This is an optimization exercise on Yosys and OpenROAD, whose aim is small area and a short achievable clock period, not a production implementation.
At most, simulation tests tie the RTL to the original design; equivalence was not proved.
Some runs may be left out. An edit can pass the tests and still lose a function that they never use.
Only the layout flow was run in runs 2 to 7; the RTL was not checked for function there.

**flow/config.mk**
```make
export PLATFORM = sky130hd
export DESIGN_NAME = lowp5
export DESIGN_NICKNAME = lowp5
export VERILOG_FILES = /design/flow/design.v
export SDC_FILE = /design/flow/constraint.sdc
export NUM_CORES = 4
export LEC_CHECK = 0
export CAP_MARGIN = 20
export CORE_MARGIN = 2
export CORE_UTILIZATION = 40
export SLEW_MARGIN = 20
```
**flow/constraint.sdc**
```tcl
create_clock -name core_clock -period 15.0 [get_ports {clock_in}]
set_input_delay 3.0000 -clock core_clock [delete_from_list [all_inputs] [get_ports {clock_in}]]
set_output_delay 3.0000 -clock core_clock [all_outputs]
set_load 0.01 [all_outputs]
```
**flow/design.v**
```verilog
`timescale 1ns / 1ps
module lowp5(signal_in,
                                signal_out,  
										  time_constant,
                                clock_in,
                                reset,
										  enable);
parameter N=3;
input enable;
input   signed  [27:0]  signal_in;
integer i;
input   signed  [4:0]  time_constant;
input   clock_in;
input   reset;           
reg signed  [27:0]  signal_out_1 [0:N-1];
reg signed  [27:0]  signal_in_1 [0:N-1];
output signed  [27:0]  signal_out;
assign signal_out=signal_out_1[0];
wire signed [31:0] a1=1073741824;
wire signed [31:0] a2=2148224448;
wire signed [31:0] a3=1073001490;
wire signed [31:0] b1=104;
wire signed [31:0] b2=208;
wire signed [31:0] b3=104;
wire    signed  [59:0]  multiply_out;
assign  multiply_out = (b1*signal_in+b2*signal_in_1[0]+b3*signal_in_1[1])-(a2*signal_out_1[0]+a3*signal_out_1[1]);
always @ (posedge clock_in)
begin
    if(reset)  
    begin
		  for (i = 0; i < N ; i = i + 1) begin
				signal_out_1[i] <= signal_in;
				signal_in_1[i] <= signal_in;
		  end
    end
    else if(enable)
    begin
	 signal_in_1[0]<=signal_in;
	 signal_out_1[0]<={multiply_out[59], multiply_out[56:30]};
		  for (i = 1; i < N ; i = i + 1) begin
				signal_out_1[i] <= signal_out_1[i-1];
				signal_in_1[i]  <= signal_in_1[i-1];
		  end
    end
end
endmodule
```
**flow/run.sh**
```bash
#!/bin/bash
# synth_recipe.tcl (not shown) runs the flow's synth.tcl, then flattens the netlist and writes it again
# the make line also repeats each setting of config.mk as NAME=value (left out here)
make -C /OpenROAD-flow-scripts/flow DESIGN_CONFIG=/design/flow/config.mk WORK_HOME=/design/flow/orfs CLKGATE_MAP_FILE= SYNTH_SCRIPT=/design/flow/synth_recipe.tcl finish
```
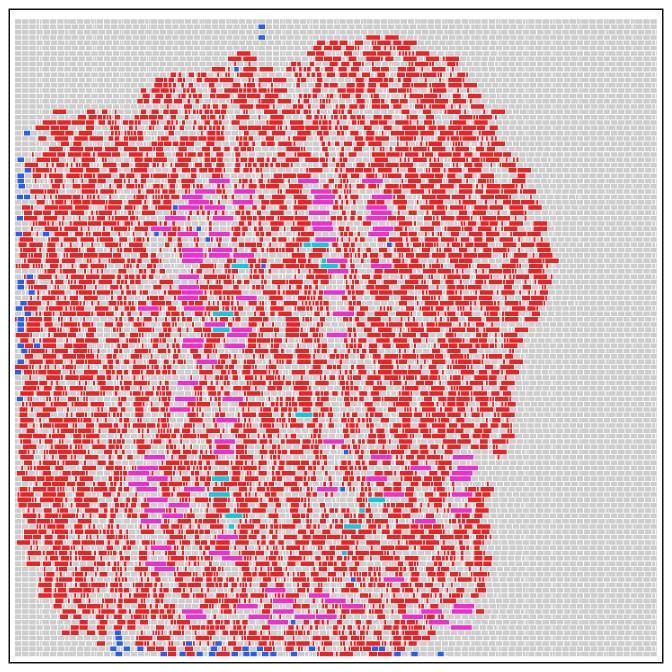
*Cells coloured by class, run 1*
Fill, decap, tap and diode cells in grey.
legend:
  red:
    class: remaining logic cells
    cells: 4410
    share_of_their_area: 90%
  cyan:
    class: clock drivers and dummy loads
    cells: 16
    share_of_their_area: 0.74%
  blue:
    class: remaining buffers and delay cells
    cells: 68
    share_of_their_area: 1.5%
  magenta:
    class: registers
    cells: 112
    share_of_their_area: 7.6%
cell area after layout: 46100 um2
number of core rows: 120
flip-flop and latch share of the layout cell area: 0.0729

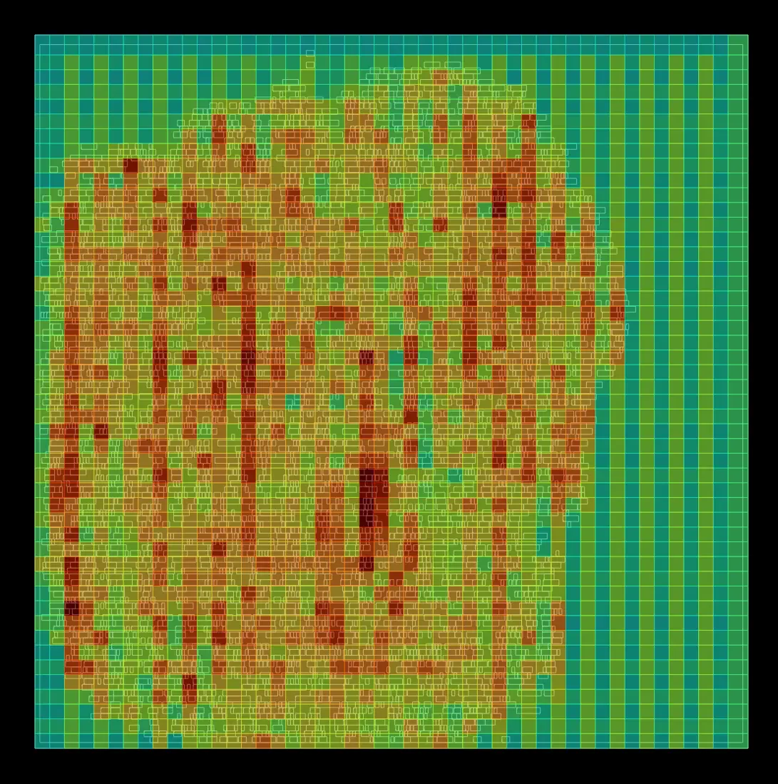
*Routing congestion, run 1*
met1 track demand over resource: 0.284
Total Routing Usage GR: 0.203
fin util: 0.430
GR Util met2: 0.341

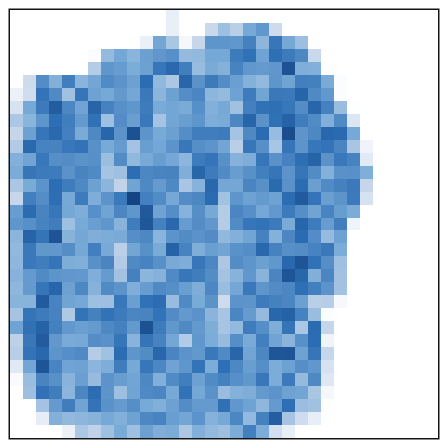
*Local utilization, run 1*
33 x 33 tiles, from white (low) to dark blue (high), 0 to 100% covered.
fullest tile: 92%
emptiest ninth of the die: lower right
nearly empty tiles: 29%
mean over tiles: 40%

==> impl_results.rst, run 1 <==
.. list-table::
   :header-rows: 1

   * - Metric
     - Value
   * - Total vias in the final route
     - 30017
   * - Horizontal die dimension
     - roughly 330 um
   * - Destination of the worst hold path
     - signal_in_1[1][2]
   * - Shortest clock period the worst path allows after layout
     - 12.84 ns
   * - Fraction of post-synthesis cell area in the top cell type by area
     - 0.341
   * - Synth Register Bits
     - 112
   * - Pre-Repair DR Iteration Count
     - 8
   * - Status
     - no timing/DRC/antenna violations
   * - Required time at the worst-slack endpoint
     - 15.12 ns
   * - Path type of the worst setup path
     - in2reg
   * - Placer Congestion
     - 0.899
   * - H-tree levels
     - 3
   * - Arr. time, crit path
     - 12.96 ns
   * - Max incr delay on CP
     - 0.59 ns
   * - Primary FF master, synth
     - edfxtp_1
   * - Buffer cell driving the clock tree root
     - clkbuf_16
   * - Initial cell density of the core
     - 0.405
   * - Post-cts resize count
     - 0
   * - Setup clock skew after layout
     - roughly 0.012 ns
   * - Clock insertion delay at the later pin of the skew report
     - 0.39 ns
   * - DRC errors left
     - 0
   * - Global-route wire length before repair
     - around 170 mm
   * - CTS max path bufs
     - 2
   * - Sequential element share of the synthesized area
     - 0.0774
   * - Slowest stage cell on the critical path
     - clkdlybuf4s50_1
   * - FILL cells
     - 10462
   * - Number of buffers added by the clock tree synthesis step
     - 9
   * - Worst-case headroom to the max-slew limit
     - 0.260
   * - Clock-pin slew of the registers on the worst-case setup and hold paths
     - 0.09 ns
   * - Vias in the first global route
     - 31841
   * - Element type at the critical path end
     - flip-flop
   * - Share of post-route cells with drive strength above 1
     - 0.0135
   * - Sort of element at the start of the critical path
     - input port
[run 1: logic make-up after synthesis]
| logic type | after synthesis | share of synthesized area |
|---|---|---|
| flops | 112 | 0.0774 |
| xor+xnor | 224 | 0.0453 |
| fa+ha+maj | 1642 | 0.601 |
| mux | 13 | 0.00325 |
| simple gates | 464 | 0.0521 |
| compound gates | 674 | 0.0990 |
| buf+inv | 1417 | 0.122 |
[run 1: stage by stage]
step / setup WS [ns] / cell area, um2 / utilization / cells
3_3_place_gp: 1.97 / 45800 / 0.427 / 5993
5_1_grt: 1.62 / 46100 / 0.430 / 6009
3_5_place_dp: 1.90 / 45800 / 0.427 / 5993
4_1_cts: 2.29 / 46100 / 0.430 / 6009
6_report: 2.16 / 46100 / 0.430 / 6010
2_1_floorplan: 3.94 / 43500 / - / 4546
[run 1: flip-flops by register name, summed over array words and instances, names as in the netlist]
signal        cells
signal_in_1      56
signal_out_1     56
[run 1: critical path: cells and delay by family]
kind	cells	cell delay [ns]
buffers and inverters	4	0.76
XOR/XNOR	1	0.29
AO/OA/AOI/OAI	22	5.61
adder cells (fa/ha/maj)	8	3.14
AND/OR/NAND/NOR	1	0.14
[run 1: layer usage]
layer	global-route usage	up-vias	wire [um]
met1	0.284	14898	51200
met4	0.0496	0	2690
met5	0	-	0
met3	0.0141	95	3970
li1	-	14479	-
met2	0.341	545	51600
[run 1: synth_stat cells, types with 8 or more instances]
master / count
xnor2_1: 157
nor2b_1: 26
inv_1: 1393
a21o_1: 102
nand3_1: 43
a211oi_1: 17
nor2_1: 109
mux2_2: 9
o21bai_1: 21
and4_1: 9
a211o_1: 13
fa_1: 741
o21ai_1: 10
a31oi_1: 16
and2_1: 13
o21ai_0: 189
or3_1: 8
ha_1: 901
o211ai_1: 10
nand2b_1: 31
o21a_1: 26
clkbuf_1: 22
edfxtp_1: 112
a311oi_1: 8
nor3_1: 20
and3_1: 26
a21boi_0: 9
xor2_1: 66
nand2_1: 138
a21oi_1: 176
nand4_1: 21
[run 1: worst max path at each step]
stage | to | cells after the start | startpoint | slack (ns)
2_1_floorplan | signal_out_1[0][26] | 40 | signal_out_1[1][2] | 3.94
3_3_place_gp | signal_out_1[0][26] | 36 | signal_in[3] | 1.97
3_5_place_dp | signal_out_1[0][27] | 36 | signal_in[3] | 1.90
4_1_cts | signal_out_1[0][27] | 36 | signal_in[3] | 2.29
5_1_grt | signal_out_1[0][26] | 36 | signal_in[2] | 1.62
6_report | signal_out_1[0][27] | 36 | signal_in[3] | 2.16
[run 1: placed cells by master, fill, tap and decap left out, drive strengths merged, types with 16 or more instances in the layout]
master         Yosys  layout
a211oi            19      19
a21o             104     104
a21oi            177     177
a31oi             16      16
and3              27      27
clkdlybuf4s50      0      57
edfxtp           112     112
fa               741     741
ha               901     901
inv             1393    1395
nand2            138     138
nand2b            31      31
nand3             43      43
nand4             21      21
nor2             109     109
nor2b             26      26
nor3              20      20
o21a              26      26
o21ai            200     200
o21bai            21      21
xnor2            158     158
xor2              66      66
[run 1: final cells by class]
class	count	area (um2)	share of cell area
well taps	1403	1760	0.0381
repair buffers	68	653	0.0142
diodes	1	2.50	0.0000543
flip-flops and latches	112	3360	0.0729
inverters	1393	5230	0.113
clock inverters	7	104	0.00225
multi-input cells	3017	34800	0.754
clock buffers	9	225	0.00488
--- run 2 (changed files replaced; the others as in run 1) ---
==> flow/design.v <==
module lowp5(signal_in, signal_out, time_constant, clock_in, reset, enable);
input enable;
input signed [27:0] signal_in;
input signed [4:0] time_constant;
input clock_in;
input reset;
output signed [27:0] signal_out;
reg [27:0] x1, x2, y1, y2;
assign signal_out = y1;
wire [27:0] x = signal_in;
wire [27:0] xn = ~x, x1n = ~x1, x2n = ~x2, y1n = ~y1, y2n = ~y2;
wire [28:0] d = {y1[27], y1} - {y2[27], y2};
wire [28:0] dn = ~d;
wire s1, c2; bq_ha us1 (.a(y2n[2]), .b(x2[0]), .s(s1), .co(c2));
wire s3, c4; bq_fa us3 (.a(y2n[0]), .b(x2[1]), .c(x1[0]), .s(s3), .co(c4));
wire s5, c6; bq_fa us5 (.a(~y2n[3]), .b(c2), .c(s3), .s(s5), .co(c6));
wire s7, c8; bq_fa us7 (.a(y2n[4]), .b(y2n[1]), .c(x2[2]), .s(s7), .co(c8));
wire s9, c10; bq_fa us9 (.a(x2n[0]), .b(x1[1]), .c(y2n[3]), .s(s9), .co(c10));
wire s11, c12; bq_fa us11 (.a(c4), .b(s7), .c(s9), .s(s11), .co(c12));
wire s13, c14; bq_fa us13 (.a(c6), .b(s11), .c(x[2]), .s(s13), .co(c14));
wire s15, c16; bq_fa us15 (.a(y1[0]), .b(y2n[5]), .c(y2n[2]), .s(s15), .co(c16));
wire s17, c18; bq_fa us17 (.a(x2[3]), .b(x2n[1]), .c(x1[2]), .s(s17), .co(c18));
wire s19, c20; bq_fa us19 (.a(x1n[0]), .b(c8), .c(c10), .s(s19), .co(c20));
wire s21, c22; bq_fa us21 (.a(s15), .b(s17), .c(c12), .s(s21), .co(c22));
wire s23, c24; bq_fa us23 (.a(s19), .b(s21), .c(x[3]), .s(s23), .co(c24));
wire s25, c26; bq_ha us25 (.a(xn[1]), .b(c14), .s(s25), .co(c26));
wire s27, c28; bq_fa us27 (.a(y2n[6]), .b(y2n[3]), .c(x2[4]), .s(s27), .co(c28));
wire s29, c30; bq_fa us29 (.a(x2n[2]), .b(x2[0]), .c(x1[3]), .s(s29), .co(c30));
wire s31, c32; bq_fa us31 (.a(x1n[1]), .b(~y1[1]), .c(c16), .s(s31), .co(c32));
wire s33, c34; bq_fa us33 (.a(c18), .b(s27), .c(s29), .s(s33), .co(c34));
wire s35, c36; bq_fa us35 (.a(c20), .b(s31), .c(s33), .s(s35), .co(c36));
wire s37, c38; bq_fa us37 (.a(c22), .b(s35), .c(x[4]), .s(s37), .co(c38));
wire s39, c40; bq_fa us39 (.a(xn[2]), .b(x[0]), .c(c24), .s(s39), .co(c40));
wire s41, c42; bq_ha us41 (.a(s37), .b(c26), .s(s41), .co(c42));
wire s43, c44; bq_fa us43 (.a(y1[2]), .b(y2n[7]), .c(y2n[4]), .s(s43), .co(c44));
wire s45, c46; bq_fa us45 (.a(x2[5]), .b(x2n[3]), .c(x2[1]), .s(s45), .co(c46));
wire s47, c48; bq_fa us47 (.a(x1[4]), .b(x1n[2]), .c(x1[0]), .s(s47), .co(c48));
wire s49, c50; bq_fa us49 (.a(y1[1]), .b(c28), .c(c30), .s(s49), .co(c50));
wire s51, c52; bq_fa us51 (.a(s43), .b(s45), .c(s47), .s(s51), .co(c52));
wire s53, c54; bq_fa us53 (.a(c32), .b(c34), .c(s49), .s(s53), .co(c54));
wire s55, c56; bq_fa us55 (.a(s51), .b(c36), .c(s53), .s(s55), .co(c56));
wire s57, c58; bq_fa us57 (.a(s55), .b(x[5]), .c(xn[3]), .s(s57), .co(c58));
wire s59, c60; bq_fa us59 (.a(x[1]), .b(c38), .c(s57), .s(s59), .co(c60));
wire s61, c62; bq_ha us61 (.a(c40), .b(c42), .s(s61), .co(c62));
wire s63, c64; bq_fa us63 (.a(y1[3]), .b(y1[0]), .c(y2n[8]), .s(s63), .co(c64));
wire s65, c66; bq_fa us65 (.a(y2n[5]), .b(x2[6]), .c(x2n[4]), .s(s65), .co(c66));
wire s67, c68; bq_fa us67 (.a(x2[2]), .b(x1[5]), .c(x1n[3]), .s(s67), .co(c68));
wire s69, c70; bq_fa us69 (.a(x1[1]), .b(c44), .c(c46), .s(s69), .co(c70));
wire s71, c72; bq_fa us71 (.a(c48), .b(s63), .c(s65), .s(s71), .co(c72));
wire s73, c74; bq_fa us73 (.a(s67), .b(c50), .c(c52), .s(s73), .co(c74));
wire s75, c76; bq_fa us75 (.a(s69), .b(s71), .c(c54), .s(s75), .co(c76));
wire s77, c78; bq_fa us77 (.a(s73), .b(c56), .c(s75), .s(s77), .co(c78));
wire s79, c80; bq_fa us79 (.a(s77), .b(x[6]), .c(xn[4]), .s(s79), .co(c80));
wire s81, c82; bq_fa us81 (.a(x[2]), .b(c58), .c(s79), .s(s81), .co(c82));
wire s83, c84; bq_ha us83 (.a(c60), .b(s81), .s(s83), .co(c84));
wire s85, c86; bq_fa us85 (.a(y1[1]), .b(y2n[9]), .c(y2n[6]), .s(s85), .co(c86));
wire s87, c88; bq_fa us87 (.a(y2n[0]), .b(x2[7]), .c(x2n[5]), .s(s87), .co(c88));
wire s89, c90; bq_fa us89 (.a(x2[3]), .b(x1[6]), .c(x1n[4]), .s(s89), .co(c90));
wire s91, c92; bq_fa us91 (.a(x1[2]), .b(~y1[4]), .c(c64), .s(s91), .co(c92));
wire s93, c94; bq_fa us93 (.a(c66), .b(c68), .c(s85), .s(s93), .co(c94));
wire s95, c96; bq_fa us95 (.a(s87), .b(s89), .c(c70), .s(s95), .co(c96));
wire s97, c98; bq_fa us97 (.a(c72), .b(s91), .c(s93), .s(s97), .co(c98));
wire s99, c100; bq_fa us99 (.a(c74), .b(s95), .c(s97), .s(s99), .co(c100));
wire s101, c102; bq_fa us101 (.a(c76), .b(s99), .c(c78), .s(s101), .co(c102));
wire s103, c104; bq_fa us103 (.a(s101), .b(x[7]), .c(xn[5]), .s(s103), .co(c104));
wire s105, c106; bq_fa us105 (.a(x[3]), .b(c80), .c(s103), .s(s105), .co(c106));
wire s107, c108; bq_ha us107 (.a(c82), .b(s105), .s(s107), .co(c108));
wire s109, c110; bq_fa us109 (.a(y1[5]), .b(y1[2]), .c(y2n[10]), .s(s109), .co(c110));
wire s111, c112; bq_fa us111 (.a(y2n[7]), .b(y2n[1]), .c(x2[8]), .s(s111), .co(c112));
wire s113, c114; bq_fa us113 (.a(x2n[6]), .b(x2[4]), .c(x1[7]), .s(s113), .co(c114));
wire s115, c116; bq_fa us115 (.a(x1n[5]), .b(x1[3]), .c(y1[4]), .s(s115), .co(c116));
wire s117, c118; bq_fa us117 (.a(c86), .b(c88), .c(c90), .s(s117), .co(c118));
wire s119, c120; bq_fa us119 (.a(s109), .b(s111), .c(s113), .s(s119), .co(c120));
wire s121, c122; bq_fa us121 (.a(s115), .b(c92), .c(c94), .s(s121), .co(c122));
wire s123, c124; bq_fa us123 (.a(s117), .b(s119), .c(c96), .s(s123), .co(c124));
wire s125, c126; bq_fa us125 (.a(c98), .b(s121), .c(s123), .s(s125), .co(c126));
wire s127, c128; bq_fa us127 (.a(c100), .b(s125), .c(c102), .s(s127), .co(c128));
wire s129, c130; bq_fa us129 (.a(s127), .b(x[8]), .c(xn[6]), .s(s129), .co(c130));
wire s131, c132; bq_fa us131 (.a(x[4]), .b(c104), .c(s129), .s(s131), .co(c132));
wire s133, c134; bq_ha us133 (.a(c106), .b(s131), .s(s133), .co(c134));
wire s135, c136; bq_fa us135 (.a(y1[3]), .b(y2n[11]), .c(y2n[8]), .s(s135), .co(c136));
wire s137, c138; bq_fa us137 (.a(y2n[2]), .b(x2[9]), .c(x2n[7]), .s(s137), .co(c138));
wire s139, c140; bq_fa us139 (.a(x2[5]), .b(x1[8]), .c(x1n[6]), .s(s139), .co(c140));
wire s141, c142; bq_fa us141 (.a(x1[4]), .b(~y1[6]), .c(c110), .s(s141), .co(c142));
wire s143, c144; bq_fa us143 (.a(c112), .b(c114), .c(c116), .s(s143), .co(c144));
wire s145, c146; bq_fa us145 (.a(s135), .b(s137), .c(s139), .s(s145), .co(c146));
wire s147, c148; bq_fa us147 (.a(c118), .b(c120), .c(s141), .s(s147), .co(c148));
wire s149, c150; bq_fa us149 (.a(s143), .b(s145), .c(c122), .s(s149), .co(c150));
wire s151, c152; bq_fa us151 (.a(s147), .b(c124), .c(s149), .s(s151), .co(c152));
wire s153, c154; bq_fa us153 (.a(dn[0]), .b(c126), .c(s151), .s(s153), .co(c154));
wire s155, c156; bq_fa us155 (.a(s153), .b(c128), .c(x[9]), .s(s155), .co(c156));
wire s157, c158; bq_fa us157 (.a(xn[7]), .b(x[5]), .c(c130), .s(s157), .co(c158));
wire s159, c160; bq_fa us159 (.a(s155), .b(c132), .c(s157), .s(s159), .co(c160));
wire s161, c162; bq_fa us161 (.a(y1[7]), .b(y1[4]), .c(y2n[12]), .s(s161), .co(c162));
wire s163, c164; bq_fa us163 (.a(y2n[9]), .b(y2n[3]), .c(x2[10]), .s(s163), .co(c164));
wire s165, c166; bq_fa us165 (.a(x2n[8]), .b(x2[6]), .c(x1[9]), .s(s165), .co(c166));
wire s167, c168; bq_fa us167 (.a(x1n[7]), .b(x1[5]), .c(y1[6]), .s(s167), .co(c168));
wire s169, c170; bq_fa us169 (.a(c136), .b(c138), .c(c140), .s(s169), .co(c170));
wire s171, c172; bq_fa us171 (.a(s161), .b(s163), .c(s165), .s(s171), .co(c172));
wire s173, c174; bq_fa us173 (.a(s167), .b(c142), .c(c144), .s(s173), .co(c174));
wire s175, c176; bq_fa us175 (.a(c146), .b(s169), .c(s171), .s(s175), .co(c176));
wire s177, c178; bq_fa us177 (.a(c148), .b(s173), .c(s175), .s(s177), .co(c178));
wire s179, c180; bq_fa us179 (.a(c150), .b(dn[1]), .c(s177), .s(s179), .co(c180));
wire s181, c182; bq_fa us181 (.a(c152), .b(s179), .c(c154), .s(s181), .co(c182));
wire s183, c184; bq_fa us183 (.a(s181), .b(x[10]), .c(xn[8]), .s(s183), .co(c184));
wire s185, c186; bq_fa us185 (.a(x[6]), .b(c156), .c(s183), .s(s185), .co(c186));
wire s187, c188; bq_ha us187 (.a(c158), .b(s185), .s(s187), .co(c188));
wire s189, c190; bq_fa us189 (.a(y1[5]), .b(y2n[13]), .c(y2n[10]), .s(s189), .co(c190));
wire s191, c192; bq_fa us191 (.a(y2n[4]), .b(x2[11]), .c(x2n[9]), .s(s191), .co(c192));
wire s193, c194; bq_fa us193 (.a(x2[7]), .b(x1[10]), .c(x1n[8]), .s(s193), .co(c194));
wire s195, c196; bq_fa us195 (.a(x1[6]), .b(~y1[8]), .c(c162), .s(s195), .co(c196));
wire s197, c198; bq_fa us197 (.a(c164), .b(c166), .c(c168), .s(s197), .co(c198));
wire s199, c200; bq_fa us199 (.a(s189), .b(s191), .c(s193), .s(s199), .co(c200));
wire s201, c202; bq_fa us201 (.a(c170), .b(c172), .c(s195), .s(s201), .co(c202));
wire s203, c204; bq_fa us203 (.a(s197), .b(s199), .c(c174), .s(s203), .co(c204));
wire s205, c206; bq_fa us205 (.a(c176), .b(s201), .c(s203), .s(s205), .co(c206));
wire s207, c208; bq_fa us207 (.a(dn[2]), .b(dn[0]), .c(c178), .s(s207), .co(c208));
wire s209, c210; bq_fa us209 (.a(s205), .b(c180), .c(s207), .s(s209), .co(c210));
wire s211, c212; bq_fa us211 (.a(s209), .b(c182), .c(x[11]), .s(s211), .co(c212));
wire s213, c214; bq_fa us213 (.a(xn[9]), .b(x[7]), .c(c184), .s(s213), .co(c214));
wire s215, c216; bq_fa us215 (.a(s211), .b(c186), .c(s213), .s(s215), .co(c216));
wire s217, c218; bq_fa us217 (.a(y1[9]), .b(y1[6]), .c(y2n[14]), .s(s217), .co(c218));
wire s219, c220; bq_fa us219 (.a(y2n[11]), .b(y2n[5]), .c(x2[12]), .s(s219), .co(c220));
wire s221, c222; bq_fa us221 (.a(x2n[10]), .b(x2[8]), .c(x1[11]), .s(s221), .co(c222));
wire s223, c224; bq_fa us223 (.a(x1n[9]), .b(x1[7]), .c(y1[8]), .s(s223), .co(c224));
wire s225, c226; bq_fa us225 (.a(c190), .b(c192), .c(c194), .s(s225), .co(c226));
wire s227, c228; bq_fa us227 (.a(s217), .b(s219), .c(s221), .s(s227), .co(c228));
wire s229, c230; bq_fa us229 (.a(s223), .b(c196), .c(c198), .s(s229), .co(c230));
wire s231, c232; bq_fa us231 (.a(c200), .b(s225), .c(s227), .s(s231), .co(c232));
wire s233, c234; bq_fa us233 (.a(c202), .b(s229), .c(s231), .s(s233), .co(c234));
wire s235, c236; bq_fa us235 (.a(c204), .b(dn[3]), .c(dn[1]), .s(s235), .co(c236));
wire s237, c238; bq_fa us237 (.a(s233), .b(c206), .c(c208), .s(s237), .co(c238));
wire s239, c240; bq_fa us239 (.a(s235), .b(c210), .c(s237), .s(s239), .co(c240));
wire s241, c242; bq_fa us241 (.a(s239), .b(x[12]), .c(xn[10]), .s(s241), .co(c242));
wire s243, c244; bq_fa us243 (.a(x[8]), .b(c212), .c(s241), .s(s243), .co(c244));
wire s245, c246; bq_ha us245 (.a(c214), .b(s243), .s(s245), .co(c246));
wire s247, c248; bq_fa us247 (.a(y1[10]), .b(y1[7]), .c(y2n[15]), .s(s247), .co(c248));
wire s249, c250; bq_fa us249 (.a(y2n[12]), .b(y2n[6]), .c(x2[13]), .s(s249), .co(c250));
wire s251, c252; bq_fa us251 (.a(x2n[11]), .b(x2[9]), .c(x1[12]), .s(s251), .co(c252));
wire s253, c254; bq_fa us253 (.a(x1n[10]), .b(x1[8]), .c(c218), .s(s253), .co(c254));
wire s255, c256; bq_fa us255 (.a(c220), .b(c222), .c(c224), .s(s255), .co(c256));
wire s257, c258; bq_fa us257 (.a(s247), .b(s249), .c(s251), .s(s257), .co(c258));
wire s259, c260; bq_fa us259 (.a(c226), .b(c228), .c(s253), .s(s259), .co(c260));
wire s261, c262; bq_fa us261 (.a(s255), .b(s257), .c(c230), .s(s261), .co(c262));
wire s263, c264; bq_fa us263 (.a(c232), .b(s259), .c(s261), .s(s263), .co(c264));
wire s265, c266; bq_fa us265 (.a(dn[4]), .b(dn[2]), .c(d[0]), .s(s265), .co(c266));
wire s267, c268; bq_fa us267 (.a(c234), .b(s263), .c(c236), .s(s267), .co(c268));
wire s269, c270; bq_fa us269 (.a(s265), .b(c238), .c(s267), .s(s269), .co(c270));
wire s271, c272; bq_fa us271 (.a(c240), .b(s269), .c(x[13]), .s(s271), .co(c272));
wire s273, c274; bq_fa us273 (.a(xn[11]), .b(x[9]), .c(c242), .s(s273), .co(c274));
wire s275, c276; bq_fa us275 (.a(s271), .b(c244), .c(s273), .s(s275), .co(c276));
wire s277, c278; bq_fa us277 (.a(y1[11]), .b(y1[8]), .c(y2n[16]), .s(s277), .co(c278));
wire s279, c280; bq_fa us279 (.a(y2n[13]), .b(y2n[7]), .c(x2[14]), .s(s279), .co(c280));
wire s281, c282; bq_fa us281 (.a(x2n[12]), .b(x2[10]), .c(x1[13]), .s(s281), .co(c282));
wire s283, c284; bq_fa us283 (.a(x1n[11]), .b(x1[9]), .c(c248), .s(s283), .co(c284));
wire s285, c286; bq_fa us285 (.a(c250), .b(c252), .c(s277), .s(s285), .co(c286));
wire s287, c288; bq_fa us287 (.a(s279), .b(s281), .c(c254), .s(s287), .co(c288));
wire s289, c290; bq_fa us289 (.a(c256), .b(c258), .c(s283), .s(s289), .co(c290));
wire s291, c292; bq_fa us291 (.a(s285), .b(c260), .c(s287), .s(s291), .co(c292));
wire s293, c294; bq_fa us293 (.a(s289), .b(c262), .c(s291), .s(s293), .co(c294));
wire s295, c296; bq_fa us295 (.a(dn[5]), .b(dn[3]), .c(d[1]), .s(s295), .co(c296));
wire s297, c298; bq_fa us297 (.a(c264), .b(c266), .c(s293), .s(s297), .co(c298));
wire s299, c300; bq_fa us299 (.a(s295), .b(c268), .c(s297), .s(s299), .co(c300));
wire s301, c302; bq_fa us301 (.a(c270), .b(s299), .c(x[14]), .s(s301), .co(c302));
wire s303, c304; bq_fa us303 (.a(xn[12]), .b(x[10]), .c(c272), .s(s303), .co(c304));
wire s305, c306; bq_fa us305 (.a(s301), .b(c274), .c(s303), .s(s305), .co(c306));
wire s307, c308; bq_fa us307 (.a(y1[12]), .b(y1[9]), .c(y2n[17]), .s(s307), .co(c308));
wire s309, c310; bq_fa us309 (.a(y2n[14]), .b(y2n[8]), .c(x2[15]), .s(s309), .co(c310));
wire s311, c312; bq_fa us311 (.a(x2n[13]), .b(x2[11]), .c(x1[14]), .s(s311), .co(c312));
wire s313, c314; bq_fa us313 (.a(x1n[12]), .b(x1[10]), .c(c278), .s(s313), .co(c314));
wire s315, c316; bq_fa us315 (.a(c280), .b(c282), .c(s307), .s(s315), .co(c316));
wire s317, c318; bq_fa us317 (.a(s309), .b(s311), .c(c284), .s(s317), .co(c318));
wire s319, c320; bq_fa us319 (.a(c286), .b(s313), .c(s315), .s(s319), .co(c320));
wire s321, c322; bq_fa us321 (.a(c288), .b(c290), .c(s317), .s(s321), .co(c322));
wire s323, c324; bq_fa us323 (.a(s319), .b(c292), .c(s321), .s(s323), .co(c324));
wire s325, c326; bq_fa us325 (.a(dn[6]), .b(dn[4]), .c(d[2]), .s(s325), .co(c326));
wire s327, c328; bq_fa us327 (.a(d[0]), .b(c294), .c(c296), .s(s327), .co(c328));
wire s329, c330; bq_fa us329 (.a(s323), .b(s325), .c(c298), .s(s329), .co(c330));
wire s331, c332; bq_fa us331 (.a(s327), .b(c300), .c(s329), .s(s331), .co(c332));
wire s333, c334; bq_fa us333 (.a(x[15]), .b(xn[13]), .c(x[11]), .s(s333), .co(c334));
wire s335, c336; bq_fa us335 (.a(s331), .b(c302), .c(s333), .s(s335), .co(c336));
wire s337, c338; bq_ha us337 (.a(c304), .b(s335), .s(s337), .co(c338));
wire s339, c340; bq_fa us339 (.a(y1[13]), .b(y1[10]), .c(y2n[18]), .s(s339), .co(c340));
wire s341, c342; bq_fa us341 (.a(y2n[15]), .b(y2n[9]), .c(x2[16]), .s(s341), .co(c342));
wire s343, c344; bq_fa us343 (.a(x2n[14]), .b(x2[12]), .c(x1[15]), .s(s343), .co(c344));
wire s345, c346; bq_fa us345 (.a(x1n[13]), .b(x1[11]), .c(c308), .s(s345), .co(c346));
wire s347, c348; bq_fa us347 (.a(c310), .b(c312), .c(s339), .s(s347), .co(c348));
wire s349, c350; bq_fa us349 (.a(s341), .b(s343), .c(c314), .s(s349), .co(c350));
wire s351, c352; bq_fa us351 (.a(c316), .b(s345), .c(s347), .s(s351), .co(c352));
wire s353, c354; bq_fa us353 (.a(c318), .b(s349), .c(c320), .s(s353), .co(c354));
wire s355, c356; bq_fa us355 (.a(s351), .b(c322), .c(dn[7]), .s(s355), .co(c356));
wire s357, c358; bq_fa us357 (.a(dn[5]), .b(d[3]), .c(d[1]), .s(s357), .co(c358));
wire s359, c360; bq_fa us359 (.a(s353), .b(c324), .c(c326), .s(s359), .co(c360));
wire s361, c362; bq_fa us361 (.a(s355), .b(s357), .c(c328), .s(s361), .co(c362));
wire s363, c364; bq_fa us363 (.a(s359), .b(c330), .c(s361), .s(s363), .co(c364));
wire s365, c366; bq_fa us365 (.a(x[16]), .b(xn[14]), .c(x[12]), .s(s365), .co(c366));
wire s367, c368; bq_fa us367 (.a(c332), .b(s363), .c(c334), .s(s367), .co(c368));
wire s369, c370; bq_fa us369 (.a(s365), .b(c336), .c(s367), .s(s369), .co(c370));
wire s371, c372; bq_fa us371 (.a(y1[11]), .b(y2n[19]), .c(y2n[16]), .s(s371), .co(c372));
wire s373, c374; bq_fa us373 (.a(y2n[10]), .b(x2[17]), .c(x2n[15]), .s(s373), .co(c374));
wire s375, c376; bq_fa us375 (.a(x2[13]), .b(x1[16]), .c(x1n[14]), .s(s375), .co(c376));
wire s377, c378; bq_fa us377 (.a(x1[12]), .b(~y1[14]), .c(c340), .s(s377), .co(c378));
wire s379, c380; bq_fa us379 (.a(c342), .b(c344), .c(s371), .s(s379), .co(c380));
wire s381, c382; bq_fa us381 (.a(s373), .b(s375), .c(c346), .s(s381), .co(c382));
wire s383, c384; bq_fa us383 (.a(c348), .b(s377), .c(s379), .s(s383), .co(c384));
wire s385, c386; bq_fa us385 (.a(c350), .b(s381), .c(c352), .s(s385), .co(c386));
wire s387, c388; bq_fa us387 (.a(s383), .b(c354), .c(dn[8]), .s(s387), .co(c388));
wire s389, c390; bq_fa us389 (.a(dn[6]), .b(d[4]), .c(d[2]), .s(s389), .co(c390));
wire s391, c392; bq_fa us391 (.a(dn[0]), .b(s385), .c(c356), .s(s391), .co(c392));
wire s393, c394; bq_fa us393 (.a(c358), .b(s387), .c(s389), .s(s393), .co(c394));
wire s395, c396; bq_fa us395 (.a(c360), .b(s391), .c(s393), .s(s395), .co(c396));
wire s397, c398; bq_fa us397 (.a(c362), .b(x[17]), .c(xn[15]), .s(s397), .co(c398));
wire s399, c400; bq_fa us399 (.a(x[13]), .b(s395), .c(c364), .s(s399), .co(c400));
wire s401, c402; bq_fa us401 (.a(c366), .b(s397), .c(s399), .s(s401), .co(c402));
wire s403, c404; bq_ha us403 (.a(c368), .b(s401), .s(s403), .co(c404));
wire s405, c406; bq_fa us405 (.a(y1[15]), .b(y1[12]), .c(y2n[20]), .s(s405), .co(c406));
wire s407, c408; bq_fa us407 (.a(y2n[17]), .b(y2n[11]), .c(x2[18]), .s(s407), .co(c408));
wire s409, c410; bq_fa us409 (.a(x2n[16]), .b(x2[14]), .c(x1[17]), .s(s409), .co(c410));
wire s411, c412; bq_fa us411 (.a(x1n[15]), .b(x1[13]), .c(y1[14]), .s(s411), .co(c412));
wire s413, c414; bq_fa us413 (.a(c372), .b(c374), .c(c376), .s(s413), .co(c414));
wire s415, c416; bq_fa us415 (.a(s405), .b(s407), .c(s409), .s(s415), .co(c416));
wire s417, c418; bq_fa us417 (.a(s411), .b(c378), .c(c380), .s(s417), .co(c418));
wire s419, c420; bq_fa us419 (.a(s413), .b(s415), .c(c382), .s(s419), .co(c420));
wire s421, c422; bq_fa us421 (.a(c384), .b(s417), .c(s419), .s(s421), .co(c422));
wire s423, c424; bq_fa us423 (.a(c386), .b(dn[9]), .c(dn[7]), .s(s423), .co(c424));
wire s425, c426; bq_fa us425 (.a(d[5]), .b(d[3]), .c(dn[1]), .s(s425), .co(c426));
wire s427, c428; bq_fa us427 (.a(s421), .b(c388), .c(c390), .s(s427), .co(c428));
wire s429, c430; bq_fa us429 (.a(s423), .b(s425), .c(c392), .s(s429), .co(c430));
wire s431, c432; bq_fa us431 (.a(c394), .b(s427), .c(s429), .s(s431), .co(c432));
wire s433, c434; bq_fa us433 (.a(c396), .b(x[18]), .c(xn[16]), .s(s433), .co(c434));
wire s435, c436; bq_fa us435 (.a(x[14]), .b(s431), .c(c398), .s(s435), .co(c436));
wire s437, c438; bq_fa us437 (.a(s433), .b(c400), .c(s435), .s(s437), .co(c438));
wire s439, c440; bq_ha us439 (.a(c402), .b(s437), .s(s439), .co(c440));
wire s441, c442; bq_fa us441 (.a(y1[16]), .b(y1[13]), .c(y2n[21]), .s(s441), .co(c442));
wire s443, c444; bq_fa us443 (.a(y2n[18]), .b(y2n[12]), .c(x2[19]), .s(s443), .co(c444));
wire s445, c446; bq_fa us445 (.a(x2n[17]), .b(x2[15]), .c(x1[18]), .s(s445), .co(c446));
wire s447, c448; bq_fa us447 (.a(x1n[16]), .b(x1[14]), .c(c406), .s(s447), .co(c448));
wire s449, c450; bq_fa us449 (.a(c408), .b(c410), .c(c412), .s(s449), .co(c450));
wire s451, c452; bq_fa us451 (.a(s441), .b(s443), .c(s445), .s(s451), .co(c452));
wire s453, c454; bq_fa us453 (.a(c414), .b(c416), .c(s447), .s(s453), .co(c454));
wire s455, c456; bq_fa us455 (.a(s449), .b(s451), .c(c418), .s(s455), .co(c456));
wire s457, c458; bq_fa us457 (.a(s453), .b(c420), .c(s455), .s(s457), .co(c458));
wire s459, c460; bq_fa us459 (.a(dn[10]), .b(dn[8]), .c(d[6]), .s(s459), .co(c460));
wire s461, c462; bq_fa us461 (.a(d[4]), .b(dn[2]), .c(c422), .s(s461), .co(c462));
wire s463, c464; bq_fa us463 (.a(c424), .b(c426), .c(s457), .s(s463), .co(c464));
wire s465, c466; bq_fa us465 (.a(s459), .b(s461), .c(c428), .s(s465), .co(c466));
wire s467, c468; bq_fa us467 (.a(s463), .b(c430), .c(s465), .s(s467), .co(c468));
wire s469, c470; bq_fa us469 (.a(x[19]), .b(xn[17]), .c(x[15]), .s(s469), .co(c470));
wire s471, c472; bq_fa us471 (.a(c432), .b(s467), .c(c434), .s(s471), .co(c472));
wire s473, c474; bq_fa us473 (.a(s469), .b(c436), .c(s471), .s(s473), .co(c474));
wire s475, c476; bq_ha us475 (.a(c438), .b(s473), .s(s475), .co(c476));
wire s477, c478; bq_fa us477 (.a(y1[17]), .b(y1[14]), .c(y2n[22]), .s(s477), .co(c478));
wire s479, c480; bq_fa us479 (.a(y2n[19]), .b(y2n[13]), .c(x2[20]), .s(s479), .co(c480));
wire s481, c482; bq_fa us481 (.a(x2n[18]), .b(x2[16]), .c(x1[19]), .s(s481), .co(c482));
wire s483, c484; bq_fa us483 (.a(x1n[17]), .b(x1[15]), .c(c442), .s(s483), .co(c484));
wire s485, c486; bq_fa us485 (.a(c444), .b(c446), .c(s477), .s(s485), .co(c486));
wire s487, c488; bq_fa us487 (.a(s479), .b(s481), .c(c448), .s(s487), .co(c488));
wire s489, c490; bq_fa us489 (.a(c450), .b(c452), .c(s483), .s(s489), .co(c490));
wire s491, c492; bq_fa us491 (.a(s485), .b(c454), .c(s487), .s(s491), .co(c492));
wire s493, c494; bq_fa us493 (.a(s489), .b(c456), .c(s491), .s(s493), .co(c494));
wire s495, c496; bq_fa us495 (.a(dn[11]), .b(dn[9]), .c(d[7]), .s(s495), .co(c496));
wire s497, c498; bq_fa us497 (.a(d[5]), .b(dn[3]), .c(c458), .s(s497), .co(c498));
wire s499, c500; bq_fa us499 (.a(c460), .b(s493), .c(s495), .s(s499), .co(c500));
wire s501, c502; bq_fa us501 (.a(c462), .b(c464), .c(s497), .s(s501), .co(c502));
wire s503, c504; bq_fa us503 (.a(s499), .b(c466), .c(s501), .s(s503), .co(c504));
wire s505, c506; bq_fa us505 (.a(x[20]), .b(xn[18]), .c(x[16]), .s(s505), .co(c506));
wire s507, c508; bq_fa us507 (.a(c468), .b(s503), .c(c470), .s(s507), .co(c508));
wire s509, c510; bq_fa us509 (.a(s505), .b(c472), .c(s507), .s(s509), .co(c510));
wire s511, c512; bq_ha us511 (.a(c474), .b(s509), .s(s511), .co(c512));
wire s513, c514; bq_fa us513 (.a(y1[18]), .b(y1[15]), .c(y2n[23]), .s(s513), .co(c514));
wire s515, c516; bq_fa us515 (.a(y2n[20]), .b(y2n[14]), .c(x2[21]), .s(s515), .co(c516));
wire s517, c518; bq_fa us517 (.a(x2n[19]), .b(x2[17]), .c(x1[20]), .s(s517), .co(c518));
wire s519, c520; bq_fa us519 (.a(x1n[18]), .b(x1[16]), .c(c478), .s(s519), .co(c520));
wire s521, c522; bq_fa us521 (.a(c480), .b(c482), .c(s513), .s(s521), .co(c522));
wire s523, c524; bq_fa us523 (.a(s515), .b(s517), .c(c484), .s(s523), .co(c524));
wire s525, c526; bq_fa us525 (.a(c486), .b(s519), .c(s521), .s(s525), .co(c526));
wire s527, c528; bq_fa us527 (.a(c488), .b(c490), .c(s523), .s(s527), .co(c528));
wire s529, c530; bq_fa us529 (.a(s525), .b(c492), .c(s527), .s(s529), .co(c530));
wire s531, c532; bq_fa us531 (.a(dn[12]), .b(dn[10]), .c(d[8]), .s(s531), .co(c532));
wire s533, c534; bq_fa us533 (.a(d[6]), .b(dn[4]), .c(c494), .s(s533), .co(c534));
wire s535, c536; bq_fa us535 (.a(c496), .b(s529), .c(s531), .s(s535), .co(c536));
wire s537, c538; bq_fa us537 (.a(c498), .b(s533), .c(c500), .s(s537), .co(c538));
wire s539, c540; bq_fa us539 (.a(s535), .b(c502), .c(s537), .s(s539), .co(c540));
wire s541, c542; bq_fa us541 (.a(x[21]), .b(xn[19]), .c(x[17]), .s(s541), .co(c542));
wire s543, c544; bq_fa us543 (.a(c504), .b(c506), .c(s539), .s(s543), .co(c544));
wire s545, c546; bq_fa us545 (.a(s541), .b(c508), .c(s543), .s(s545), .co(c546));
wire s547, c548; bq_ha us547 (.a(c510), .b(s545), .s(s547), .co(c548));
wire s549, c550; bq_fa us549 (.a(y1[19]), .b(y1[16]), .c(y2n[24]), .s(s549), .co(c550));
wire s551, c552; bq_fa us551 (.a(y2n[21]), .b(y2n[15]), .c(x2[22]), .s(s551), .co(c552));
wire s553, c554; bq_fa us553 (.a(x2n[20]), .b(x2[18]), .c(x1[21]), .s(s553), .co(c554));
wire s555, c556; bq_fa us555 (.a(x1n[19]), .b(x1[17]), .c(c514), .s(s555), .co(c556));
wire s557, c558; bq_fa us557 (.a(c516), .b(c518), .c(s549), .s(s557), .co(c558));
wire s559, c560; bq_fa us559 (.a(s551), .b(s553), .c(c520), .s(s559), .co(c560));
wire s561, c562; bq_fa us561 (.a(c522), .b(s555), .c(s557), .s(s561), .co(c562));
wire s563, c564; bq_fa us563 (.a(c524), .b(s559), .c(c526), .s(s563), .co(c564));
wire s565, c566; bq_fa us565 (.a(s561), .b(c528), .c(dn[13]), .s(s565), .co(c566));
wire s567, c568; bq_fa us567 (.a(dn[11]), .b(d[9]), .c(d[7]), .s(s567), .co(c568));
wire s569, c570; bq_fa us569 (.a(dn[5]), .b(s563), .c(c530), .s(s569), .co(c570));
wire s571, c572; bq_fa us571 (.a(c532), .b(s565), .c(s567), .s(s571), .co(c572));
wire s573, c574; bq_fa us573 (.a(c534), .b(s569), .c(c536), .s(s573), .co(c574));
wire s575, c576; bq_fa us575 (.a(s571), .b(c538), .c(s573), .s(s575), .co(c576));
wire s577, c578; bq_fa us577 (.a(x[22]), .b(xn[20]), .c(x[18]), .s(s577), .co(c578));
wire s579, c580; bq_fa us579 (.a(c540), .b(c542), .c(s575), .s(s579), .co(c580));
wire s581, c582; bq_fa us581 (.a(s577), .b(c544), .c(s579), .s(s581), .co(c582));
wire s583, c584; bq_ha us583 (.a(c546), .b(s581), .s(s583), .co(c584));
wire s585, c586; bq_fa us585 (.a(y1[20]), .b(y1[17]), .c(y2n[25]), .s(s585), .co(c586));
wire s587, c588; bq_fa us587 (.a(y2n[22]), .b(y2n[16]), .c(x2[23]), .s(s587), .co(c588));
wire s589, c590; bq_fa us589 (.a(x2n[21]), .b(x2[19]), .c(x1[22]), .s(s589), .co(c590));
wire s591, c592; bq_fa us591 (.a(x1n[20]), .b(x1[18]), .c(c550), .s(s591), .co(c592));
wire s593, c594; bq_fa us593 (.a(c552), .b(c554), .c(s585), .s(s593), .co(c594));
wire s595, c596; bq_fa us595 (.a(s587), .b(s589), .c(c556), .s(s595), .co(c596));
wire s597, c598; bq_fa us597 (.a(c558), .b(s591), .c(s593), .s(s597), .co(c598));
wire s599, c600; bq_fa us599 (.a(c560), .b(s595), .c(c562), .s(s599), .co(c600));
wire s601, c602; bq_fa us601 (.a(s597), .b(c564), .c(dn[14]), .s(s601), .co(c602));
wire s603, c604; bq_fa us603 (.a(dn[12]), .b(d[10]), .c(d[8]), .s(s603), .co(c604));
wire s605, c606; bq_fa us605 (.a(dn[6]), .b(s599), .c(c566), .s(s605), .co(c606));
wire s607, c608; bq_fa us607 (.a(c568), .b(s601), .c(s603), .s(s607), .co(c608));
wire s609, c610; bq_fa us609 (.a(c570), .b(c572), .c(s605), .s(s609), .co(c610));
wire s611, c612; bq_fa us611 (.a(s607), .b(c574), .c(s609), .s(s611), .co(c612));
wire s613, c614; bq_fa us613 (.a(x[23]), .b(xn[21]), .c(x[19]), .s(s613), .co(c614));
wire s615, c616; bq_fa us615 (.a(c576), .b(c578), .c(s611), .s(s615), .co(c616));
wire s617, c618; bq_fa us617 (.a(s613), .b(c580), .c(s615), .s(s617), .co(c618));
wire s619, c620; bq_ha us619 (.a(c582), .b(s617), .s(s619), .co(c620));
wire s621, c622; bq_fa us621 (.a(y1[21]), .b(y1[18]), .c(y2n[26]), .s(s621), .co(c622));
wire s623, c624; bq_fa us623 (.a(y2n[23]), .b(y2n[17]), .c(x2[24]), .s(s623), .co(c624));
wire s625, c626; bq_fa us625 (.a(x2n[22]), .b(x2[20]), .c(x1[23]), .s(s625), .co(c626));
wire s627, c628; bq_fa us627 (.a(x1n[21]), .b(x1[19]), .c(c586), .s(s627), .co(c628));
wire s629, c630; bq_fa us629 (.a(c588), .b(c590), .c(s621), .s(s629), .co(c630));
wire s631, c632; bq_fa us631 (.a(s623), .b(s625), .c(c592), .s(s631), .co(c632));
wire s633, c634; bq_fa us633 (.a(c594), .b(s627), .c(s629), .s(s633), .co(c634));
wire s635, c636; bq_fa us635 (.a(c596), .b(s631), .c(c598), .s(s635), .co(c636));
wire s637, c638; bq_fa us637 (.a(s633), .b(c600), .c(dn[15]), .s(s637), .co(c638));
wire s639, c640; bq_fa us639 (.a(dn[13]), .b(d[11]), .c(d[9]), .s(s639), .co(c640));
wire s641, c642; bq_fa us641 (.a(dn[7]), .b(s635), .c(c602), .s(s641), .co(c642));
wire s643, c644; bq_fa us643 (.a(c604), .b(s637), .c(s639), .s(s643), .co(c644));
wire s645, c646; bq_fa us645 (.a(c606), .b(c608), .c(s641), .s(s645), .co(c646));
wire s647, c648; bq_fa us647 (.a(s643), .b(c610), .c(s645), .s(s647), .co(c648));
wire s649, c650; bq_fa us649 (.a(x[24]), .b(xn[22]), .c(x[20]), .s(s649), .co(c650));
wire s651, c652; bq_fa us651 (.a(c612), .b(c614), .c(s647), .s(s651), .co(c652));
wire s653, c654; bq_fa us653 (.a(s649), .b(c616), .c(s651), .s(s653), .co(c654));
wire s655, c656; bq_ha us655 (.a(c618), .b(s653), .s(s655), .co(c656));
wire s657, c658; bq_fa us657 (.a(y1[19]), .b(y2[27]), .c(y2n[24]), .s(s657), .co(c658));
wire s659, c660; bq_fa us659 (.a(y2n[18]), .b(x2[25]), .c(x2n[23]), .s(s659), .co(c660));
wire s661, c662; bq_fa us661 (.a(x2[21]), .b(x1[24]), .c(x1n[22]), .s(s661), .co(c662));
wire s663, c664; bq_fa us663 (.a(x1[20]), .b(~y1[22]), .c(c622), .s(s663), .co(c664));
wire s665, c666; bq_fa us665 (.a(c624), .b(c626), .c(s657), .s(s665), .co(c666));
wire s667, c668; bq_fa us667 (.a(s659), .b(s661), .c(c628), .s(s667), .co(c668));
wire s669, c670; bq_fa us669 (.a(c630), .b(s663), .c(s665), .s(s669), .co(c670));
wire s671, c672; bq_fa us671 (.a(c632), .b(s667), .c(c634), .s(s671), .co(c672));
wire s673, c674; bq_fa us673 (.a(s669), .b(c636), .c(dn[16]), .s(s673), .co(c674));
wire s675, c676; bq_fa us675 (.a(dn[14]), .b(d[12]), .c(d[10]), .s(s675), .co(c676));
wire s677, c678; bq_fa us677 (.a(dn[8]), .b(s671), .c(c638), .s(s677), .co(c678));
wire s679, c680; bq_fa us679 (.a(c640), .b(s673), .c(s675), .s(s679), .co(c680));
wire s681, c682; bq_fa us681 (.a(c642), .b(c644), .c(s677), .s(s681), .co(c682));
wire s683, c684; bq_fa us683 (.a(s679), .b(c646), .c(s681), .s(s683), .co(c684));
wire s685, c686; bq_fa us685 (.a(x[25]), .b(xn[23]), .c(x[21]), .s(s685), .co(c686));
wire s687, c688; bq_fa us687 (.a(c648), .b(c650), .c(s683), .s(s687), .co(c688));
wire s689, c690; bq_fa us689 (.a(s685), .b(c652), .c(s687), .s(s689), .co(c690));
wire s691, c692; bq_ha us691 (.a(c654), .b(s689), .s(s691), .co(c692));
wire s693, c694; bq_fa us693 (.a(y1[20]), .b(y2n[25]), .c(y2n[19]), .s(s693), .co(c694));
wire s695, c696; bq_fa us695 (.a(x2[26]), .b(x2n[24]), .c(x2[22]), .s(s695), .co(c696));
wire s697, c698; bq_fa us697 (.a(x1[25]), .b(x1n[23]), .c(x1[21]), .s(s697), .co(c698));
wire s699, c700; bq_fa us699 (.a(y1[22]), .b(~y1[23]), .c(c658), .s(s699), .co(c700));
wire s701, c702; bq_fa us701 (.a(c660), .b(c662), .c(s693), .s(s701), .co(c702));
wire s703, c704; bq_fa us703 (.a(s695), .b(s697), .c(c664), .s(s703), .co(c704));
wire s705, c706; bq_fa us705 (.a(c666), .b(s699), .c(s701), .s(s705), .co(c706));
wire s707, c708; bq_fa us707 (.a(c668), .b(s703), .c(c670), .s(s707), .co(c708));
wire s709, c710; bq_fa us709 (.a(s705), .b(c672), .c(dn[17]), .s(s709), .co(c710));
wire s711, c712; bq_fa us711 (.a(dn[15]), .b(d[13]), .c(d[11]), .s(s711), .co(c712));
wire s713, c714; bq_fa us713 (.a(dn[9]), .b(s707), .c(c674), .s(s713), .co(c714));
wire s715, c716; bq_fa us715 (.a(c676), .b(s709), .c(s711), .s(s715), .co(c716));
wire s717, c718; bq_fa us717 (.a(c678), .b(c680), .c(s713), .s(s717), .co(c718));
wire s719, c720; bq_fa us719 (.a(s715), .b(c682), .c(s717), .s(s719), .co(c720));
wire s721, c722; bq_fa us721 (.a(x[26]), .b(xn[24]), .c(x[22]), .s(s721), .co(c722));
wire s723, c724; bq_fa us723 (.a(c684), .b(c686), .c(s719), .s(s723), .co(c724));
wire s725, c726; bq_fa us725 (.a(s721), .b(c688), .c(s723), .s(s725), .co(c726));
wire s727, c728; bq_ha us727 (.a(c690), .b(s725), .s(s727), .co(c728));
wire s729, c730; bq_fa us729 (.a(y1[24]), .b(y1[21]), .c(y2n[26]), .s(s729), .co(c730));
wire s731, c732; bq_fa us731 (.a(y2n[20]), .b(y2n[0]), .c(x2n[27]), .s(s731), .co(c732));
wire s733, c734; bq_fa us733 (.a(x2n[25]), .b(x2[23]), .c(x1[26]), .s(s733), .co(c734));
wire s735, c736; bq_fa us735 (.a(x1n[24]), .b(x1[22]), .c(y1[23]), .s(s735), .co(c736));
wire s737, c738; bq_fa us737 (.a(c694), .b(c696), .c(c698), .s(s737), .co(c738));
wire s739, c740; bq_fa us739 (.a(s729), .b(s731), .c(s733), .s(s739), .co(c740));
wire s741, c742; bq_fa us741 (.a(s735), .b(c700), .c(c702), .s(s741), .co(c742));
wire s743, c744; bq_fa us743 (.a(s737), .b(s739), .c(c704), .s(s743), .co(c744));
wire s745, c746; bq_fa us745 (.a(c706), .b(s741), .c(s743), .s(s745), .co(c746));
wire s747, c748; bq_fa us747 (.a(c708), .b(dn[18]), .c(dn[16]), .s(s747), .co(c748));
wire s749, c750; bq_fa us749 (.a(d[14]), .b(d[12]), .c(dn[10]), .s(s749), .co(c750));
wire s751, c752; bq_fa us751 (.a(s745), .b(c710), .c(c712), .s(s751), .co(c752));
wire s753, c754; bq_fa us753 (.a(s747), .b(s749), .c(c714), .s(s753), .co(c754));
wire s755, c756; bq_fa us755 (.a(c716), .b(s751), .c(c718), .s(s755), .co(c756));
wire s757, c758; bq_fa us757 (.a(s753), .b(xn[27]), .c(xn[25]), .s(s757), .co(c758));
wire s759, c760; bq_fa us759 (.a(x[23]), .b(c720), .c(s755), .s(s759), .co(c760));
wire s761, c762; bq_fa us761 (.a(c722), .b(s757), .c(c724), .s(s761), .co(c762));
wire s763, c764; bq_fa us763 (.a(s759), .b(c726), .c(s761), .s(s763), .co(c764));
wire s765, c766; bq_fa us765 (.a(y1[22]), .b(y1[0]), .c(y2[27]), .s(s765), .co(c766));
wire s767, c768; bq_fa us767 (.a(y2n[21]), .b(y2n[1]), .c(x2n[26]), .s(s767), .co(c768));
wire s769, c770; bq_fa us769 (.a(x2[24]), .b(x1n[27]), .c(x1n[25]), .s(s769), .co(c770));
wire s771, c772; bq_fa us771 (.a(x1[23]), .b(~y1[25]), .c(c730), .s(s771), .co(c772));
wire s773, c774; bq_fa us773 (.a(c732), .b(c734), .c(c736), .s(s773), .co(c774));
wire s775, c776; bq_fa us775 (.a(s765), .b(s767), .c(s769), .s(s775), .co(c776));
wire s777, c778; bq_fa us777 (.a(c738), .b(c740), .c(s771), .s(s777), .co(c778));
wire s779, c780; bq_fa us779 (.a(s773), .b(s775), .c(c742), .s(s779), .co(c780));
wire s781, c782; bq_fa us781 (.a(s777), .b(c744), .c(s779), .s(s781), .co(c782));
wire s783, c784; bq_fa us783 (.a(dn[19]), .b(dn[17]), .c(d[15]), .s(s783), .co(c784));
wire s785, c786; bq_fa us785 (.a(d[13]), .b(dn[11]), .c(c746), .s(s785), .co(c786));
wire s787, c788; bq_fa us787 (.a(c748), .b(c750), .c(s781), .s(s787), .co(c788));
wire s789, c790; bq_fa us789 (.a(s783), .b(s785), .c(c752), .s(s789), .co(c790));
wire s791, c792; bq_fa us791 (.a(s787), .b(c754), .c(s789), .s(s791), .co(c792));
wire s793, c794; bq_fa us793 (.a(xn[26]), .b(x[24]), .c(c756), .s(s793), .co(c794));
wire s795, c796; bq_fa us795 (.a(s791), .b(c758), .c(c760), .s(s795), .co(c796));
wire s797, c798; bq_fa us797 (.a(s793), .b(s795), .c(c762), .s(s797), .co(c798));
wire s799, c800; bq_fa us799 (.a(y1[26]), .b(y1[23]), .c(y1[1]), .s(s799), .co(c800));
wire s801, c802; bq_fa us801 (.a(y2n[22]), .b(y2n[2]), .c(x2[27]), .s(s801), .co(c802));
wire s803, c804; bq_fa us803 (.a(x2[25]), .b(x1n[26]), .c(x1[24]), .s(s803), .co(c804));
wire s805, c806; bq_fa us805 (.a(y1[25]), .b(c766), .c(c768), .s(s805), .co(c806));
wire s807, c808; bq_fa us807 (.a(c770), .b(s799), .c(s801), .s(s807), .co(c808));
wire s809, c810; bq_fa us809 (.a(s803), .b(c772), .c(c774), .s(s809), .co(c810));
wire s811, c812; bq_fa us811 (.a(c776), .b(s805), .c(s807), .s(s811), .co(c812));
wire s813, c814; bq_fa us813 (.a(c778), .b(s809), .c(s811), .s(s813), .co(c814));
wire s815, c816; bq_fa us815 (.a(c780), .b(dn[20]), .c(dn[18]), .s(s815), .co(c816));
wire s817, c818; bq_fa us817 (.a(d[16]), .b(d[14]), .c(dn[12]), .s(s817), .co(c818));
wire s819, c820; bq_fa us819 (.a(s813), .b(c782), .c(c784), .s(s819), .co(c820));
wire s821, c822; bq_fa us821 (.a(s815), .b(s817), .c(c786), .s(s821), .co(c822));
wire s823, c824; bq_fa us823 (.a(c788), .b(s819), .c(s821), .s(s823), .co(c824));
wire s825, c826; bq_fa us825 (.a(c790), .b(x[27]), .c(x[25]), .s(s825), .co(c826));
wire s827, c828; bq_fa us827 (.a(s823), .b(c792), .c(s825), .s(s827), .co(c828));
wire s829, c830; bq_fa us829 (.a(c794), .b(s827), .c(c796), .s(s829), .co(c830));
wire s831, c832; bq_fa us831 (.a(y1n[27]), .b(y1[24]), .c(y1[2]), .s(s831), .co(c832));
wire s833, c834; bq_fa us833 (.a(y2n[23]), .b(y2n[3]), .c(x2[26]), .s(s833), .co(c834));
wire s835, c836; bq_fa us835 (.a(x1[27]), .b(x1[25]), .c(c800), .s(s835), .co(c836));
wire s837, c838; bq_fa us837 (.a(c802), .b(c804), .c(s831), .s(s837), .co(c838));
wire s839, c840; bq_fa us839 (.a(s833), .b(c806), .c(c808), .s(s839), .co(c840));
wire s841, c842; bq_fa us841 (.a(s835), .b(s837), .c(c810), .s(s841), .co(c842));
wire s843, c844; bq_fa us843 (.a(c812), .b(s839), .c(s841), .s(s843), .co(c844));
wire s845, c846; bq_fa us845 (.a(dn[21]), .b(dn[19]), .c(d[17]), .s(s845), .co(c846));
wire s847, c848; bq_fa us847 (.a(d[15]), .b(dn[13]), .c(c814), .s(s847), .co(c848));
wire s849, c850; bq_fa us849 (.a(s843), .b(c816), .c(c818), .s(s849), .co(c850));
wire s851, c852; bq_fa us851 (.a(s845), .b(s847), .c(c820), .s(s851), .co(c852));
wire s853, c854; bq_fa us853 (.a(s849), .b(c822), .c(s851), .s(s853), .co(c854));
wire s855, c856; bq_fa us855 (.a(x[26]), .b(c824), .c(s853), .s(s855), .co(c856));
wire s857, c858; bq_fa us857 (.a(c826), .b(s855), .c(c828), .s(s857), .co(c858));
wire s859, c860; bq_fa us859 (.a(y1[25]), .b(y1[3]), .c(y2n[24]), .s(s859), .co(c860));
wire s861, c862; bq_fa us861 (.a(y2n[4]), .b(x2n[27]), .c(x1[26]), .s(s861), .co(c862));
wire s863, c864; bq_fa us863 (.a(c832), .b(c834), .c(s859), .s(s863), .co(c864));
wire s865, c866; bq_fa us865 (.a(s861), .b(c836), .c(c838), .s(s865), .co(c866));
wire s867, c868; bq_fa us867 (.a(s863), .b(c840), .c(s865), .s(s867), .co(c868));
wire s869, c870; bq_fa us869 (.a(c842), .b(dn[22]), .c(dn[20]), .s(s869), .co(c870));
wire s871, c872; bq_fa us871 (.a(d[18]), .b(d[16]), .c(dn[14]), .s(s871), .co(c872));
wire s873, c874; bq_fa us873 (.a(s867), .b(c844), .c(c846), .s(s873), .co(c874));
wire s875, c876; bq_fa us875 (.a(c848), .b(s869), .c(s871), .s(s875), .co(c876));
wire s877, c878; bq_fa us877 (.a(c850), .b(s873), .c(s875), .s(s877), .co(c878));
wire s879, c880; bq_fa us879 (.a(c852), .b(xn[27]), .c(s877), .s(s879), .co(c880));
wire s881, c882; bq_fa us881 (.a(c854), .b(s879), .c(c856), .s(s881), .co(c882));
wire s883, c884; bq_fa us883 (.a(y1[4]), .b(y2n[25]), .c(y2n[5]), .s(s883), .co(c884));
wire s885, c886; bq_fa us885 (.a(x1n[27]), .b(~y1[26]), .c(c860), .s(s885), .co(c886));
wire s887, c888; bq_fa us887 (.a(c862), .b(s883), .c(c864), .s(s887), .co(c888));
wire s889, c890; bq_fa us889 (.a(s885), .b(c866), .c(s887), .s(s889), .co(c890));
wire s891, c892; bq_fa us891 (.a(c868), .b(dn[23]), .c(dn[21]), .s(s891), .co(c892));
wire s893, c894; bq_fa us893 (.a(d[19]), .b(d[17]), .c(dn[15]), .s(s893), .co(c894));
wire s895, c896; bq_fa us895 (.a(s889), .b(c870), .c(c872), .s(s895), .co(c896));
wire s897, c898; bq_fa us897 (.a(s891), .b(s893), .c(c874), .s(s897), .co(c898));
wire s899, c900; bq_fa us899 (.a(c876), .b(s895), .c(s897), .s(s899), .co(c900));
wire s901, c902; bq_fa us901 (.a(c878), .b(s899), .c(c880), .s(s901), .co(c902));
wire s903, c904; bq_fa us903 (.a(y1[5]), .b(y2n[26]), .c(y2n[6]), .s(s903), .co(c904));
wire s905, c906; bq_fa us905 (.a(y1[26]), .b(~y1n[27]), .c(c884), .s(s905), .co(c906));
wire s907, c908; bq_fa us907 (.a(s903), .b(c886), .c(s905), .s(s907), .co(c908));
wire s909, c910; bq_fa us909 (.a(c888), .b(s907), .c(c890), .s(s909), .co(c910));
wire s911, c912; bq_fa us911 (.a(dn[24]), .b(dn[22]), .c(d[20]), .s(s911), .co(c912));
wire s913, c914; bq_fa us913 (.a(d[18]), .b(dn[16]), .c(c892), .s(s913), .co(c914));
wire s915, c916; bq_fa us915 (.a(c894), .b(s909), .c(s911), .s(s915), .co(c916));
wire s917, c918; bq_fa us917 (.a(c896), .b(s913), .c(s915), .s(s917), .co(c918));
wire s919, c920; bq_fa us919 (.a(c898), .b(s917), .c(c900), .s(s919), .co(c920));
wire s921, c922; bq_fa us921 (.a(y2[27]), .b(y2n[7]), .c(y1n[27]), .s(s921), .co(c922));
wire s923, c924; bq_fa us923 (.a(~y1[6]), .b(c904), .c(s921), .s(s923), .co(c924));
wire s925, c926; bq_fa us925 (.a(c906), .b(s923), .c(c908), .s(s925), .co(c926));
wire s927, c928; bq_fa us927 (.a(s925), .b(dn[25]), .c(dn[23]), .s(s927), .co(c928));
wire s929, c930; bq_fa us929 (.a(d[21]), .b(d[19]), .c(dn[17]), .s(s929), .co(c930));
wire s931, c932; bq_fa us931 (.a(c910), .b(c912), .c(s927), .s(s931), .co(c932));
wire s933, c934; bq_fa us933 (.a(s929), .b(c914), .c(c916), .s(s933), .co(c934));
wire s935, c936; bq_fa us935 (.a(s931), .b(c918), .c(s933), .s(s935), .co(c936));
wire s937, c938; bq_fa us937 (.a(y1[7]), .b(y2n[8]), .c(y1[6]), .s(s937), .co(c938));
wire s939, c940; bq_fa us939 (.a(c922), .b(s937), .c(c924), .s(s939), .co(c940));
wire s941, c942; bq_fa us941 (.a(s939), .b(c926), .c(dn[26]), .s(s941), .co(c942));
wire s943, c944; bq_fa us943 (.a(dn[24]), .b(d[22]), .c(d[20]), .s(s943), .co(c944));
wire s945, c946; bq_fa us945 (.a(dn[18]), .b(c928), .c(c930), .s(s945), .co(c946));
wire s947, c948; bq_fa us947 (.a(s941), .b(s943), .c(c932), .s(s947), .co(c948));
wire s949, c950; bq_fa us949 (.a(s945), .b(c934), .c(s947), .s(s949), .co(c950));
wire s951, c952; bq_fa us951 (.a(y2n[9]), .b(~y1[8]), .c(c938), .s(s951), .co(c952));
wire s953, c954; bq_fa us953 (.a(s951), .b(c940), .c(dn[27]), .s(s953), .co(c954));
wire s955, c956; bq_fa us955 (.a(dn[25]), .b(d[23]), .c(d[21]), .s(s955), .co(c956));
wire s957, c958; bq_fa us957 (.a(dn[19]), .b(c942), .c(c944), .s(s957), .co(c958));
wire s959, c960; bq_fa us959 (.a(s953), .b(s955), .c(c946), .s(s959), .co(c960));
wire s961, c962; bq_fa us961 (.a(s957), .b(c948), .c(s959), .s(s961), .co(c962));
wire s963, c964; bq_fa us963 (.a(y1[9]), .b(y2n[10]), .c(y1[8]), .s(s963), .co(c964));
wire s965, c966; bq_fa us965 (.a(s963), .b(c952), .c(d[28]), .s(s965), .co(c966));
wire s967, c968; bq_fa us967 (.a(dn[26]), .b(d[24]), .c(d[22]), .s(s967), .co(c968));
wire s969, c970; bq_fa us969 (.a(dn[20]), .b(c954), .c(c956), .s(s969), .co(c970));
wire s971, c972; bq_fa us971 (.a(s965), .b(s967), .c(c958), .s(s971), .co(c972));
wire s973, c974; bq_fa us973 (.a(s969), .b(c960), .c(s971), .s(s973), .co(c974));
wire s975, c976; bq_fa us975 (.a(y2n[11]), .b(~y1[10]), .c(c964), .s(s975), .co(c976));
wire s977, c978; bq_fa us977 (.a(s975), .b(dn[27]), .c(d[25]), .s(s977), .co(c978));
wire s979, c980; bq_fa us979 (.a(d[23]), .b(dn[21]), .c(c966), .s(s979), .co(c980));
wire s981, c982; bq_fa us981 (.a(c968), .b(s977), .c(c970), .s(s981), .co(c982));
wire s983, c984; bq_fa us983 (.a(s979), .b(c972), .c(s981), .s(s983), .co(c984));
wire s985, c986; bq_fa us985 (.a(y1[11]), .b(y2n[12]), .c(y1[10]), .s(s985), .co(c986));
wire s987, c988; bq_fa us987 (.a(s985), .b(c976), .c(d[28]), .s(s987), .co(c988));
wire s989, c990; bq_fa us989 (.a(d[26]), .b(d[24]), .c(dn[22]), .s(s989), .co(c990));
wire s991, c992; bq_fa us991 (.a(c978), .b(s987), .c(s989), .s(s991), .co(c992));
wire s993, c994; bq_fa us993 (.a(c980), .b(s991), .c(c982), .s(s993), .co(c994));
wire s995, c996; bq_fa us995 (.a(y2n[13]), .b(~y1[12]), .c(c986), .s(s995), .co(c996));
wire s997, c998; bq_fa us997 (.a(s995), .b(d[27]), .c(d[25]), .s(s997), .co(c998));
wire s999, c1000; bq_fa us999 (.a(dn[23]), .b(c988), .c(c990), .s(s999), .co(c1000));
wire s1001, c1002; bq_fa us1001 (.a(s997), .b(c992), .c(s999), .s(s1001), .co(c1002));
wire s1003, c1004; bq_fa us1003 (.a(y1[13]), .b(y2n[14]), .c(y1[12]), .s(s1003), .co(c1004));
wire s1005, c1006; bq_fa us1005 (.a(s1003), .b(c996), .c(dn[28]), .s(s1005), .co(c1006));
wire s1007, c1008; bq_fa us1007 (.a(d[26]), .b(dn[24]), .c(c998), .s(s1007), .co(c1008));
wire s1009, c1010; bq_fa us1009 (.a(s1005), .b(c1000), .c(s1007), .s(s1009), .co(c1010));
wire s1011, c1012; bq_fa us1011 (.a(y2n[15]), .b(~y1[14]), .c(c1004), .s(s1011), .co(c1012));
wire s1013, c1014; bq_fa us1013 (.a(s1011), .b(d[27]), .c(dn[25]), .s(s1013), .co(c1014));
wire s1015, c1016; bq_fa us1015 (.a(c1006), .b(s1013), .c(c1008), .s(s1015), .co(c1016));
wire s1017, c1018; bq_fa us1017 (.a(y1[15]), .b(y2n[16]), .c(y1[14]), .s(s1017), .co(c1018));
wire s1019, c1020; bq_fa us1019 (.a(s1017), .b(c1012), .c(dn[28]), .s(s1019), .co(c1020));
wire s1021, c1022; bq_fa us1021 (.a(dn[26]), .b(c1014), .c(s1019), .s(s1021), .co(c1022));
wire s1023, c1024; bq_fa us1023 (.a(y2n[17]), .b(~y1[16]), .c(c1018), .s(s1023), .co(c1024));
wire s1025, c1026; bq_fa us1025 (.a(s1023), .b(dn[27]), .c(c1020), .s(s1025), .co(c1026));
wire s1027, c1028; bq_fa us1027 (.a(y1[17]), .b(y2n[18]), .c(y1[16]), .s(s1027), .co(c1028));
wire s1029, c1030; bq_fa us1029 (.a(s1027), .b(c1024), .c(d[28]), .s(s1029), .co(c1030));
wire s1031, c1032; bq_fa us1031 (.a(y2n[19]), .b(~y1[18]), .c(c1028), .s(s1031), .co(c1032));
wire s1033, c1034; bq_fa us1033 (.a(y2n[20]), .b(y1[18]), .c(~y1[19]), .s(s1033), .co(c1034));
wire s1035, c1036; bq_fa us1035 (.a(y2n[21]), .b(y1[19]), .c(~y1[20]), .s(s1035), .co(c1036));
wire s1037, c1038; bq_fa us1037 (.a(y2n[22]), .b(y1[20]), .c(~y1[21]), .s(s1037), .co(c1038));
wire s1039, c1040; bq_fa us1039 (.a(y2n[23]), .b(y1[21]), .c(~y1[22]), .s(s1039), .co(c1040));
wire s1041, c1042; bq_fa us1041 (.a(y2n[24]), .b(y1[22]), .c(~y1[23]), .s(s1041), .co(c1042));
wire s1043, c1044; bq_fa us1043 (.a(y2n[25]), .b(y1[23]), .c(~y1[24]), .s(s1043), .co(c1044));
wire s1045, c1046; bq_fa us1045 (.a(y2n[26]), .b(y1[24]), .c(~y1[25]), .s(s1045), .co(c1046));
wire s1047, c1048; bq_fa us1047 (.a(y1[26]), .b(y2[27]), .c(y1[25]), .s(s1047), .co(c1048));
wire [59:0] ra = {1'b1, y1n[27], c1046, c1044, c1042, c1040, c1038, c1036, c1034, s1033, s1031, s1029, c1022, s1021, c1010, c1002, s1001, c984, c974, c962, c950, c936, s935, s919, s901, s881, s857, s829, c764, c728, c692, c656, c620, c584, c548, c512, c476, c440, c404, c370, c338, s337, c276, c246, s245, c188, s187, c134, c108, c84, c62, s59, s39, s23, xn[0], s5, s1, y2n[1], 1'b1, 1'b0};
wire [59:0] rb = {1'b0, c1048, s1047, s1045, s1043, s1041, s1039, s1037, s1035, c1032, c1030, c1026, s1025, c1016, s1015, s1009, c994, s993, s983, s973, s961, s949, c920, c902, c882, c858, c830, c798, s797, s763, s727, s691, s655, s619, s583, s547, s511, s475, s439, s403, s369, c306, s305, s275, c216, s215, c160, s159, s133, s107, s83, s61, s41, s25, s13, x[1], x[0], 1'b0, y2n[0], 1'b0};
wire [59:0] m = ra + rb;
wire [27:0] ynew = {m[59], m[56:30]};
always @(posedge clock_in) begin
  if (reset) begin
    x1 <= signal_in; x2 <= signal_in; y1 <= signal_in; y2 <= signal_in;
  end else if (enable) begin
    x1 <= x; x2 <= x1; y1 <= ynew; y2 <= y1;
  end
end
endmodule
module bq_fa(input a, input b, input c, output s, output co);
assign s = a ^ b ^ c;
assign co = (a & b) | (a & c) | (b & c);
endmodule
module bq_ha(input a, input b, output s, output co);
assign s = a ^ b;
assign co = a & b;
endmodule
==> flow/config.mk <==
export PLATFORM = sky130hd
export DESIGN_NAME = lowp5
export DESIGN_NICKNAME = lowp5
export VERILOG_FILES = /design/flow/design.v
export SDC_FILE = /design/flow/constraint.sdc
export NUM_CORES = 4
export LEC_CHECK = 0
export CAP_MARGIN = 20
export CORE_MARGIN = 2
export CORE_UTILIZATION = 40
export SLEW_MARGIN = 20
export SYNTH_HIERARCHICAL = 1
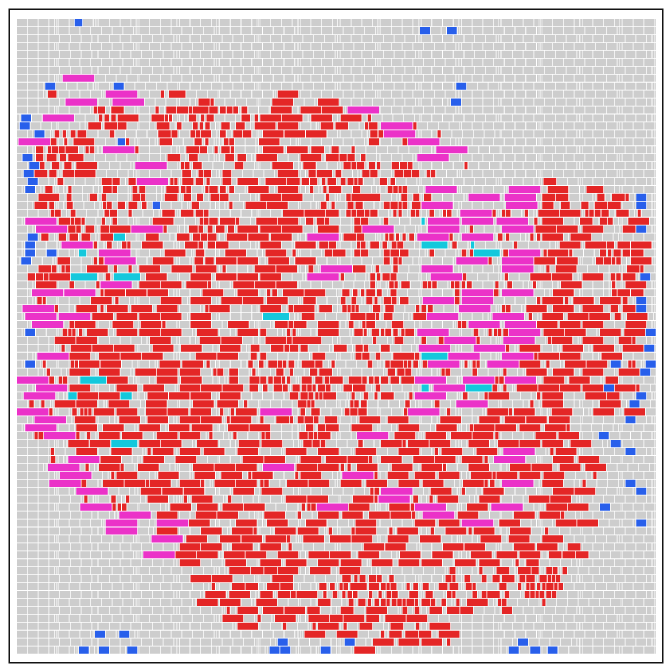
*Cells coloured by class, run 2*
Fill, decap, tap and diode cells in grey.
legend:
  magenta:
    class: registers
    cells: 112
    share_of_their_area: 17%
  red:
    class: remaining logic cells
    cells: 1373
    share_of_their_area: 79%
  cyan:
    class: clock drivers and dummy loads
    cells: 16
    share_of_their_area: 1.4%
  blue:
    class: remaining buffers and delay cells
    cells: 60
    share_of_their_area: 3.0%
area inside the core boundary: 47600 um2
cell area after layout: 20700 um2
number of core rows: 80
fin util: 0.435

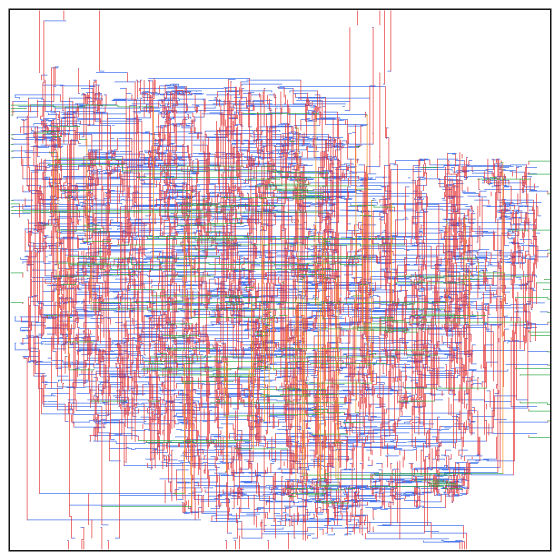
*Metal layers overlaid, run 2*
legend:
  blue:
    layer: M1
    wire_length: 23.2 mm
  orange:
    layer: M4
    wire_length: 2260 um
  green:
    layer: M3
    wire_length: 3920 um
  red:
    layer: M2
    wire_length: 27.2 mm
Routed Wire Length: 56.6 mm
total vias in the final route: 12378
routed length per placed instance: 26.0 um

==> run 2 against run 1 <==
Global-route usage up 3.5 points. Design area down 55%. Worst setup slack better by 3.0 ns. Clock-buffer cell count unchanged. Critical path depth down 8. Via count down 59%. Routed wire length down 48%. Register-to-register slack better by 2.4 ns. Final cell count down 64%. Sequential share of layout area up 8.9 points. Clock skew up 0.0012 ns. Critical path type is now reg2reg.
==> impl_results.rst, run 2 <==
.. list-table::
   :header-rows: 1

   * - Metric
     - Value
   * - Fraction of the mapped netlist area in compound gates
     - 0.108 (was 0.0990)
   * - Main combinational cell family by area after synthesis
     - adder cells (unchanged)
   * - Primary FF master, synth
     - edfxtp_1 (unchanged)
   * - Slowest stage cell on the critical path
     - edfxtp_1 (was clkdlybuf4s50_1)
   * - Clock-pin slew of the registers on the worst-case setup and hold paths
     - 0.08 ns (was 0.09 ns)
   * - Setup clock skew after layout
     - 0.0131 ns (was 0.0119 ns)
   * - Placer Congestion
     - 0.929 (was 0.899)
   * - Global-route wire length before repair
     - 85.3 mm (was 175 mm)
   * - Multiplexer share of the synthesized area
     - 0.00111 (was 0.00325)
   * - Pre-Repair DR Iteration Count
     - 5 (was 8)
   * - Fraction of post-synthesis cell area in the top cell type by area
     - 0.526 (was 0.341)
   * - Commonest non-fill, non-tap cell in the layout
     - fa_1 (was inv_1)
   * - Worst-case setup margin in the final layout
     - 5.20 ns (was 2.16 ns)
   * - Post-synthesis simple-gate area fraction
     - 0.0591 (was 0.0521)
   * - FILL cells
     - 4405 (was 10462)
   * - CTS max path bufs
     - 2 (unchanged)
   * - Element type at the critical path end
     - flip-flop (unchanged)
   * - Number of buffers added by the clock tree synthesis step
     - 9 (unchanged)
   * - Worst-case headroom to the max-slew limit
     - 0.321 (was 0.260)
   * - Synth Register Bits
     - 112 (unchanged)
   * - Worst setup slack before clock tree synthesis
     - 5.28 ns (was 1.90 ns)
   * - Max incr delay on CP
     - 0.62 ns (was 0.59 ns)
   * - Initial cell density of the core
     - 0.404 (was 0.405)
   * - Critical path launch point
     - y1[0] (was signal_in[3])
   * - Required time at the worst-slack endpoint
     - 15.13 ns (was 15.12 ns)
   * - DRC errors left
     - 0 (unchanged)
   * - N_diodes
     - 0 (was 1)
   * - Met1 track demand over resource
     - 0.315 (was 0.284)
   * - Post-Synth XOR/XNOR Area
     - 0.0196 (was 0.0453)
   * - H-tree levels
     - 3 (unchanged)
   * - Sort of element at the start of the critical path
     - flip-flop (was input port)
   * - Post-cts resize count
     - 0 (unchanged)
   * - Buf/Inv on CP
     - 2 (was 4)
   * - Horizontal die dimension
     - 223 um (was 334 um)
   * - Most frequent cells after synthesis
     - 505 x fa_1, 179 x inv_1, 112 x edfxtp_1, 104 x ha_1, 100 x o21ai_0 (was 1393 x inv_1, 901 x ha_1, 741 x fa_1, 189 x o21ai_0, 176 x a21oi_1)
   * - Status
     - no timing/DRC/antenna violations (unchanged)
   * - Sequential element share of the synthesized area
     - 0.175 (was 0.0774)
   * - GR Util met2
     - 0.392 (was 0.341)
   * - Delay-heaviest family, CP
     - adder cells (was compound AO/OA/AOI/OAI gates)
   * - Vias in the first global route
     - 13608 (was 31841)
   * - Share of post-route cells with drive strength above 1
     - 0.0320 (was 0.0135)
   * - Most used routing layer in global routing
     - met2 (unchanged)
   * - Shortest clock period the worst path allows after layout
     - 9.80 ns (was 12.84 ns)
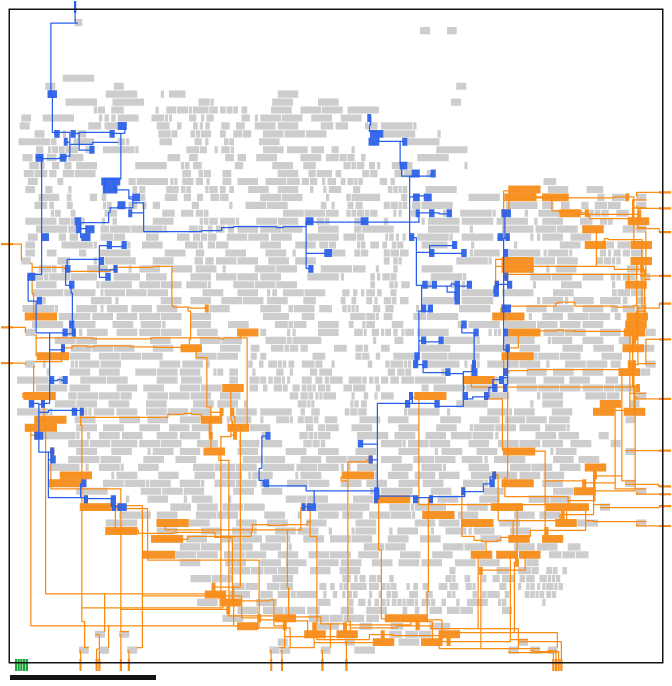
*Wires at chosen ports, followed through buffers, run 2*
Scale bar: 50 um.
legend:
  orange:
    port: `signal_in`
    bits: 28
    direction: input
    end_cells: 128
    buffers: 28
    wire: 4060 um
  green:
    port: `time_constant`
    bits: 5
    direction: input
    end_cells: 0
    buffers: 0
  blue:
    port: `reset`
    bits: 1
    direction: input
    end_cells: 125
    buffers: 2
    wire: 1180 um
number of buffers inserted by port buffering: 58
Top-Level Pins: 64

==> run 2: changes by cell type in the layout (fill, tap and decap cells not counted), moves of 26 or more <==
cell      delta
a21o_1      -67
a21oi_1    -113
fa_1       -236
ha_1       -797
inv_1     -1214
nand2_1     -70
nand2b_1    -26
nor2_1      -66
o21ai_0     -88
xnor2_1    -133
xor2_1      -47
==> run 2: final timing paths <==
path / slack [ns] / depth (start not counted) / to
setup reg to reg: 5.20 / 28 / y1[20]
setup / recovery: 5.20 / 28 / y1[20]
hold reg to reg: 0.78 / 2 / x2[3]
hold / removal: 0.78 / 2 / x2[3]
==> run 2: Yosys stat by module (local to each module, per instance) <==
| module | cells inside | flip-flops and latches | cell area (um2) |
|---|---|---|---|
| bq_ha | 1 | 0 | 12.5 |
| bq_fa | 1 | 0 | 20.0 |
| lowp5 | 993 | 112 | 8900 |
==> run 2: cell type report <==
class                      instances  area [um2]  share of cell area
multi-input combinational       1194       15000               0.726
sequential                       112        3360               0.162
tap                              615         769              0.0371
inverter                         179         672              0.0324
timing repair buffer              60         593              0.0286
clock buffer                       9         225              0.0109
clock inverter                     7        53.8             0.00260
==> run 2: kinds of logic (layout without fill, tap and decap cells) <==
logic type,after synthesis,after routing
buffers and inverters,211,255
AOI/OAI and AO/OA,314,314
xor gates and xnor gates,43,43
muxes,2,2
and+or+nand+nor,226,226
adders and majority gates,609,609
DFF,112,112
==> run 2: metal layers <==
metal / vias to the layer above / share of wire
li1: 5223 / -
met1: 6585 / 0.41
met2: 480 / 0.48
met3: 90 / 0.069
met4: 0 / 0.040
met5: - / 0
==> run 2: worst min-delay path: cells and delay by family (launching register included) <==
| kind | cells | cell delay, ns |
|---|---|---|
| flops | 1 | 0.43 |
| buf+inv | 1 | 0.10 |
| compound gates | 1 | 0.14 |
==> run 2: per-stage QoR <==
step                area (um2)  utilization  instances
finish                   20700        0.435       2176
global route             20700        0.435       2176
CTS                      20700        0.435       2176
detailed placement       20400        0.429       2160
global placement         20400        0.429       2160
floorplan                19200            -       1517
==> run 3: changes to the inputs <==
--- a/flow/config.mk
+++ b/flow/config.mk
@@ -8,5 +8,6 @@
 export CAP_MARGIN = 20
 export CORE_MARGIN = 2
 export CORE_UTILIZATION = 40
+export SETUP_SLACK_MARGIN = 5
 export SLEW_MARGIN = 20
 export SYNTH_HIERARCHICAL = 1
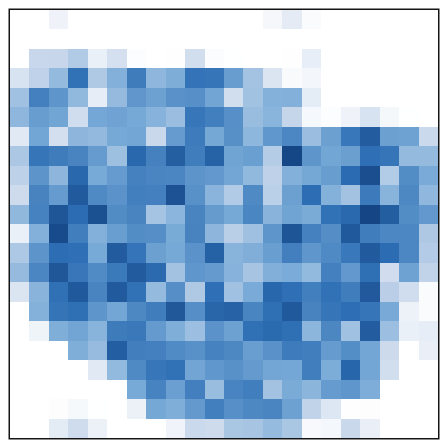
*Local utilization, run 3*
22 x 22 tiles, from white (low) to dark blue (high), 0 to 100% covered.
fullest tile: 91%
nearly empty tiles: 23%
mean over tiles: 40%
emptiest ninth of the die: upper right
tiles over 75% full: 8.5%
fin util: 0.435
initial cell density of the core: 0.404

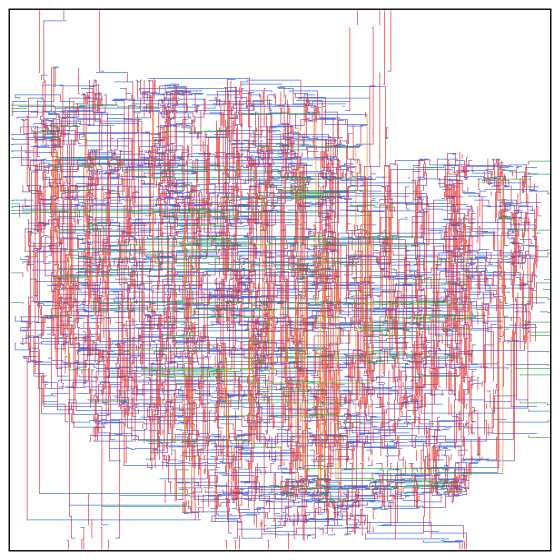
*Metal layers overlaid, run 3*
legend:
  blue:
    layer: M1
    wire_length: 23.3 mm
  orange:
    layer: M4
    wire_length: 2200 um
  green:
    layer: M3
    wire_length: 3810 um
  red:
    layer: M2
    wire_length: 27.4 mm
total vias in the final route: 12328
Total Routing Usage GR: 0.238
Routed Wire Length: 56.7 mm
routed length per placed instance: 26.1 um

==> run 3 against run 2 <==
Clock skew rose by 0.00056 ns. Hold slack gained 0.0032 ns. Register-to-register slack improved by 0.30 ns. Via count is 0.40% lower. Synthesized cell count unchanged. Largest cell class unchanged. Critical endpoint unchanged.
==> impl_results.rst, run 3 <==
.. list-table::
   :header-rows: 1

   * - Metric
     - Value
   * - Vias in the first global route
     - 13608 (unchanged)
   * - FILL cells
     - 4405 (unchanged)
   * - Clock-pin slew of the registers on the worst-case setup and hold paths
     - 0.08 ns (about the same)
   * - Hold Path Cell Cnt
     - 2 (unchanged)
   * - Top-Level Pins
     - 64 (unchanged)
   * - Clock insertion delay at the later pin of the skew report
     - 0.38 ns (was 0.37 ns)
   * - Setup clock skew after layout
     - 0.0137 ns (was 0.0131 ns)
   * - Area inside the core boundary
     - 47600 um2 (unchanged)
   * - Post-cts resize count
     - 0 (unchanged)
   * - H-tree levels
     - 3 (unchanged)
   * - CTS max path bufs
     - 2 (unchanged)
   * - Placed Cells
     - 2160 (unchanged)
   * - Share of post-route cells with drive strength above 1
     - 0.0340 (was 0.0320)
   * - Horizontal die dimension
     - 223 um (unchanged)
   * - Synth Register Bits
     - 112 (unchanged)
   * - Max incr delay on CP
     - 0.63 ns (was 0.62 ns)
   * - Worst reg2reg setup slack
     - 5.50 ns (was 5.20 ns)
   * - Number of buffers added by the clock tree synthesis step
     - 9 (unchanged)
   * - Most frequent cells in the layout
     - 505 x fa_1, 179 x inv_1, 112 x edfxtp_1 (unchanged)
   * - Commonest non-fill, non-tap cell in the layout
     - fa_1 (unchanged)
   * - Sort of element at the start of the critical path
     - flip-flop (unchanged)
   * - Arr. time, crit path
     - 9.63 ns (was 9.93 ns)
   * - Buffer cell driving the clock tree root
     - clkbuf_16 (unchanged)
   * - Number of buffers inserted by port buffering
     - 58 (unchanged)
   * - DRC errors left
     - 0 (unchanged)
   * - Pre-Repair DR Iteration Count
     - 5 (unchanged)
   * - Final #Nets
     - 2201 (unchanged)
   * - DRT met1 WL
     - 23.3 mm (was 23.2 mm)
   * - Final std cells w/o fill
     - 2176 (unchanged)
   * - N_diodes
     - 0 (unchanged)
   * - Status
     - no timing/DRC/antenna violations (unchanged)
   * - Most frequently used cell type in the post-synthesis netlist
     - fa_1 (unchanged)
   * - Area occupied by multi-input gates
     - 15100 um2 (was 15000 um2)
   * - Placer Congestion
     - 0.929 (unchanged)
   * - Number of maximum-capacitance constraint violations
     - 0 (unchanged)
   * - Number of core rows
     - 80 (unchanged)
   * - Primary FF master, synth
     - edfxtp_1 (unchanged)
   * - Slowest stage cell on the critical path
     - edfxtp_1 (unchanged)
   * - Reg-to-Reg End
     - y1[20] (unchanged)
   * - Element type at the critical path end
     - flip-flop (unchanged)
   * - Shortest clock period the worst path allows after layout
     - 9.50 ns (was 9.80 ns)
   * - Instance count of the mapped netlist
     - 1517 (unchanged)
   * - Path type of the worst setup path
     - reg2reg (unchanged)
   * - R2R depth
     - 28 (unchanged)
   * - Most frequent cells after synthesis
     - 505 x fa_1, 179 x inv_1, 112 x edfxtp_1, 104 x ha_1, 100 x o21ai_0 (unchanged)
   * - Max layer used
     - met4 (unchanged)
   * - Routed met3 length
     - 3.81 mm (was 3.92 mm)
   * - Worst-case headroom to the max-slew limit
     - 0.324 (was 0.321)
   * - Sequential element share of the synthesized area
     - 0.175 (unchanged)
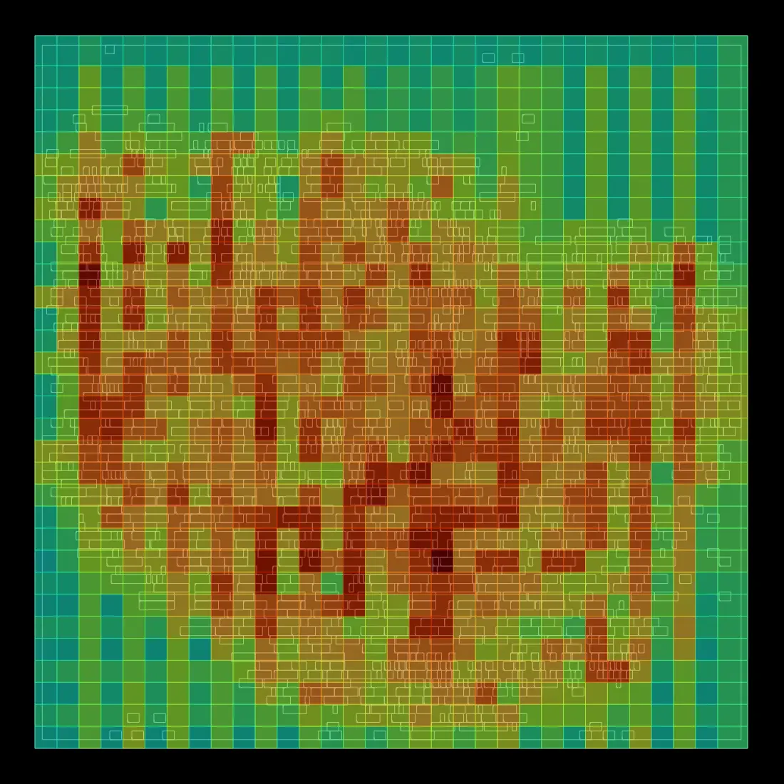
*Routing congestion, run 3*
global-route met3 utilization: 0.0479
most used routing layer in global routing: met2

run 3: cell counts after synthesis:
Identical to the previous run, type by type.
run 3: final cells by class:
cell class,count,share of cell area
clock inverters,7,0.00259
well taps,615,0.0371
flip-flops and latches,112,0.162
multi-input cells,1194,0.726
inverters,179,0.0324
clock buffers,9,0.0109
repair buffers,60,0.0286
run 3: logic make-up after synthesis:
family / count (synthesis) / share of synthesized area
buffers and inverters: 211 / 0.0440
multiplexers: 2 / 0.00111
flip-flops: 112 / 0.175
XOR/XNOR: 43 / 0.0196
AND/OR/NAND/NOR: 226 / 0.0591
AO/OA/AOI/OAI: 314 / 0.108
adder cells (fa/ha/maj): 609 / 0.593
run 3: critical path, delay by kind of cell (launching register included):
family                     cells  cell delay, ns
AOI/OAI and AO/OA             10            2.66
and+or+nand+nor                4            0.70
DFF                            1            0.63
buffers and inverters          3            0.49
xor gates and xnor gates       1            0.28
adders and majority gates     10            4.47
run 3: routing by layer:
layer  global-route usage  vias up
met2                0.392      445
met1                0.315     6576
met5                    0        -
li1                     -     5221
met4               0.0830        0
met3               0.0479       86
run 3: how the worst max path moves through the flow:
stage                     depth (start not counted)     end  start  slack [ns]
after floorplan                                  28  y1[19]  y1[0]        7.04
after global placement                           28  y1[20]  y1[0]        5.33
after detailed placement                         28  y1[20]  y1[0]        5.28
after CTS                                        28  y1[20]  y1[0]        5.20
after global routing                             28  y1[21]  y1[0]        5.01
final                                            28  y1[20]  y1[0]        5.50
run 3: Yosys stat by module, one instance, submodules excluded:
module / cells inside / flip-flops and latches / area, um2 / times used
bq_fa: 1 / 0 / 20.0 / 504
bq_ha: 1 / 0 / 12.5 / 20
lowp5: 993 / 112 / 8900 / 1
run 3: stage by stage:
step / util / hold slack [ns] / worst slack [ns] / area [um2]
final: 0.435 / 0.784 / 5.50 / 20700
after floorplan: - / 0.680 / 7.04 / 19200
after global routing: 0.435 / 0.819 / 5.01 / 20700
after detailed placement: 0.429 / 0.765 / 5.28 / 20400
after CTS: 0.435 / 0.778 / 5.20 / 20700
after global placement: 0.429 / 0.763 / 5.33 / 20400
==> run 4: changes to the inputs <==
--- a/flow/config.mk
+++ b/flow/config.mk
@@ -5,9 +5,9 @@
 export SDC_FILE = /design/flow/constraint.sdc
 export NUM_CORES = 4
 export LEC_CHECK = 0
+export ABC_CLOCK_PERIOD_IN_PS = 3000
 export CAP_MARGIN = 20
 export CORE_MARGIN = 2
 export CORE_UTILIZATION = 40
-export SETUP_SLACK_MARGIN = 5
 export SLEW_MARGIN = 20
 export SYNTH_HIERARCHICAL = 1
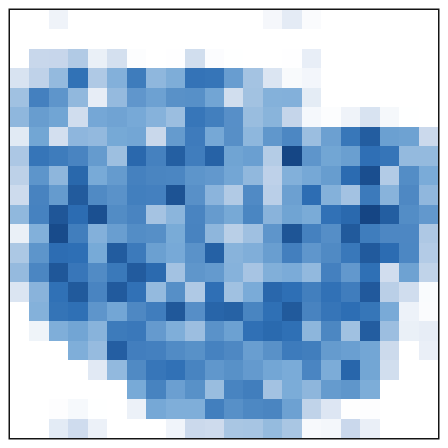
*Local utilization, run 4*
22 x 22 tiles, from white (low) to dark blue (high), 0 to 100% covered.
tiles over 75% full: 8.5%
nearly empty tiles: 23%
mean over tiles: 40%
emptiest ninth of the die: upper right
fullest tile: 91%
fin util: 0.435

==> run 4 against run 3 <==
Still clean on timing, DRC and antenna. Via count up 0.41%. Final cell count unchanged. Routed wire length is 0.28% lower. Critical path depth unchanged. Synthesized cell count is the same. First-iteration DRC count shrank 4.1%. Clock-buffer cell count unchanged. Sequential share of layout area about the same. Synthesized area unchanged. Die area unchanged.
==> impl_results.rst, run 4 <==
.. list-table::
   :header-rows: 1

   * - Metric
     - Value
   * - Reg-to-Reg End
     - y1[20] (unchanged)
   * - Most frequent cells after synthesis
     - 505 x fa_1, 179 x inv_1, 112 x edfxtp_1, 104 x ha_1, 100 x o21ai_0 (unchanged)
   * - Number of maximum-capacitance constraint violations
     - 0 (unchanged)
   * - H-tree levels
     - 3 (unchanged)
   * - Horizontal die dimension
     - 223 um (unchanged)
   * - Share of synthesized flip-flops with an asynchronous set or reset
     - 0 (unchanged)
   * - Clock-pin slew of the registers on the worst-case setup and hold paths
     - 0.08 ns (about the same)
   * - Post-Synth XOR/XNOR Area
     - 0.0196 (unchanged)
   * - Top-Level Pins
     - 64 (unchanged)
   * - Worst reg2reg setup slack
     - 5.20 ns (was 5.50 ns)
   * - Placer Congestion
     - 0.929 (unchanged)
   * - Main combinational cell family by area after synthesis
     - adder cells (unchanged)
   * - Number of buffers added by the clock tree synthesis step
     - 9 (unchanged)
   * - Post-cts resize count
     - 0 (unchanged)
   * - Max Freq
     - 102 MHz (was 105 MHz)
   * - Most frequent cells in the layout
     - 505 x fa_1, 179 x inv_1, 112 x edfxtp_1 (unchanged)
   * - Destination of the worst hold path
     - x2[3] (unchanged)
   * - Fraction of the mapped netlist area in adder cells
     - 0.593 (unchanged)
   * - Post-synthesis simple-gate area fraction
     - 0.0591 (unchanged)
   * - Instance count of the mapped netlist
     - 1517 (unchanged)
   * - Total grt overflow
     - 0 (unchanged)
   * - Vias in the first global route
     - 13608 (unchanged)
   * - Synth Register Bits
     - 112 (unchanged)
   * - Area inside the core boundary
     - 47600 um2 (unchanged)
   * - Most frequently used cell type in the post-synthesis netlist
     - fa_1 (unchanged)
   * - Required time at the worst-slack endpoint
     - 15.13 ns (about the same)
   * - Buf/Inv on CP
     - 2 (was 3)
   * - Setup clock skew after layout
     - 0.0131 ns (was 0.0137 ns)
   * - Number of core rows
     - 80 (unchanged)
   * - N_diodes
     - 0 (unchanged)
   * - Max incr delay on CP
     - 0.62 ns (was 0.63 ns)
   * - Buffer cell driving the clock tree root
     - clkbuf_16 (unchanged)
   * - Fraction of post-synthesis cell area in the top cell type by area
     - 0.526 (unchanged)
   * - Sequential element share of the synthesized area
     - 0.175 (unchanged)
   * - Total of warnings raised by yosys
     - 7 (unchanged)
   * - Clock insertion delay at the later pin of the skew report
     - 0.37 ns (was 0.38 ns)
   * - Total Routing Usage GR
     - 0.238 (unchanged)
   * - Global-route wire length before repair
     - 85.3 mm (unchanged)
   * - Pre-Repair DR Iteration Count
     - 5 (unchanged)
   * - # hold bufs at CTS
     - 0 (unchanged)
   * - Hold Path Cell Cnt
     - 2 (unchanged)
   * - Element type at the critical path end
     - flip-flop (unchanged)
   * - R2R depth
     - 28 (unchanged)
   * - Shortest clock period the worst path allows after layout
     - 9.80 ns (was 9.50 ns)
   * - Final #Nets
     - 2201 (unchanged)
   * - Number of buffers inserted by port buffering
     - 58 (unchanged)
   * - CTS max path bufs
     - 2 (unchanged)
   * - Primary FF master, synth
     - edfxtp_1 (unchanged)
   * - Routed Wire Length
     - 56.6 mm (was 56.7 mm)
   * - Delay-heaviest family, CP
     - adder cells (unchanged)
   * - Worst-case headroom to the max-slew limit
     - 0.321 (was 0.324)
   * - Sort of element at the start of the critical path
     - flip-flop (unchanged)
   * - Slowest stage cell on the critical path
     - edfxtp_1 (unchanged)
   * - Status
     - no timing/DRC/antenna violations (unchanged)
   * - Path type of the worst setup path
     - reg2reg (unchanged)
   * - Arr. time, crit path
     - 9.93 ns (was 9.63 ns)
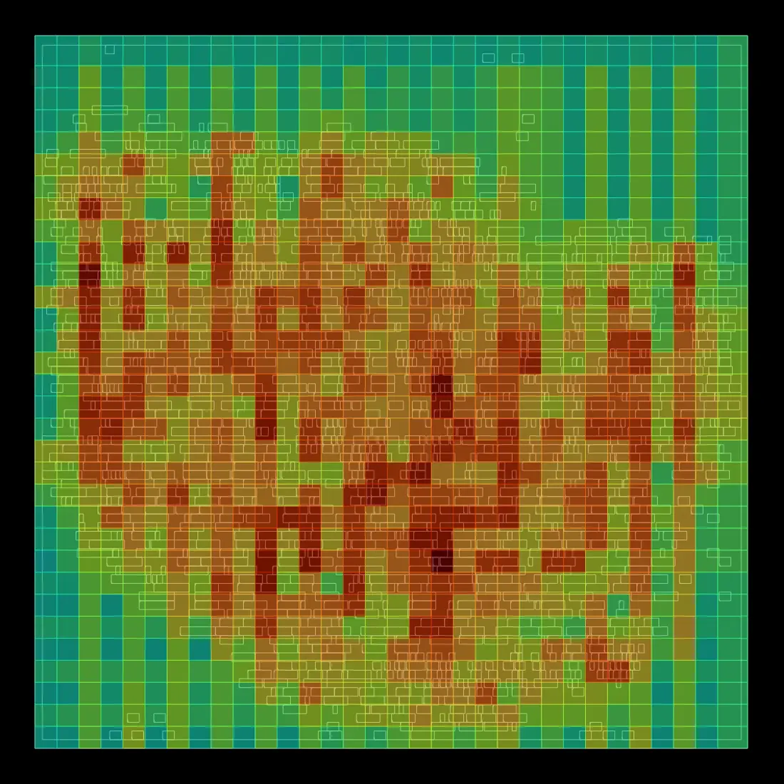
*Routing congestion, run 4*
met1 track demand over resource: 0.315
routed length per placed instance: 26.0 um
GR Util met2: 0.392

run 4: through the flow:
stage | std cells | cell area, um2 | worst slack, ns | hold slack, ns
finish | 2176 | 20700 | 5.20 | 0.781
global route | 2176 | 20700 | 4.75 | 0.819
detailed placement | 2160 | 20400 | 5.28 | 0.765
CTS | 2176 | 20700 | 5.20 | 0.778
global placement | 2160 | 20400 | 5.33 | 0.763
floorplan | 1517 | 19200 | 7.04 | 0.680
run 4: worst register-to-register path: cells and delay by family (launching register included):
kind	cells	cell delay (ns)
flops	1	0.62
mux	1	0.14
simple gates	5	1.18
fa+ha+maj	10	4.58
buf+inv	2	0.22
compound gates	10	2.82
run 4: per-module statistics from Yosys (local to each module, per instance):
module	cell area, um2	copies in the design	cells inside
bq_ha	12.5	20	1
lowp5	8900	1	993
bq_fa	20.0	504	1
run 4: worst max path at each step:
| stage | startpoint | end | slack, ns | cells past startpoint |
|---|---|---|---|---|
| final | y1[0] | y1[20] | 5.20 | 28 |
| after global routing | y1[0] | y1[20] | 4.75 | 28 |
| after CTS | y1[0] | y1[20] | 5.20 | 28 |
| after detailed placement | y1[0] | y1[20] | 5.28 | 28 |
| after global placement | y1[0] | y1[20] | 5.33 | 28 |
| after floorplan | y1[0] | y1[19] | 7.04 | 28 |
run 4: area by class of cell:
type / instances / area [um2]
clock buffers: 9 / 225
clock inverters: 7 / 53.8
fillers: 4405 / 26900
inverters: 179 / 672
multi-input cells: 1194 / 15000
flip-flops and latches: 112 / 3360
well taps: 615 / 769
repair buffers: 60 / 593
run 4: logic make-up (layout without fill, tap and decap cells):
| family | count (synthesis) | after routing |
|---|---|---|
| buf+inv | 211 | 255 |
| compound gates | 314 | 314 |
| mux | 2 | 2 |
| simple gates | 226 | 226 |
| xor+xnor | 43 | 43 |
| fa+ha+maj | 609 | 609 |
| flops | 112 | 112 |
run 4: routing by layer:
metal / GRT usage / wire length (um) / vias up
met5: 0 / 0 / -
met4: 0.0830 / 2260 / 0
met3: 0.0479 / 3920 / 90
met2: 0.392 / 27200 / 480
met1: 0.315 / 23200 / 6585
li1: - / - / 5223
## Run 5: large edit since run 4, in outline
flow/design.v: 557 -> 697 lines; modules unchanged: 2
  lowp5: edited, 549 -> 689 lines
--- a/flow/config.mk
+++ b/flow/config.mk
@@ -6,5 +6,4 @@
 export NUM_CORES = 4
 export LEC_CHECK = 0
-export ABC_CLOCK_PERIOD_IN_PS = 3000
 export CAP_MARGIN = 20
 export CORE_MARGIN = 2
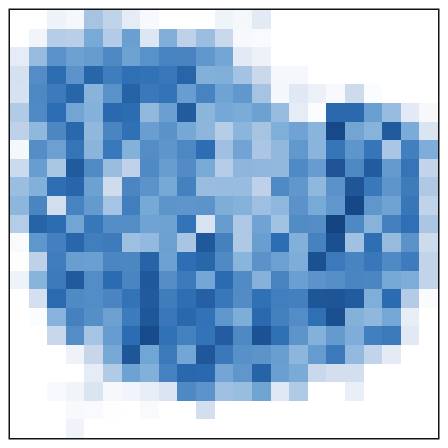
*Local utilization, run 5*
23 x 23 tiles, from white (low) to dark blue (high), 0 to 100% covered.
nearly empty tiles: 22%
fullest tile: 92%
densest ninth of the die: middle right
initial cell density of the core: 0.404
area inside the core boundary: 50100 um2
fin util: 0.439

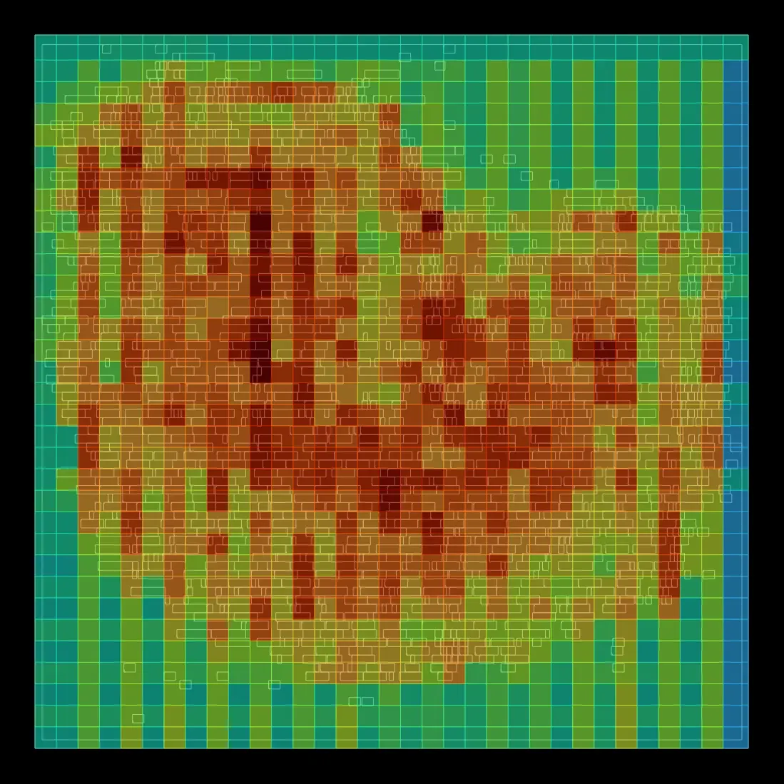
*Routing congestion, run 5*
routed length per placed instance: 30.3 um
global-route met3 utilization: 0.0815
GR Util met2: 0.419
met1 track demand over resource: 0.340
Total Routing Usage GR: 0.262

==> run 5 against run 4 <==
Critical endpoint is now y1[22]. Still clean on timing, DRC and antenna. Sequential share of layout area decreased by 0.92 points. Via count decreased by 1.2%. Hold slack improved by 0.017 ns. Routed wire length increased by 14%. Critical path type unchanged. Sequential cell count unchanged.
==> impl_results.rst, run 5 <==
.. list-table::
   :header-rows: 1

   * - Metric
     - Value
   * - Number of core rows
     - 82 (was 80)
   * - Share of post-route cells with drive strength above 1
     - 0.0301 (was 0.0320)
   * - Destination of the worst hold path
     - x2[0] (was x2[3])
   * - H-tree levels
     - 3 (unchanged)
   * - Clock insertion delay at the later pin of the skew report
     - 0.40 ns (was 0.37 ns)
   * - Synth Register Bits
     - 112 (unchanged)
   * - Buf/Inv on CP
     - 1 (was 2)
   * - Final std cells w/o fill
     - 2137 (was 2176)
   * - Post-cts resize count
     - 0 (unchanged)
   * - # hold bufs at CTS
     - 0 (unchanged)
   * - Instance count of the mapped netlist
     - 1402 (was 1517)
   * - Placed Cells
     - 2119 (was 2160)
   * - Final #Nets
     - 2216 (was 2201)
   * - Setup clock skew after layout
     - 0.0198 ns (was 0.0131 ns)
   * - Max Freq
     - 103 MHz (was 102 MHz)
   * - Pre-Repair DR Iteration Count
     - 8 (was 5)
   * - Shortest clock period the worst path allows after layout
     - 9.67 ns (was 9.80 ns)
   * - Placer Congestion
     - 0.982 (was 0.929)
   * - Routed Wire Length
     - 64.7 mm (was 56.6 mm)
   * - Hold_ws
     - 0.798 ns (was 0.781 ns)
   * - Top-Level Pins
     - 64 (unchanged)
   * - Most frequent cells after synthesis
     - 641 x fa_1, 149 x inv_1, 112 x edfxtp_1, 88 x o21ai_0, 81 x ha_1 (was 505 x fa_1, 179 x inv_1, 112 x edfxtp_1, 104 x ha_1, 100 x o21ai_0)
   * - Number of maximum-capacitance constraint violations
     - 0 (unchanged)
   * - Most frequent cells in the layout
     - 641 x fa_1, 149 x inv_1, 112 x edfxtp_1 (was 505 x fa_1, 179 x inv_1, 112 x edfxtp_1)
   * - Most used routing layer in global routing
     - met2 (unchanged)
   * - Reg-to-Reg End
     - y1[22] (was y1[20])
   * - Status
     - no timing/DRC/antenna violations (unchanged)
   * - FILL cells
     - 4708 (was 4405)
   * - Worst-case setup margin in the final layout
     - 5.33 ns (was 5.20 ns)
   * - Buffer cell driving the clock tree root
     - clkbuf_16 (unchanged)
   * - Sequential cell area in the final layout
     - 3360 um2 (unchanged)
   * - Worst reg2reg setup slack
     - 5.33 ns (was 5.20 ns)
   * - Worst-case headroom to the max-slew limit
     - 0.359 (was 0.321)
   * - Required time at the worst-slack endpoint
     - 15.12 ns (was 15.13 ns)
   * - CTS max path bufs
     - 2 (unchanged)
   * - Vias in the first global route
     - 14326 (was 13608)
   * - Fraction of post-synthesis cell area in the top cell type by area
     - 0.634 (was 0.526)
   * - Delay-heaviest family, CP
     - adder cells (unchanged)
   * - DRC errors left
     - 0 (unchanged)
   * - Area occupied by multi-input gates
     - 16200 um2 (was 15000 um2)
   * - Path type of the worst setup path
     - reg2reg (unchanged)
   * - Arr. time, crit path
     - 9.79 ns (was 9.93 ns)
   * - Worst setup slack before clock tree synthesis
     - 5.45 ns (was 5.28 ns)
   * - Horizontal die dimension
     - 229 um (was 223 um)
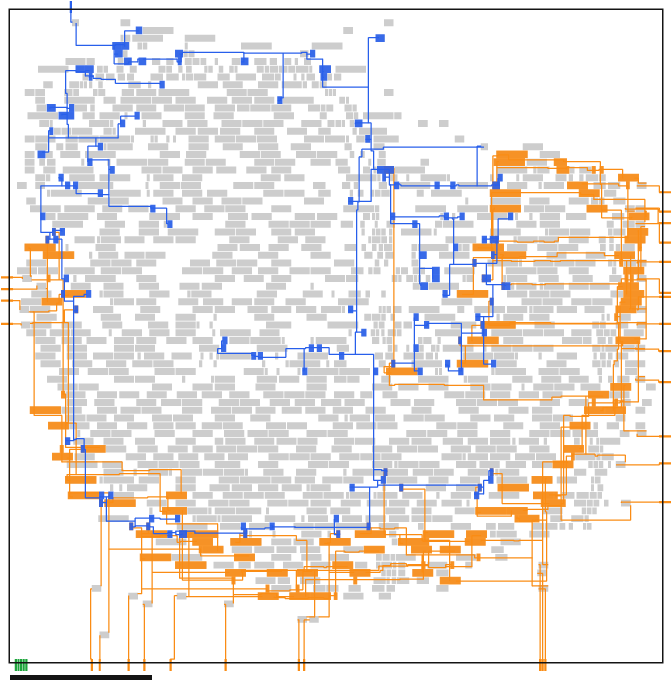
*Wires at chosen ports, followed through buffers, run 5*
Scale bar: 50 um.
legend:
  blue:
    port: `reset`
    bits: 1
    direction: input
    end_cells: 125
    buffers: 2
    wire: 1460 um
  orange:
    port: `signal_in`
    bits: 28
    direction: input
    end_cells: 138
    buffers: 28
    wire: 3680 um
  green:
    port: `time_constant`
    bits: 5
    direction: input
    end_cells: 0
    buffers: 0

[run 5: logic make-up (layout without fill, tap and decap cells)]
kind of cell	Yosys count	in the layout	share of synthesized area
buf+inv	171	232	0.0320
simple gates	155	155	0.0382
xor+xnor	14	14	0.00606
other cells	0	2	0
flops	112	112	0.166
fa+ha+maj	722	722	0.685
compound gates	228	228	0.0729
[run 5: worst register-to-register path: cells and delay by family, from the launching register on]
| kind | cells | cell delay [ns] |
|---|---|---|
| flip-flops | 1 | 0.92 |
| AND/OR/NAND/NOR | 2 | 0.57 |
| adder cells (fa/ha/maj) | 12 | 5.64 |
| AO/OA/AOI/OAI | 5 | 1.49 |
| buffers and inverters | 1 | 0.57 |
| XOR/XNOR | 1 | 0.22 |
[run 5: stage by stage]
stage          utilization  cell area (um2)
2_1_floorplan            -            20200
3_3_place_gp         0.432            21600
3_5_place_dp         0.432            21600
4_1_cts              0.438            22000
5_1_grt              0.438            22000
6_report             0.439            22000
[run 5: modules after synthesis, one instance, submodules excluded]
module  cells  flops+latches
lowp5     736            112
bq_fa       1              0
bq_ha       1              0
[run 5: cell type report]
cell class | instances | area share
diodes | 2 | 0.000228
clock inverters | 6 | 0.00444
well taps | 672 | 0.0383
repair buffers | 67 | 0.0294
inverters | 149 | 0.0255
clock buffers | 10 | 0.0104
flip-flops and latches | 112 | 0.153
multi-input cells | 1119 | 0.739
[run 5: worst max-delay path by stage]
stage	to	slack (ns)	cells past startpoint
6_report	y1[22]	5.33	21
5_1_grt	y1[22]	5.06	21
4_1_cts	y1[26]	5.43	22
3_5_place_dp	y1[26]	5.45	22
3_3_place_gp	y1[26]	5.47	22
2_1_floorplan	y1[26]	7.10	22
[run 5: per-layer routing]
layer | wire (um) | up-vias
met4 | 2510 | 2
met1 | 24600 | 6721
met5 | 11 | -
li1 | - | 4748
met2 | 31000 | 640
met3 | 6560 | 117
--- run 6: outline of the changes from run 5 ---
flow/design.v: 697 -> 486 lines; modules unchanged: 2
  lowp5: edited, 689 -> 478 lines
--- a/flow/config.mk
+++ b/flow/config.mk
@@ -9,4 +9,5 @@
 export CORE_MARGIN = 2
 export CORE_UTILIZATION = 40
+export SETUP_SLACK_MARGIN = 5
 export SLEW_MARGIN = 20
 export SYNTH_HIERARCHICAL = 1
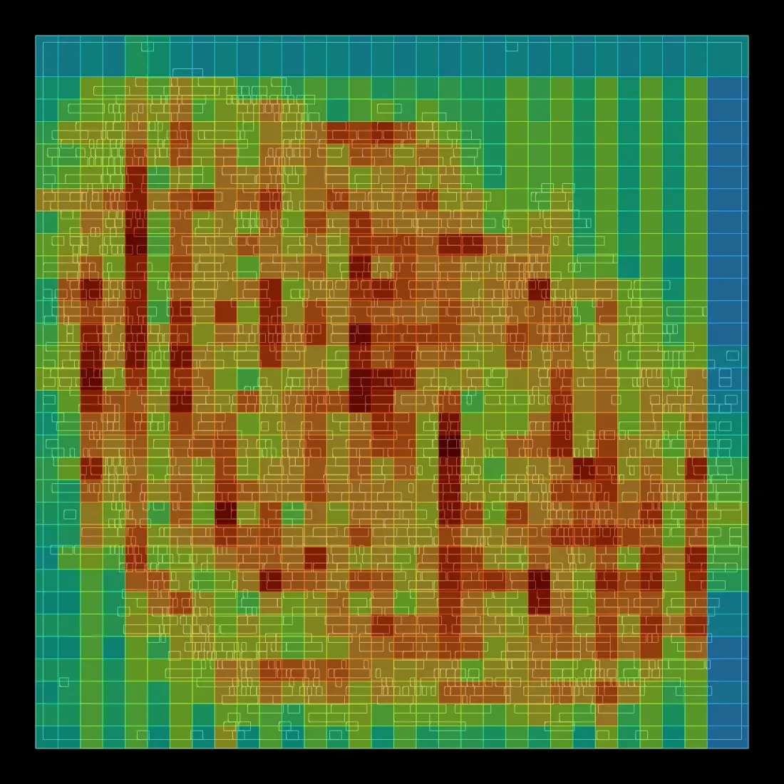
*Routing congestion, run 6*
Total Routing Usage GR: 0.247
routed length per placed instance: 25.2 um

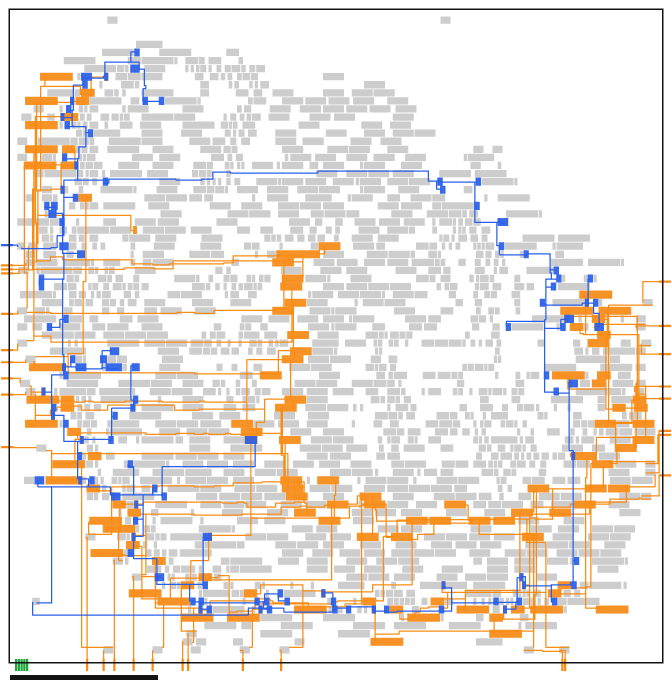
*Wires at chosen ports, followed through buffers, run 6*
Scale bar: 50 um.
legend:
  blue:
    port: `reset`
    bits: 1
    direction: input
    end_cells: 118
    buffers: 2
    wire: 1330 um
  green:
    port: `time_constant`
    bits: 5
    direction: input
    end_cells: 0
    buffers: 0
  orange:
    port: `signal_in`
    bits: 28
    direction: input
    end_cells: 138
    buffers: 28
    wire: 4200 um

==> run 6 against run 5 <==
Still clean on timing, DRC and antenna. First-iteration DRC count fell by 9.6%. Critical path depth rose by 8. Highest routed layer is now met4. Critical endpoint is now y1[11]. Largest cell class unchanged. Die area fell by 7.9%.
==> impl_results.rst, run 6 <==
.. list-table::
   :header-rows: 1

   * - Metric
     - Value
   * - DRC errors left
     - 0 (unchanged)
   * - Number of maximum-capacitance constraint violations
     - 0 (unchanged)
   * - Clock insertion delay at the later pin of the skew report
     - 0.49 ns (was 0.40 ns)
   * - H-tree levels
     - 4 (was 3)
   * - Commonest non-fill, non-tap cell in the layout
     - fa_1 (unchanged)
   * - Largest register by flop count
     - r
   * - Fraction of post-synthesis cell area in the top cell type by area
     - 0.462 (was 0.634)
   * - FILL cells
     - 4391 (was 4708)
   * - Area occupied by multi-input gates
     - 14600 um2 (was 16200 um2)
   * - Primary FF master, synth
     - edfxtp_1 (unchanged)
   * - Status
     - no timing/DRC/antenna violations (unchanged)
   * - Buffer cell driving the clock tree root
     - clkbuf_16 (unchanged)
   * - Most frequently used cell type in the post-synthesis netlist
     - fa_1 (unchanged)
   * - # hold bufs at CTS
     - 0 (unchanged)
   * - Synth Register Bits
     - 114 (was 112)
   * - Share of synthesized flip-flops with an asynchronous set or reset
     - 0 (unchanged)
   * - Number of buffers inserted by port buffering
     - 58 (unchanged)
   * - Most frequent cells in the layout
     - 429 x fa_1, 137 x inv_1, 133 x ha_1 (was 641 x fa_1, 149 x inv_1, 112 x edfxtp_1)
   * - Hold_ws
     - 0.587 ns (was 0.798 ns)
   * - Slowest stage cell on the critical path
     - edfxtp_1 (unchanged)
   * - Shortest clock period the worst path allows after layout
     - 9.47 ns (was 9.67 ns)
   * - CTS max path bufs
     - 2 (unchanged)
   * - Arr. time, crit path
     - 9.69 ns (was 9.79 ns)
   * - Critical path launch point
     - y1[0] (was y1[12])
   * - Top-Level Pins
     - 64 (unchanged)
   * - Instance count of the mapped netlist
     - 1549 (was 1402)
   * - Final #Nets
     - 2198 (was 2216)
   * - Number of buffers added by the clock tree synthesis step
     - 17 (was 9)
   * - Horizontal die dimension
     - 220 um (was 229 um)
   * - Routed Wire Length
     - 55.9 mm (was 64.7 mm)
   * - Setup clock skew after layout
     - 0.0189 ns (was 0.0198 ns)
   * - N_diodes
     - 0 (was 2)
   * - Path type of the worst setup path
     - reg2reg (unchanged)
   * - Worst-case headroom to the max-slew limit
     - 0.420 (was 0.359)
   * - Post-cts resize count
     - 0 (unchanged)
   * - Share of post-route cells with drive strength above 1
     - 0.0353 (was 0.0301)
   * - Placer Congestion
     - 0.911 (was 0.982)
   * - Global-route wire length before repair
     - 84.5 mm (was 97.0 mm)
   * - Element type at the critical path end
     - flip-flop (unchanged)
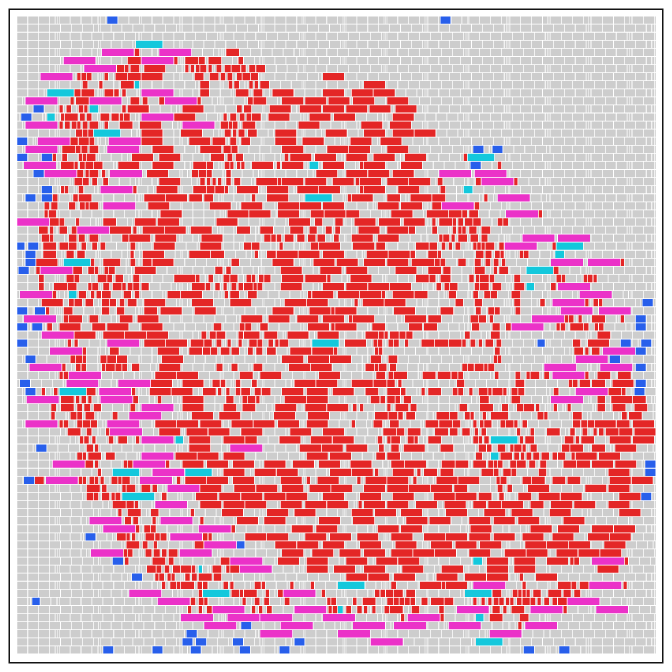
*Cells coloured by class, run 6*
Fill, decap, tap and diode cells in grey.
legend:
  cyan:
    class: clock drivers and dummy loads
    cells: 32
    share_of_their_area: 2.8%
  red:
    class: remaining logic cells
    cells: 1406
    share_of_their_area: 77%
  magenta:
    class: registers
    cells: 114
    share_of_their_area: 17%
  blue:
    class: remaining buffers and delay cells
    cells: 61
    share_of_their_area: 3.1%

[run 6: cell count changes after synthesis, moves of 22 or more]
cell | before | now
a21o_1 | 29 | 61
a21oi_1 | 42 | 87
fa_1 | 641 | 429
ha_1 | 81 | 133
nand2_1 | 55 | 84
nor2_1 | 28 | 50
o21ai_0 | 88 | 116
xnor2_1 | 9 | 40
xor2_1 | 5 | 30
[run 6: path summary, 6_finish.rpt]
check        endpoint  slack (ns)  cells after the start
max            y1[11]        5.53                     29
min              r[0]        0.59                      2
min reg2reg      r[0]        0.59                      2
max reg2reg    y1[11]        5.53                     29
[run 6: cell type report]
cell class,count,share of cell area
multi-input combinational,1269,0.713
clock inverter,14,0.00631
sequential,114,0.168
clock buffer,18,0.0210
timing repair buffer,61,0.0294
inverter,137,0.0252
tap,607,0.0372
[run 6: critical path: cells and delay by family (launching register included)]
family                     cells  cell delay [ns]
AOI/OAI and AO/OA             14             3.48
xor gates and xnor gates       2             0.82
adders and majority gates      8             3.28
buffers and inverters          3             0.57
DFF                            1             0.66
and+or+nand+nor                2             0.39
[run 6: per-module statistics from Yosys, one instance, submodules excluded]
module,copies in the design,cells,flops+latches,cell area [um2]
lowp5,1,1101,114,9790
bq_fa,427,1,0,20.0
bq_ha,21,1,0,12.5
[run 6: layer usage]
metal	vias to the layer above	part of all wire	GRT usage
met1	6473	0.43	0.329
met5	-	0	0
li1	5487	-	-
met4	0	0.036	0.0937
met3	78	0.062	0.0516
met2	396	0.47	0.398
[run 6: cell families after synthesis]
family / synth area share
AOI/OAI and AO/OA: 0.129
xor gates and xnor gates: 0.0330
adders and majority gates: 0.551
buffers and inverters: 0.0336
DFF: 0.184
muxes: 0.000605
and+or+nand+nor: 0.0692
[run 6: through the flow]
stage | cells | setup WS, ns | utilization | cell area [um2]
after CTS | 2220 | 5.60 | 0.441 | 20400
after global routing | 2220 | 5.24 | 0.441 | 20400
final | 2220 | 5.53 | 0.441 | 20400
after detailed placement | 2188 | 5.32 | 0.429 | 19900
after global placement | 2188 | 5.38 | 0.429 | 19900
after floorplan | 1549 | 7.22 | - | 18600
--- run 7: outline of the changes from run 6 ---
flow/design.v: 486 -> 555 lines; modules unchanged: 2
  lowp5: edited, 478 -> 547 lines
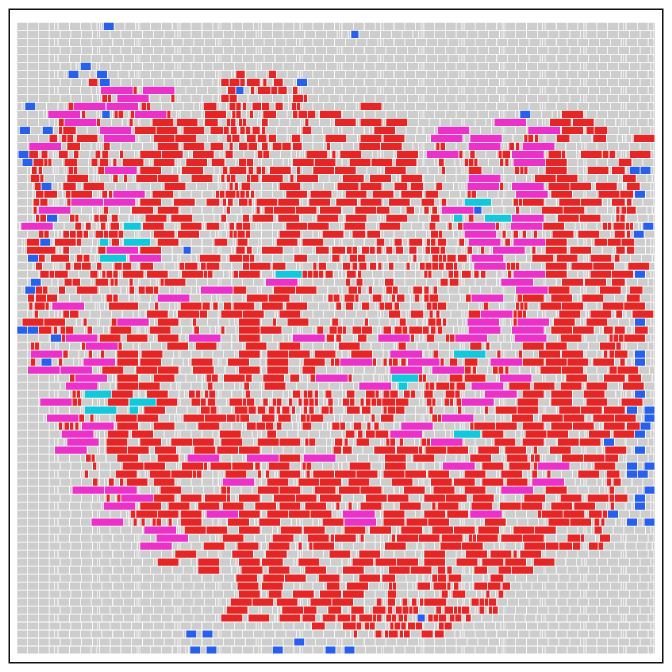
*Cells coloured by class, run 7*
Fill, decap, tap and diode cells in grey.
legend:
  magenta:
    class: registers
    cells: 112
    share_of_their_area: 17%
  red:
    class: remaining logic cells
    cells: 1344
    share_of_their_area: 78%
  blue:
    class: remaining buffers and delay cells
    cells: 63
    share_of_their_area: 3.1%
  cyan:
    class: clock drivers and dummy loads
    cells: 16
    share_of_their_area: 1.7%

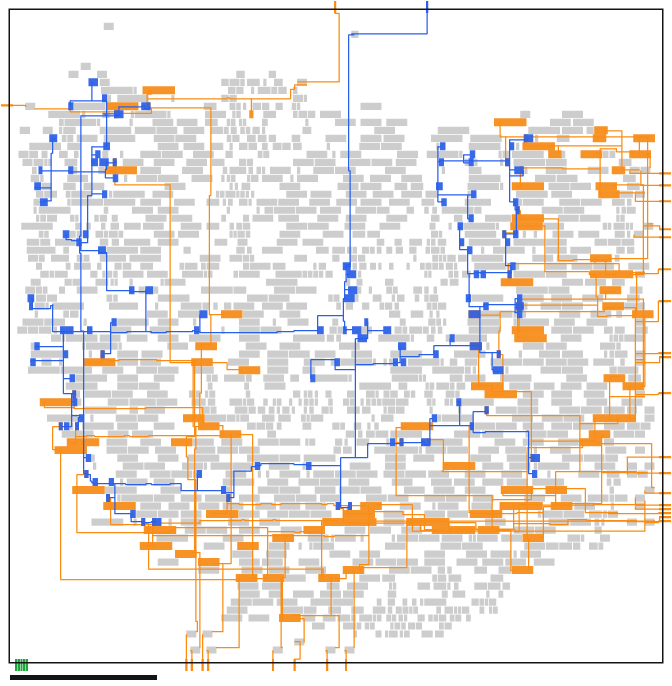
*Wires at chosen ports, followed through buffers, run 7*
Scale bar: 50 um.
legend:
  blue:
    port: `reset`
    bits: 1
    direction: input
    end_cells: 125
    buffers: 2
    wire: 1410 um
  green:
    port: `time_constant`
    bits: 5
    direction: input
    end_cells: 0
    buffers: 0
  orange:
    port: `signal_in`
    bits: 28
    direction: input
    end_cells: 111
    buffers: 28
    wire: 3920 um

==> run 7 against run 6 <==
Via count is 0.36% higher. Non-clock buffer count up 2. Die area is 2.0% higher. Critical path depth fell by 13. Clock skew down 0.0070 ns. Critical path type is now in2reg.
==> impl_results.rst, run 7 <==
.. list-table::
   :header-rows: 1

   * - Metric
     - Value
   * - Horizontal die dimension
     - 222 um (was 220 um)
   * - Worst-case setup margin in the final layout
     - 5.97 ns (was 5.53 ns)
   * - CTS max path bufs
     - 2 (unchanged)
   * - FILL cells
     - 4332 (was 4391)
   * - Max Freq
     - 111 MHz (was 106 MHz)
   * - N_diodes
     - 0 (unchanged)
   * - Placer Congestion
     - 0.946 (was 0.911)
   * - Share of post-route cells with drive strength above 1
     - 0.0235 (was 0.0353)
   * - Routed Wire Length
     - 58.3 mm (was 55.9 mm)
   * - Area inside the core boundary
     - 46700 um2 (was 46300 um2)
   * - Routed length per placed instance
     - 27.2 um (was 25.2 um)
   * - Clock insertion delay at the later pin of the skew report
     - 0.39 ns (was 0.49 ns)
   * - Total Routing Usage GR
     - 0.246 (was 0.247)
   * - Delay-heaviest family, CP
     - adder cells (was compound AO/OA/AOI/OAI gates)
   * - Pre-Repair DR Iteration Count
     - 18 (was 5)
   * - Element type at the critical path end
     - flip-flop (unchanged)
   * - Instance count of the mapped netlist
     - 1483 (was 1549)
   * - Number of buffers added by the clock tree synthesis step
     - 9 (was 17)
   * - Worst setup slack before clock tree synthesis
     - 5.50 ns (was 5.32 ns)
   * - Most frequently used cell type in the post-synthesis netlist
     - fa_1 (unchanged)
   * - Vias in the first global route
     - 13726 (was 13367)
   * - Commonest non-fill, non-tap cell in the layout
     - fa_1 (unchanged)
   * - Status
     - no timing/DRC/antenna violations (unchanged)
   * - Critical path launch point
     - signal_in[25] (was y1[0])
   * - # hold bufs at CTS
     - 0 (unchanged)
   * - DRC errors left
     - 0 (unchanged)
   * - Buf/Inv on CP
     - 2 (was 3)
   * - Worst-case headroom to the max-slew limit
     - 0.316 (was 0.420)
   * - Clock-pin slew of the registers on the worst-case setup and hold paths
     - 0.09 ns (was 0.06 ns)
   * - Total vias in the final route
     - 12479 (was 12434)
   * - Top-Level Pins
     - 64 (unchanged)
   * - Number of buffers inserted by port buffering
     - 58 (unchanged)
   * - Primary FF master, synth
     - edfxtp_1 (unchanged)
   * - Sequential cell area in the final layout
     - 3360 um2 (was 3420 um2)
   * - Area occupied by multi-input gates
     - 15000 um2 (was 14600 um2)
   * - Share of synthesized flip-flops with an asynchronous set or reset
     - 0 (unchanged)
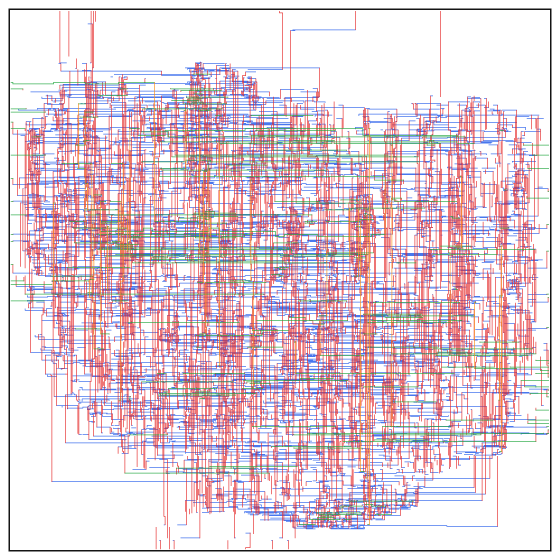
*Metal layers overlaid, run 7*
legend:
  blue:
    layer: M1
    wire_length: 23.4 mm
  red:
    layer: M2
    wire_length: 28.3 mm
  orange:
    layer: M4
    wire_length: 1770 um
  green:
    layer: M3
    wire_length: 4810 um

## run 7: changes by cell type in the layout (fill, tap and decap cells not counted), moves of 8 or more
| cell | change |
|---|---|
| nor2_1 | -11 |
| ha_1 | -29 |
| a21o_1 | -26 |
| xnor2_1 | -16 |
| clkbuf_16 | -8 |
| a21oi_1 | -11 |
| xor2_1 | -18 |
| fa_1 | +73 |
## run 7: path summary, 6_finish.rpt
| path | cells after the start | slack, ns | end |
|---|---|---|---|
| setup / recovery | 16 | 5.97 | y1[23] |
| hold / removal | 2 | 0.73 | x2[27] |
| setup reg to reg | 25 | 6.04 | y1[27] |
| hold reg to reg | 2 | 0.73 | x2[27] |
## run 7: logic make-up after synthesis
logic type / share of synthesized area
flops: 0.177
fa+ha+maj: 0.598
compound gates: 0.111
xor+xnor: 0.0166
mux: 0.00224
buf+inv: 0.0318
simple gates: 0.0632
## run 7: metal layers
metal / vias to the layer above / track usage / part of all wire
met2: 480 / 0.405 / 0.49
met3: 86 / 0.0673 / 0.082
met1: 6704 / 0.319 / 0.40
li1: 5209 / - / -
met5: - / 0 / 0
met4: 0 / 0.0730 / 0.030
## run 7: final cells by class
cell class	instances	area share
clock buffers	9	0.0109
clock inverters	7	0.00541
inverters	134	0.0244
multi-input cells	1210	0.729
flip-flops and latches	112	0.163
well taps	607	0.0369
repair buffers	63	0.0299
## run 7: per-module statistics from Yosys, one instance, submodules excluded
module  cell area (um2)  cells  times used
bq_ha              12.5      1          20
bq_fa              20.0      1         501
lowp5              8700    962           1
## run 7: per-stage QoR
stage / hold slack (ns) / cells / area [um2]
after global placement: 0.703 / 2126 / 20300
after global routing: 0.788 / 2142 / 20600
after floorplan: 0.637 / 1483 / 19000
final: 0.727 / 2142 / 20600
after CTS: 0.733 / 2142 / 20600
after detailed placement: 0.709 / 2126 / 20300
## run 7: worst register-to-register path, delay by kind of cell, from the launching register on
family	cells	cell delay (ns)
xor gates and xnor gates	1	0.81
DFF	1	0.63
AOI/OAI and AO/OA	11	2.64
adders and majority gates	7	3.17
and+or+nand+nor	3	1.01
buffers and inverters	3	0.45

-- static timing again, ports no longer ideal --
How much do the figures lean on ideal ports? The routed layouts below were timed once more, with nothing changed but the port constraints.
Step 1 (the two cells are an assumption about what drives the block):
set clk [get_ports {clock_in}]
set_driving_cell -lib_cell sky130_fd_sc_hd__clkbuf_16 $clk
set_driving_cell -lib_cell sky130_fd_sc_hd__buf_2 [delete_from_list [all_inputs] $clk]
Step 2 also shifts input and output timing later by t, the mid clock arrival at the registers, as if the neighbouring blocks saw the same clock.
Slacks: ideal / step 1 / step 2; pairs: ideal / step 1.
run | shift t [ns] | slack for setup (ns) | worst setup path after step 2 | latest minus earliest clock arrival (ns) | cell pins on the clock port's net
run 1 | 0.438 | 2.159 / 2.187 / 1.749 | input to register | 0.013 / 0.014 | 1
run 2 | 0.419 | 5.200 / 5.200 / 5.200 | register to register | 0.015 / 0.014 | 1
run 3 | 0.419 | 5.496 / 5.496 / 5.496 | register to register | 0.015 / 0.015 | 1
run 4 | 0.419 | 5.200 / 5.200 / 5.200 | register to register | 0.015 / 0.014 | 1
run 5 | 0.442 | 5.328 / 5.328 / 5.328 | register to register | 0.021 / 0.021 | 1
run 6 | 0.538 | 5.526 / 5.526 / 5.158 | input to register | 0.019 / 0.019 | 1
run 7 | 0.431 | 5.968 / 5.993 / 5.562 | input to register | 0.012 / 0.012 | 1
After both steps setup and hold are still met in every run listed. For run 1, which loses most, drivers alone change the setup slack by +0.028 ns; drivers and shift together by -0.410 ns.
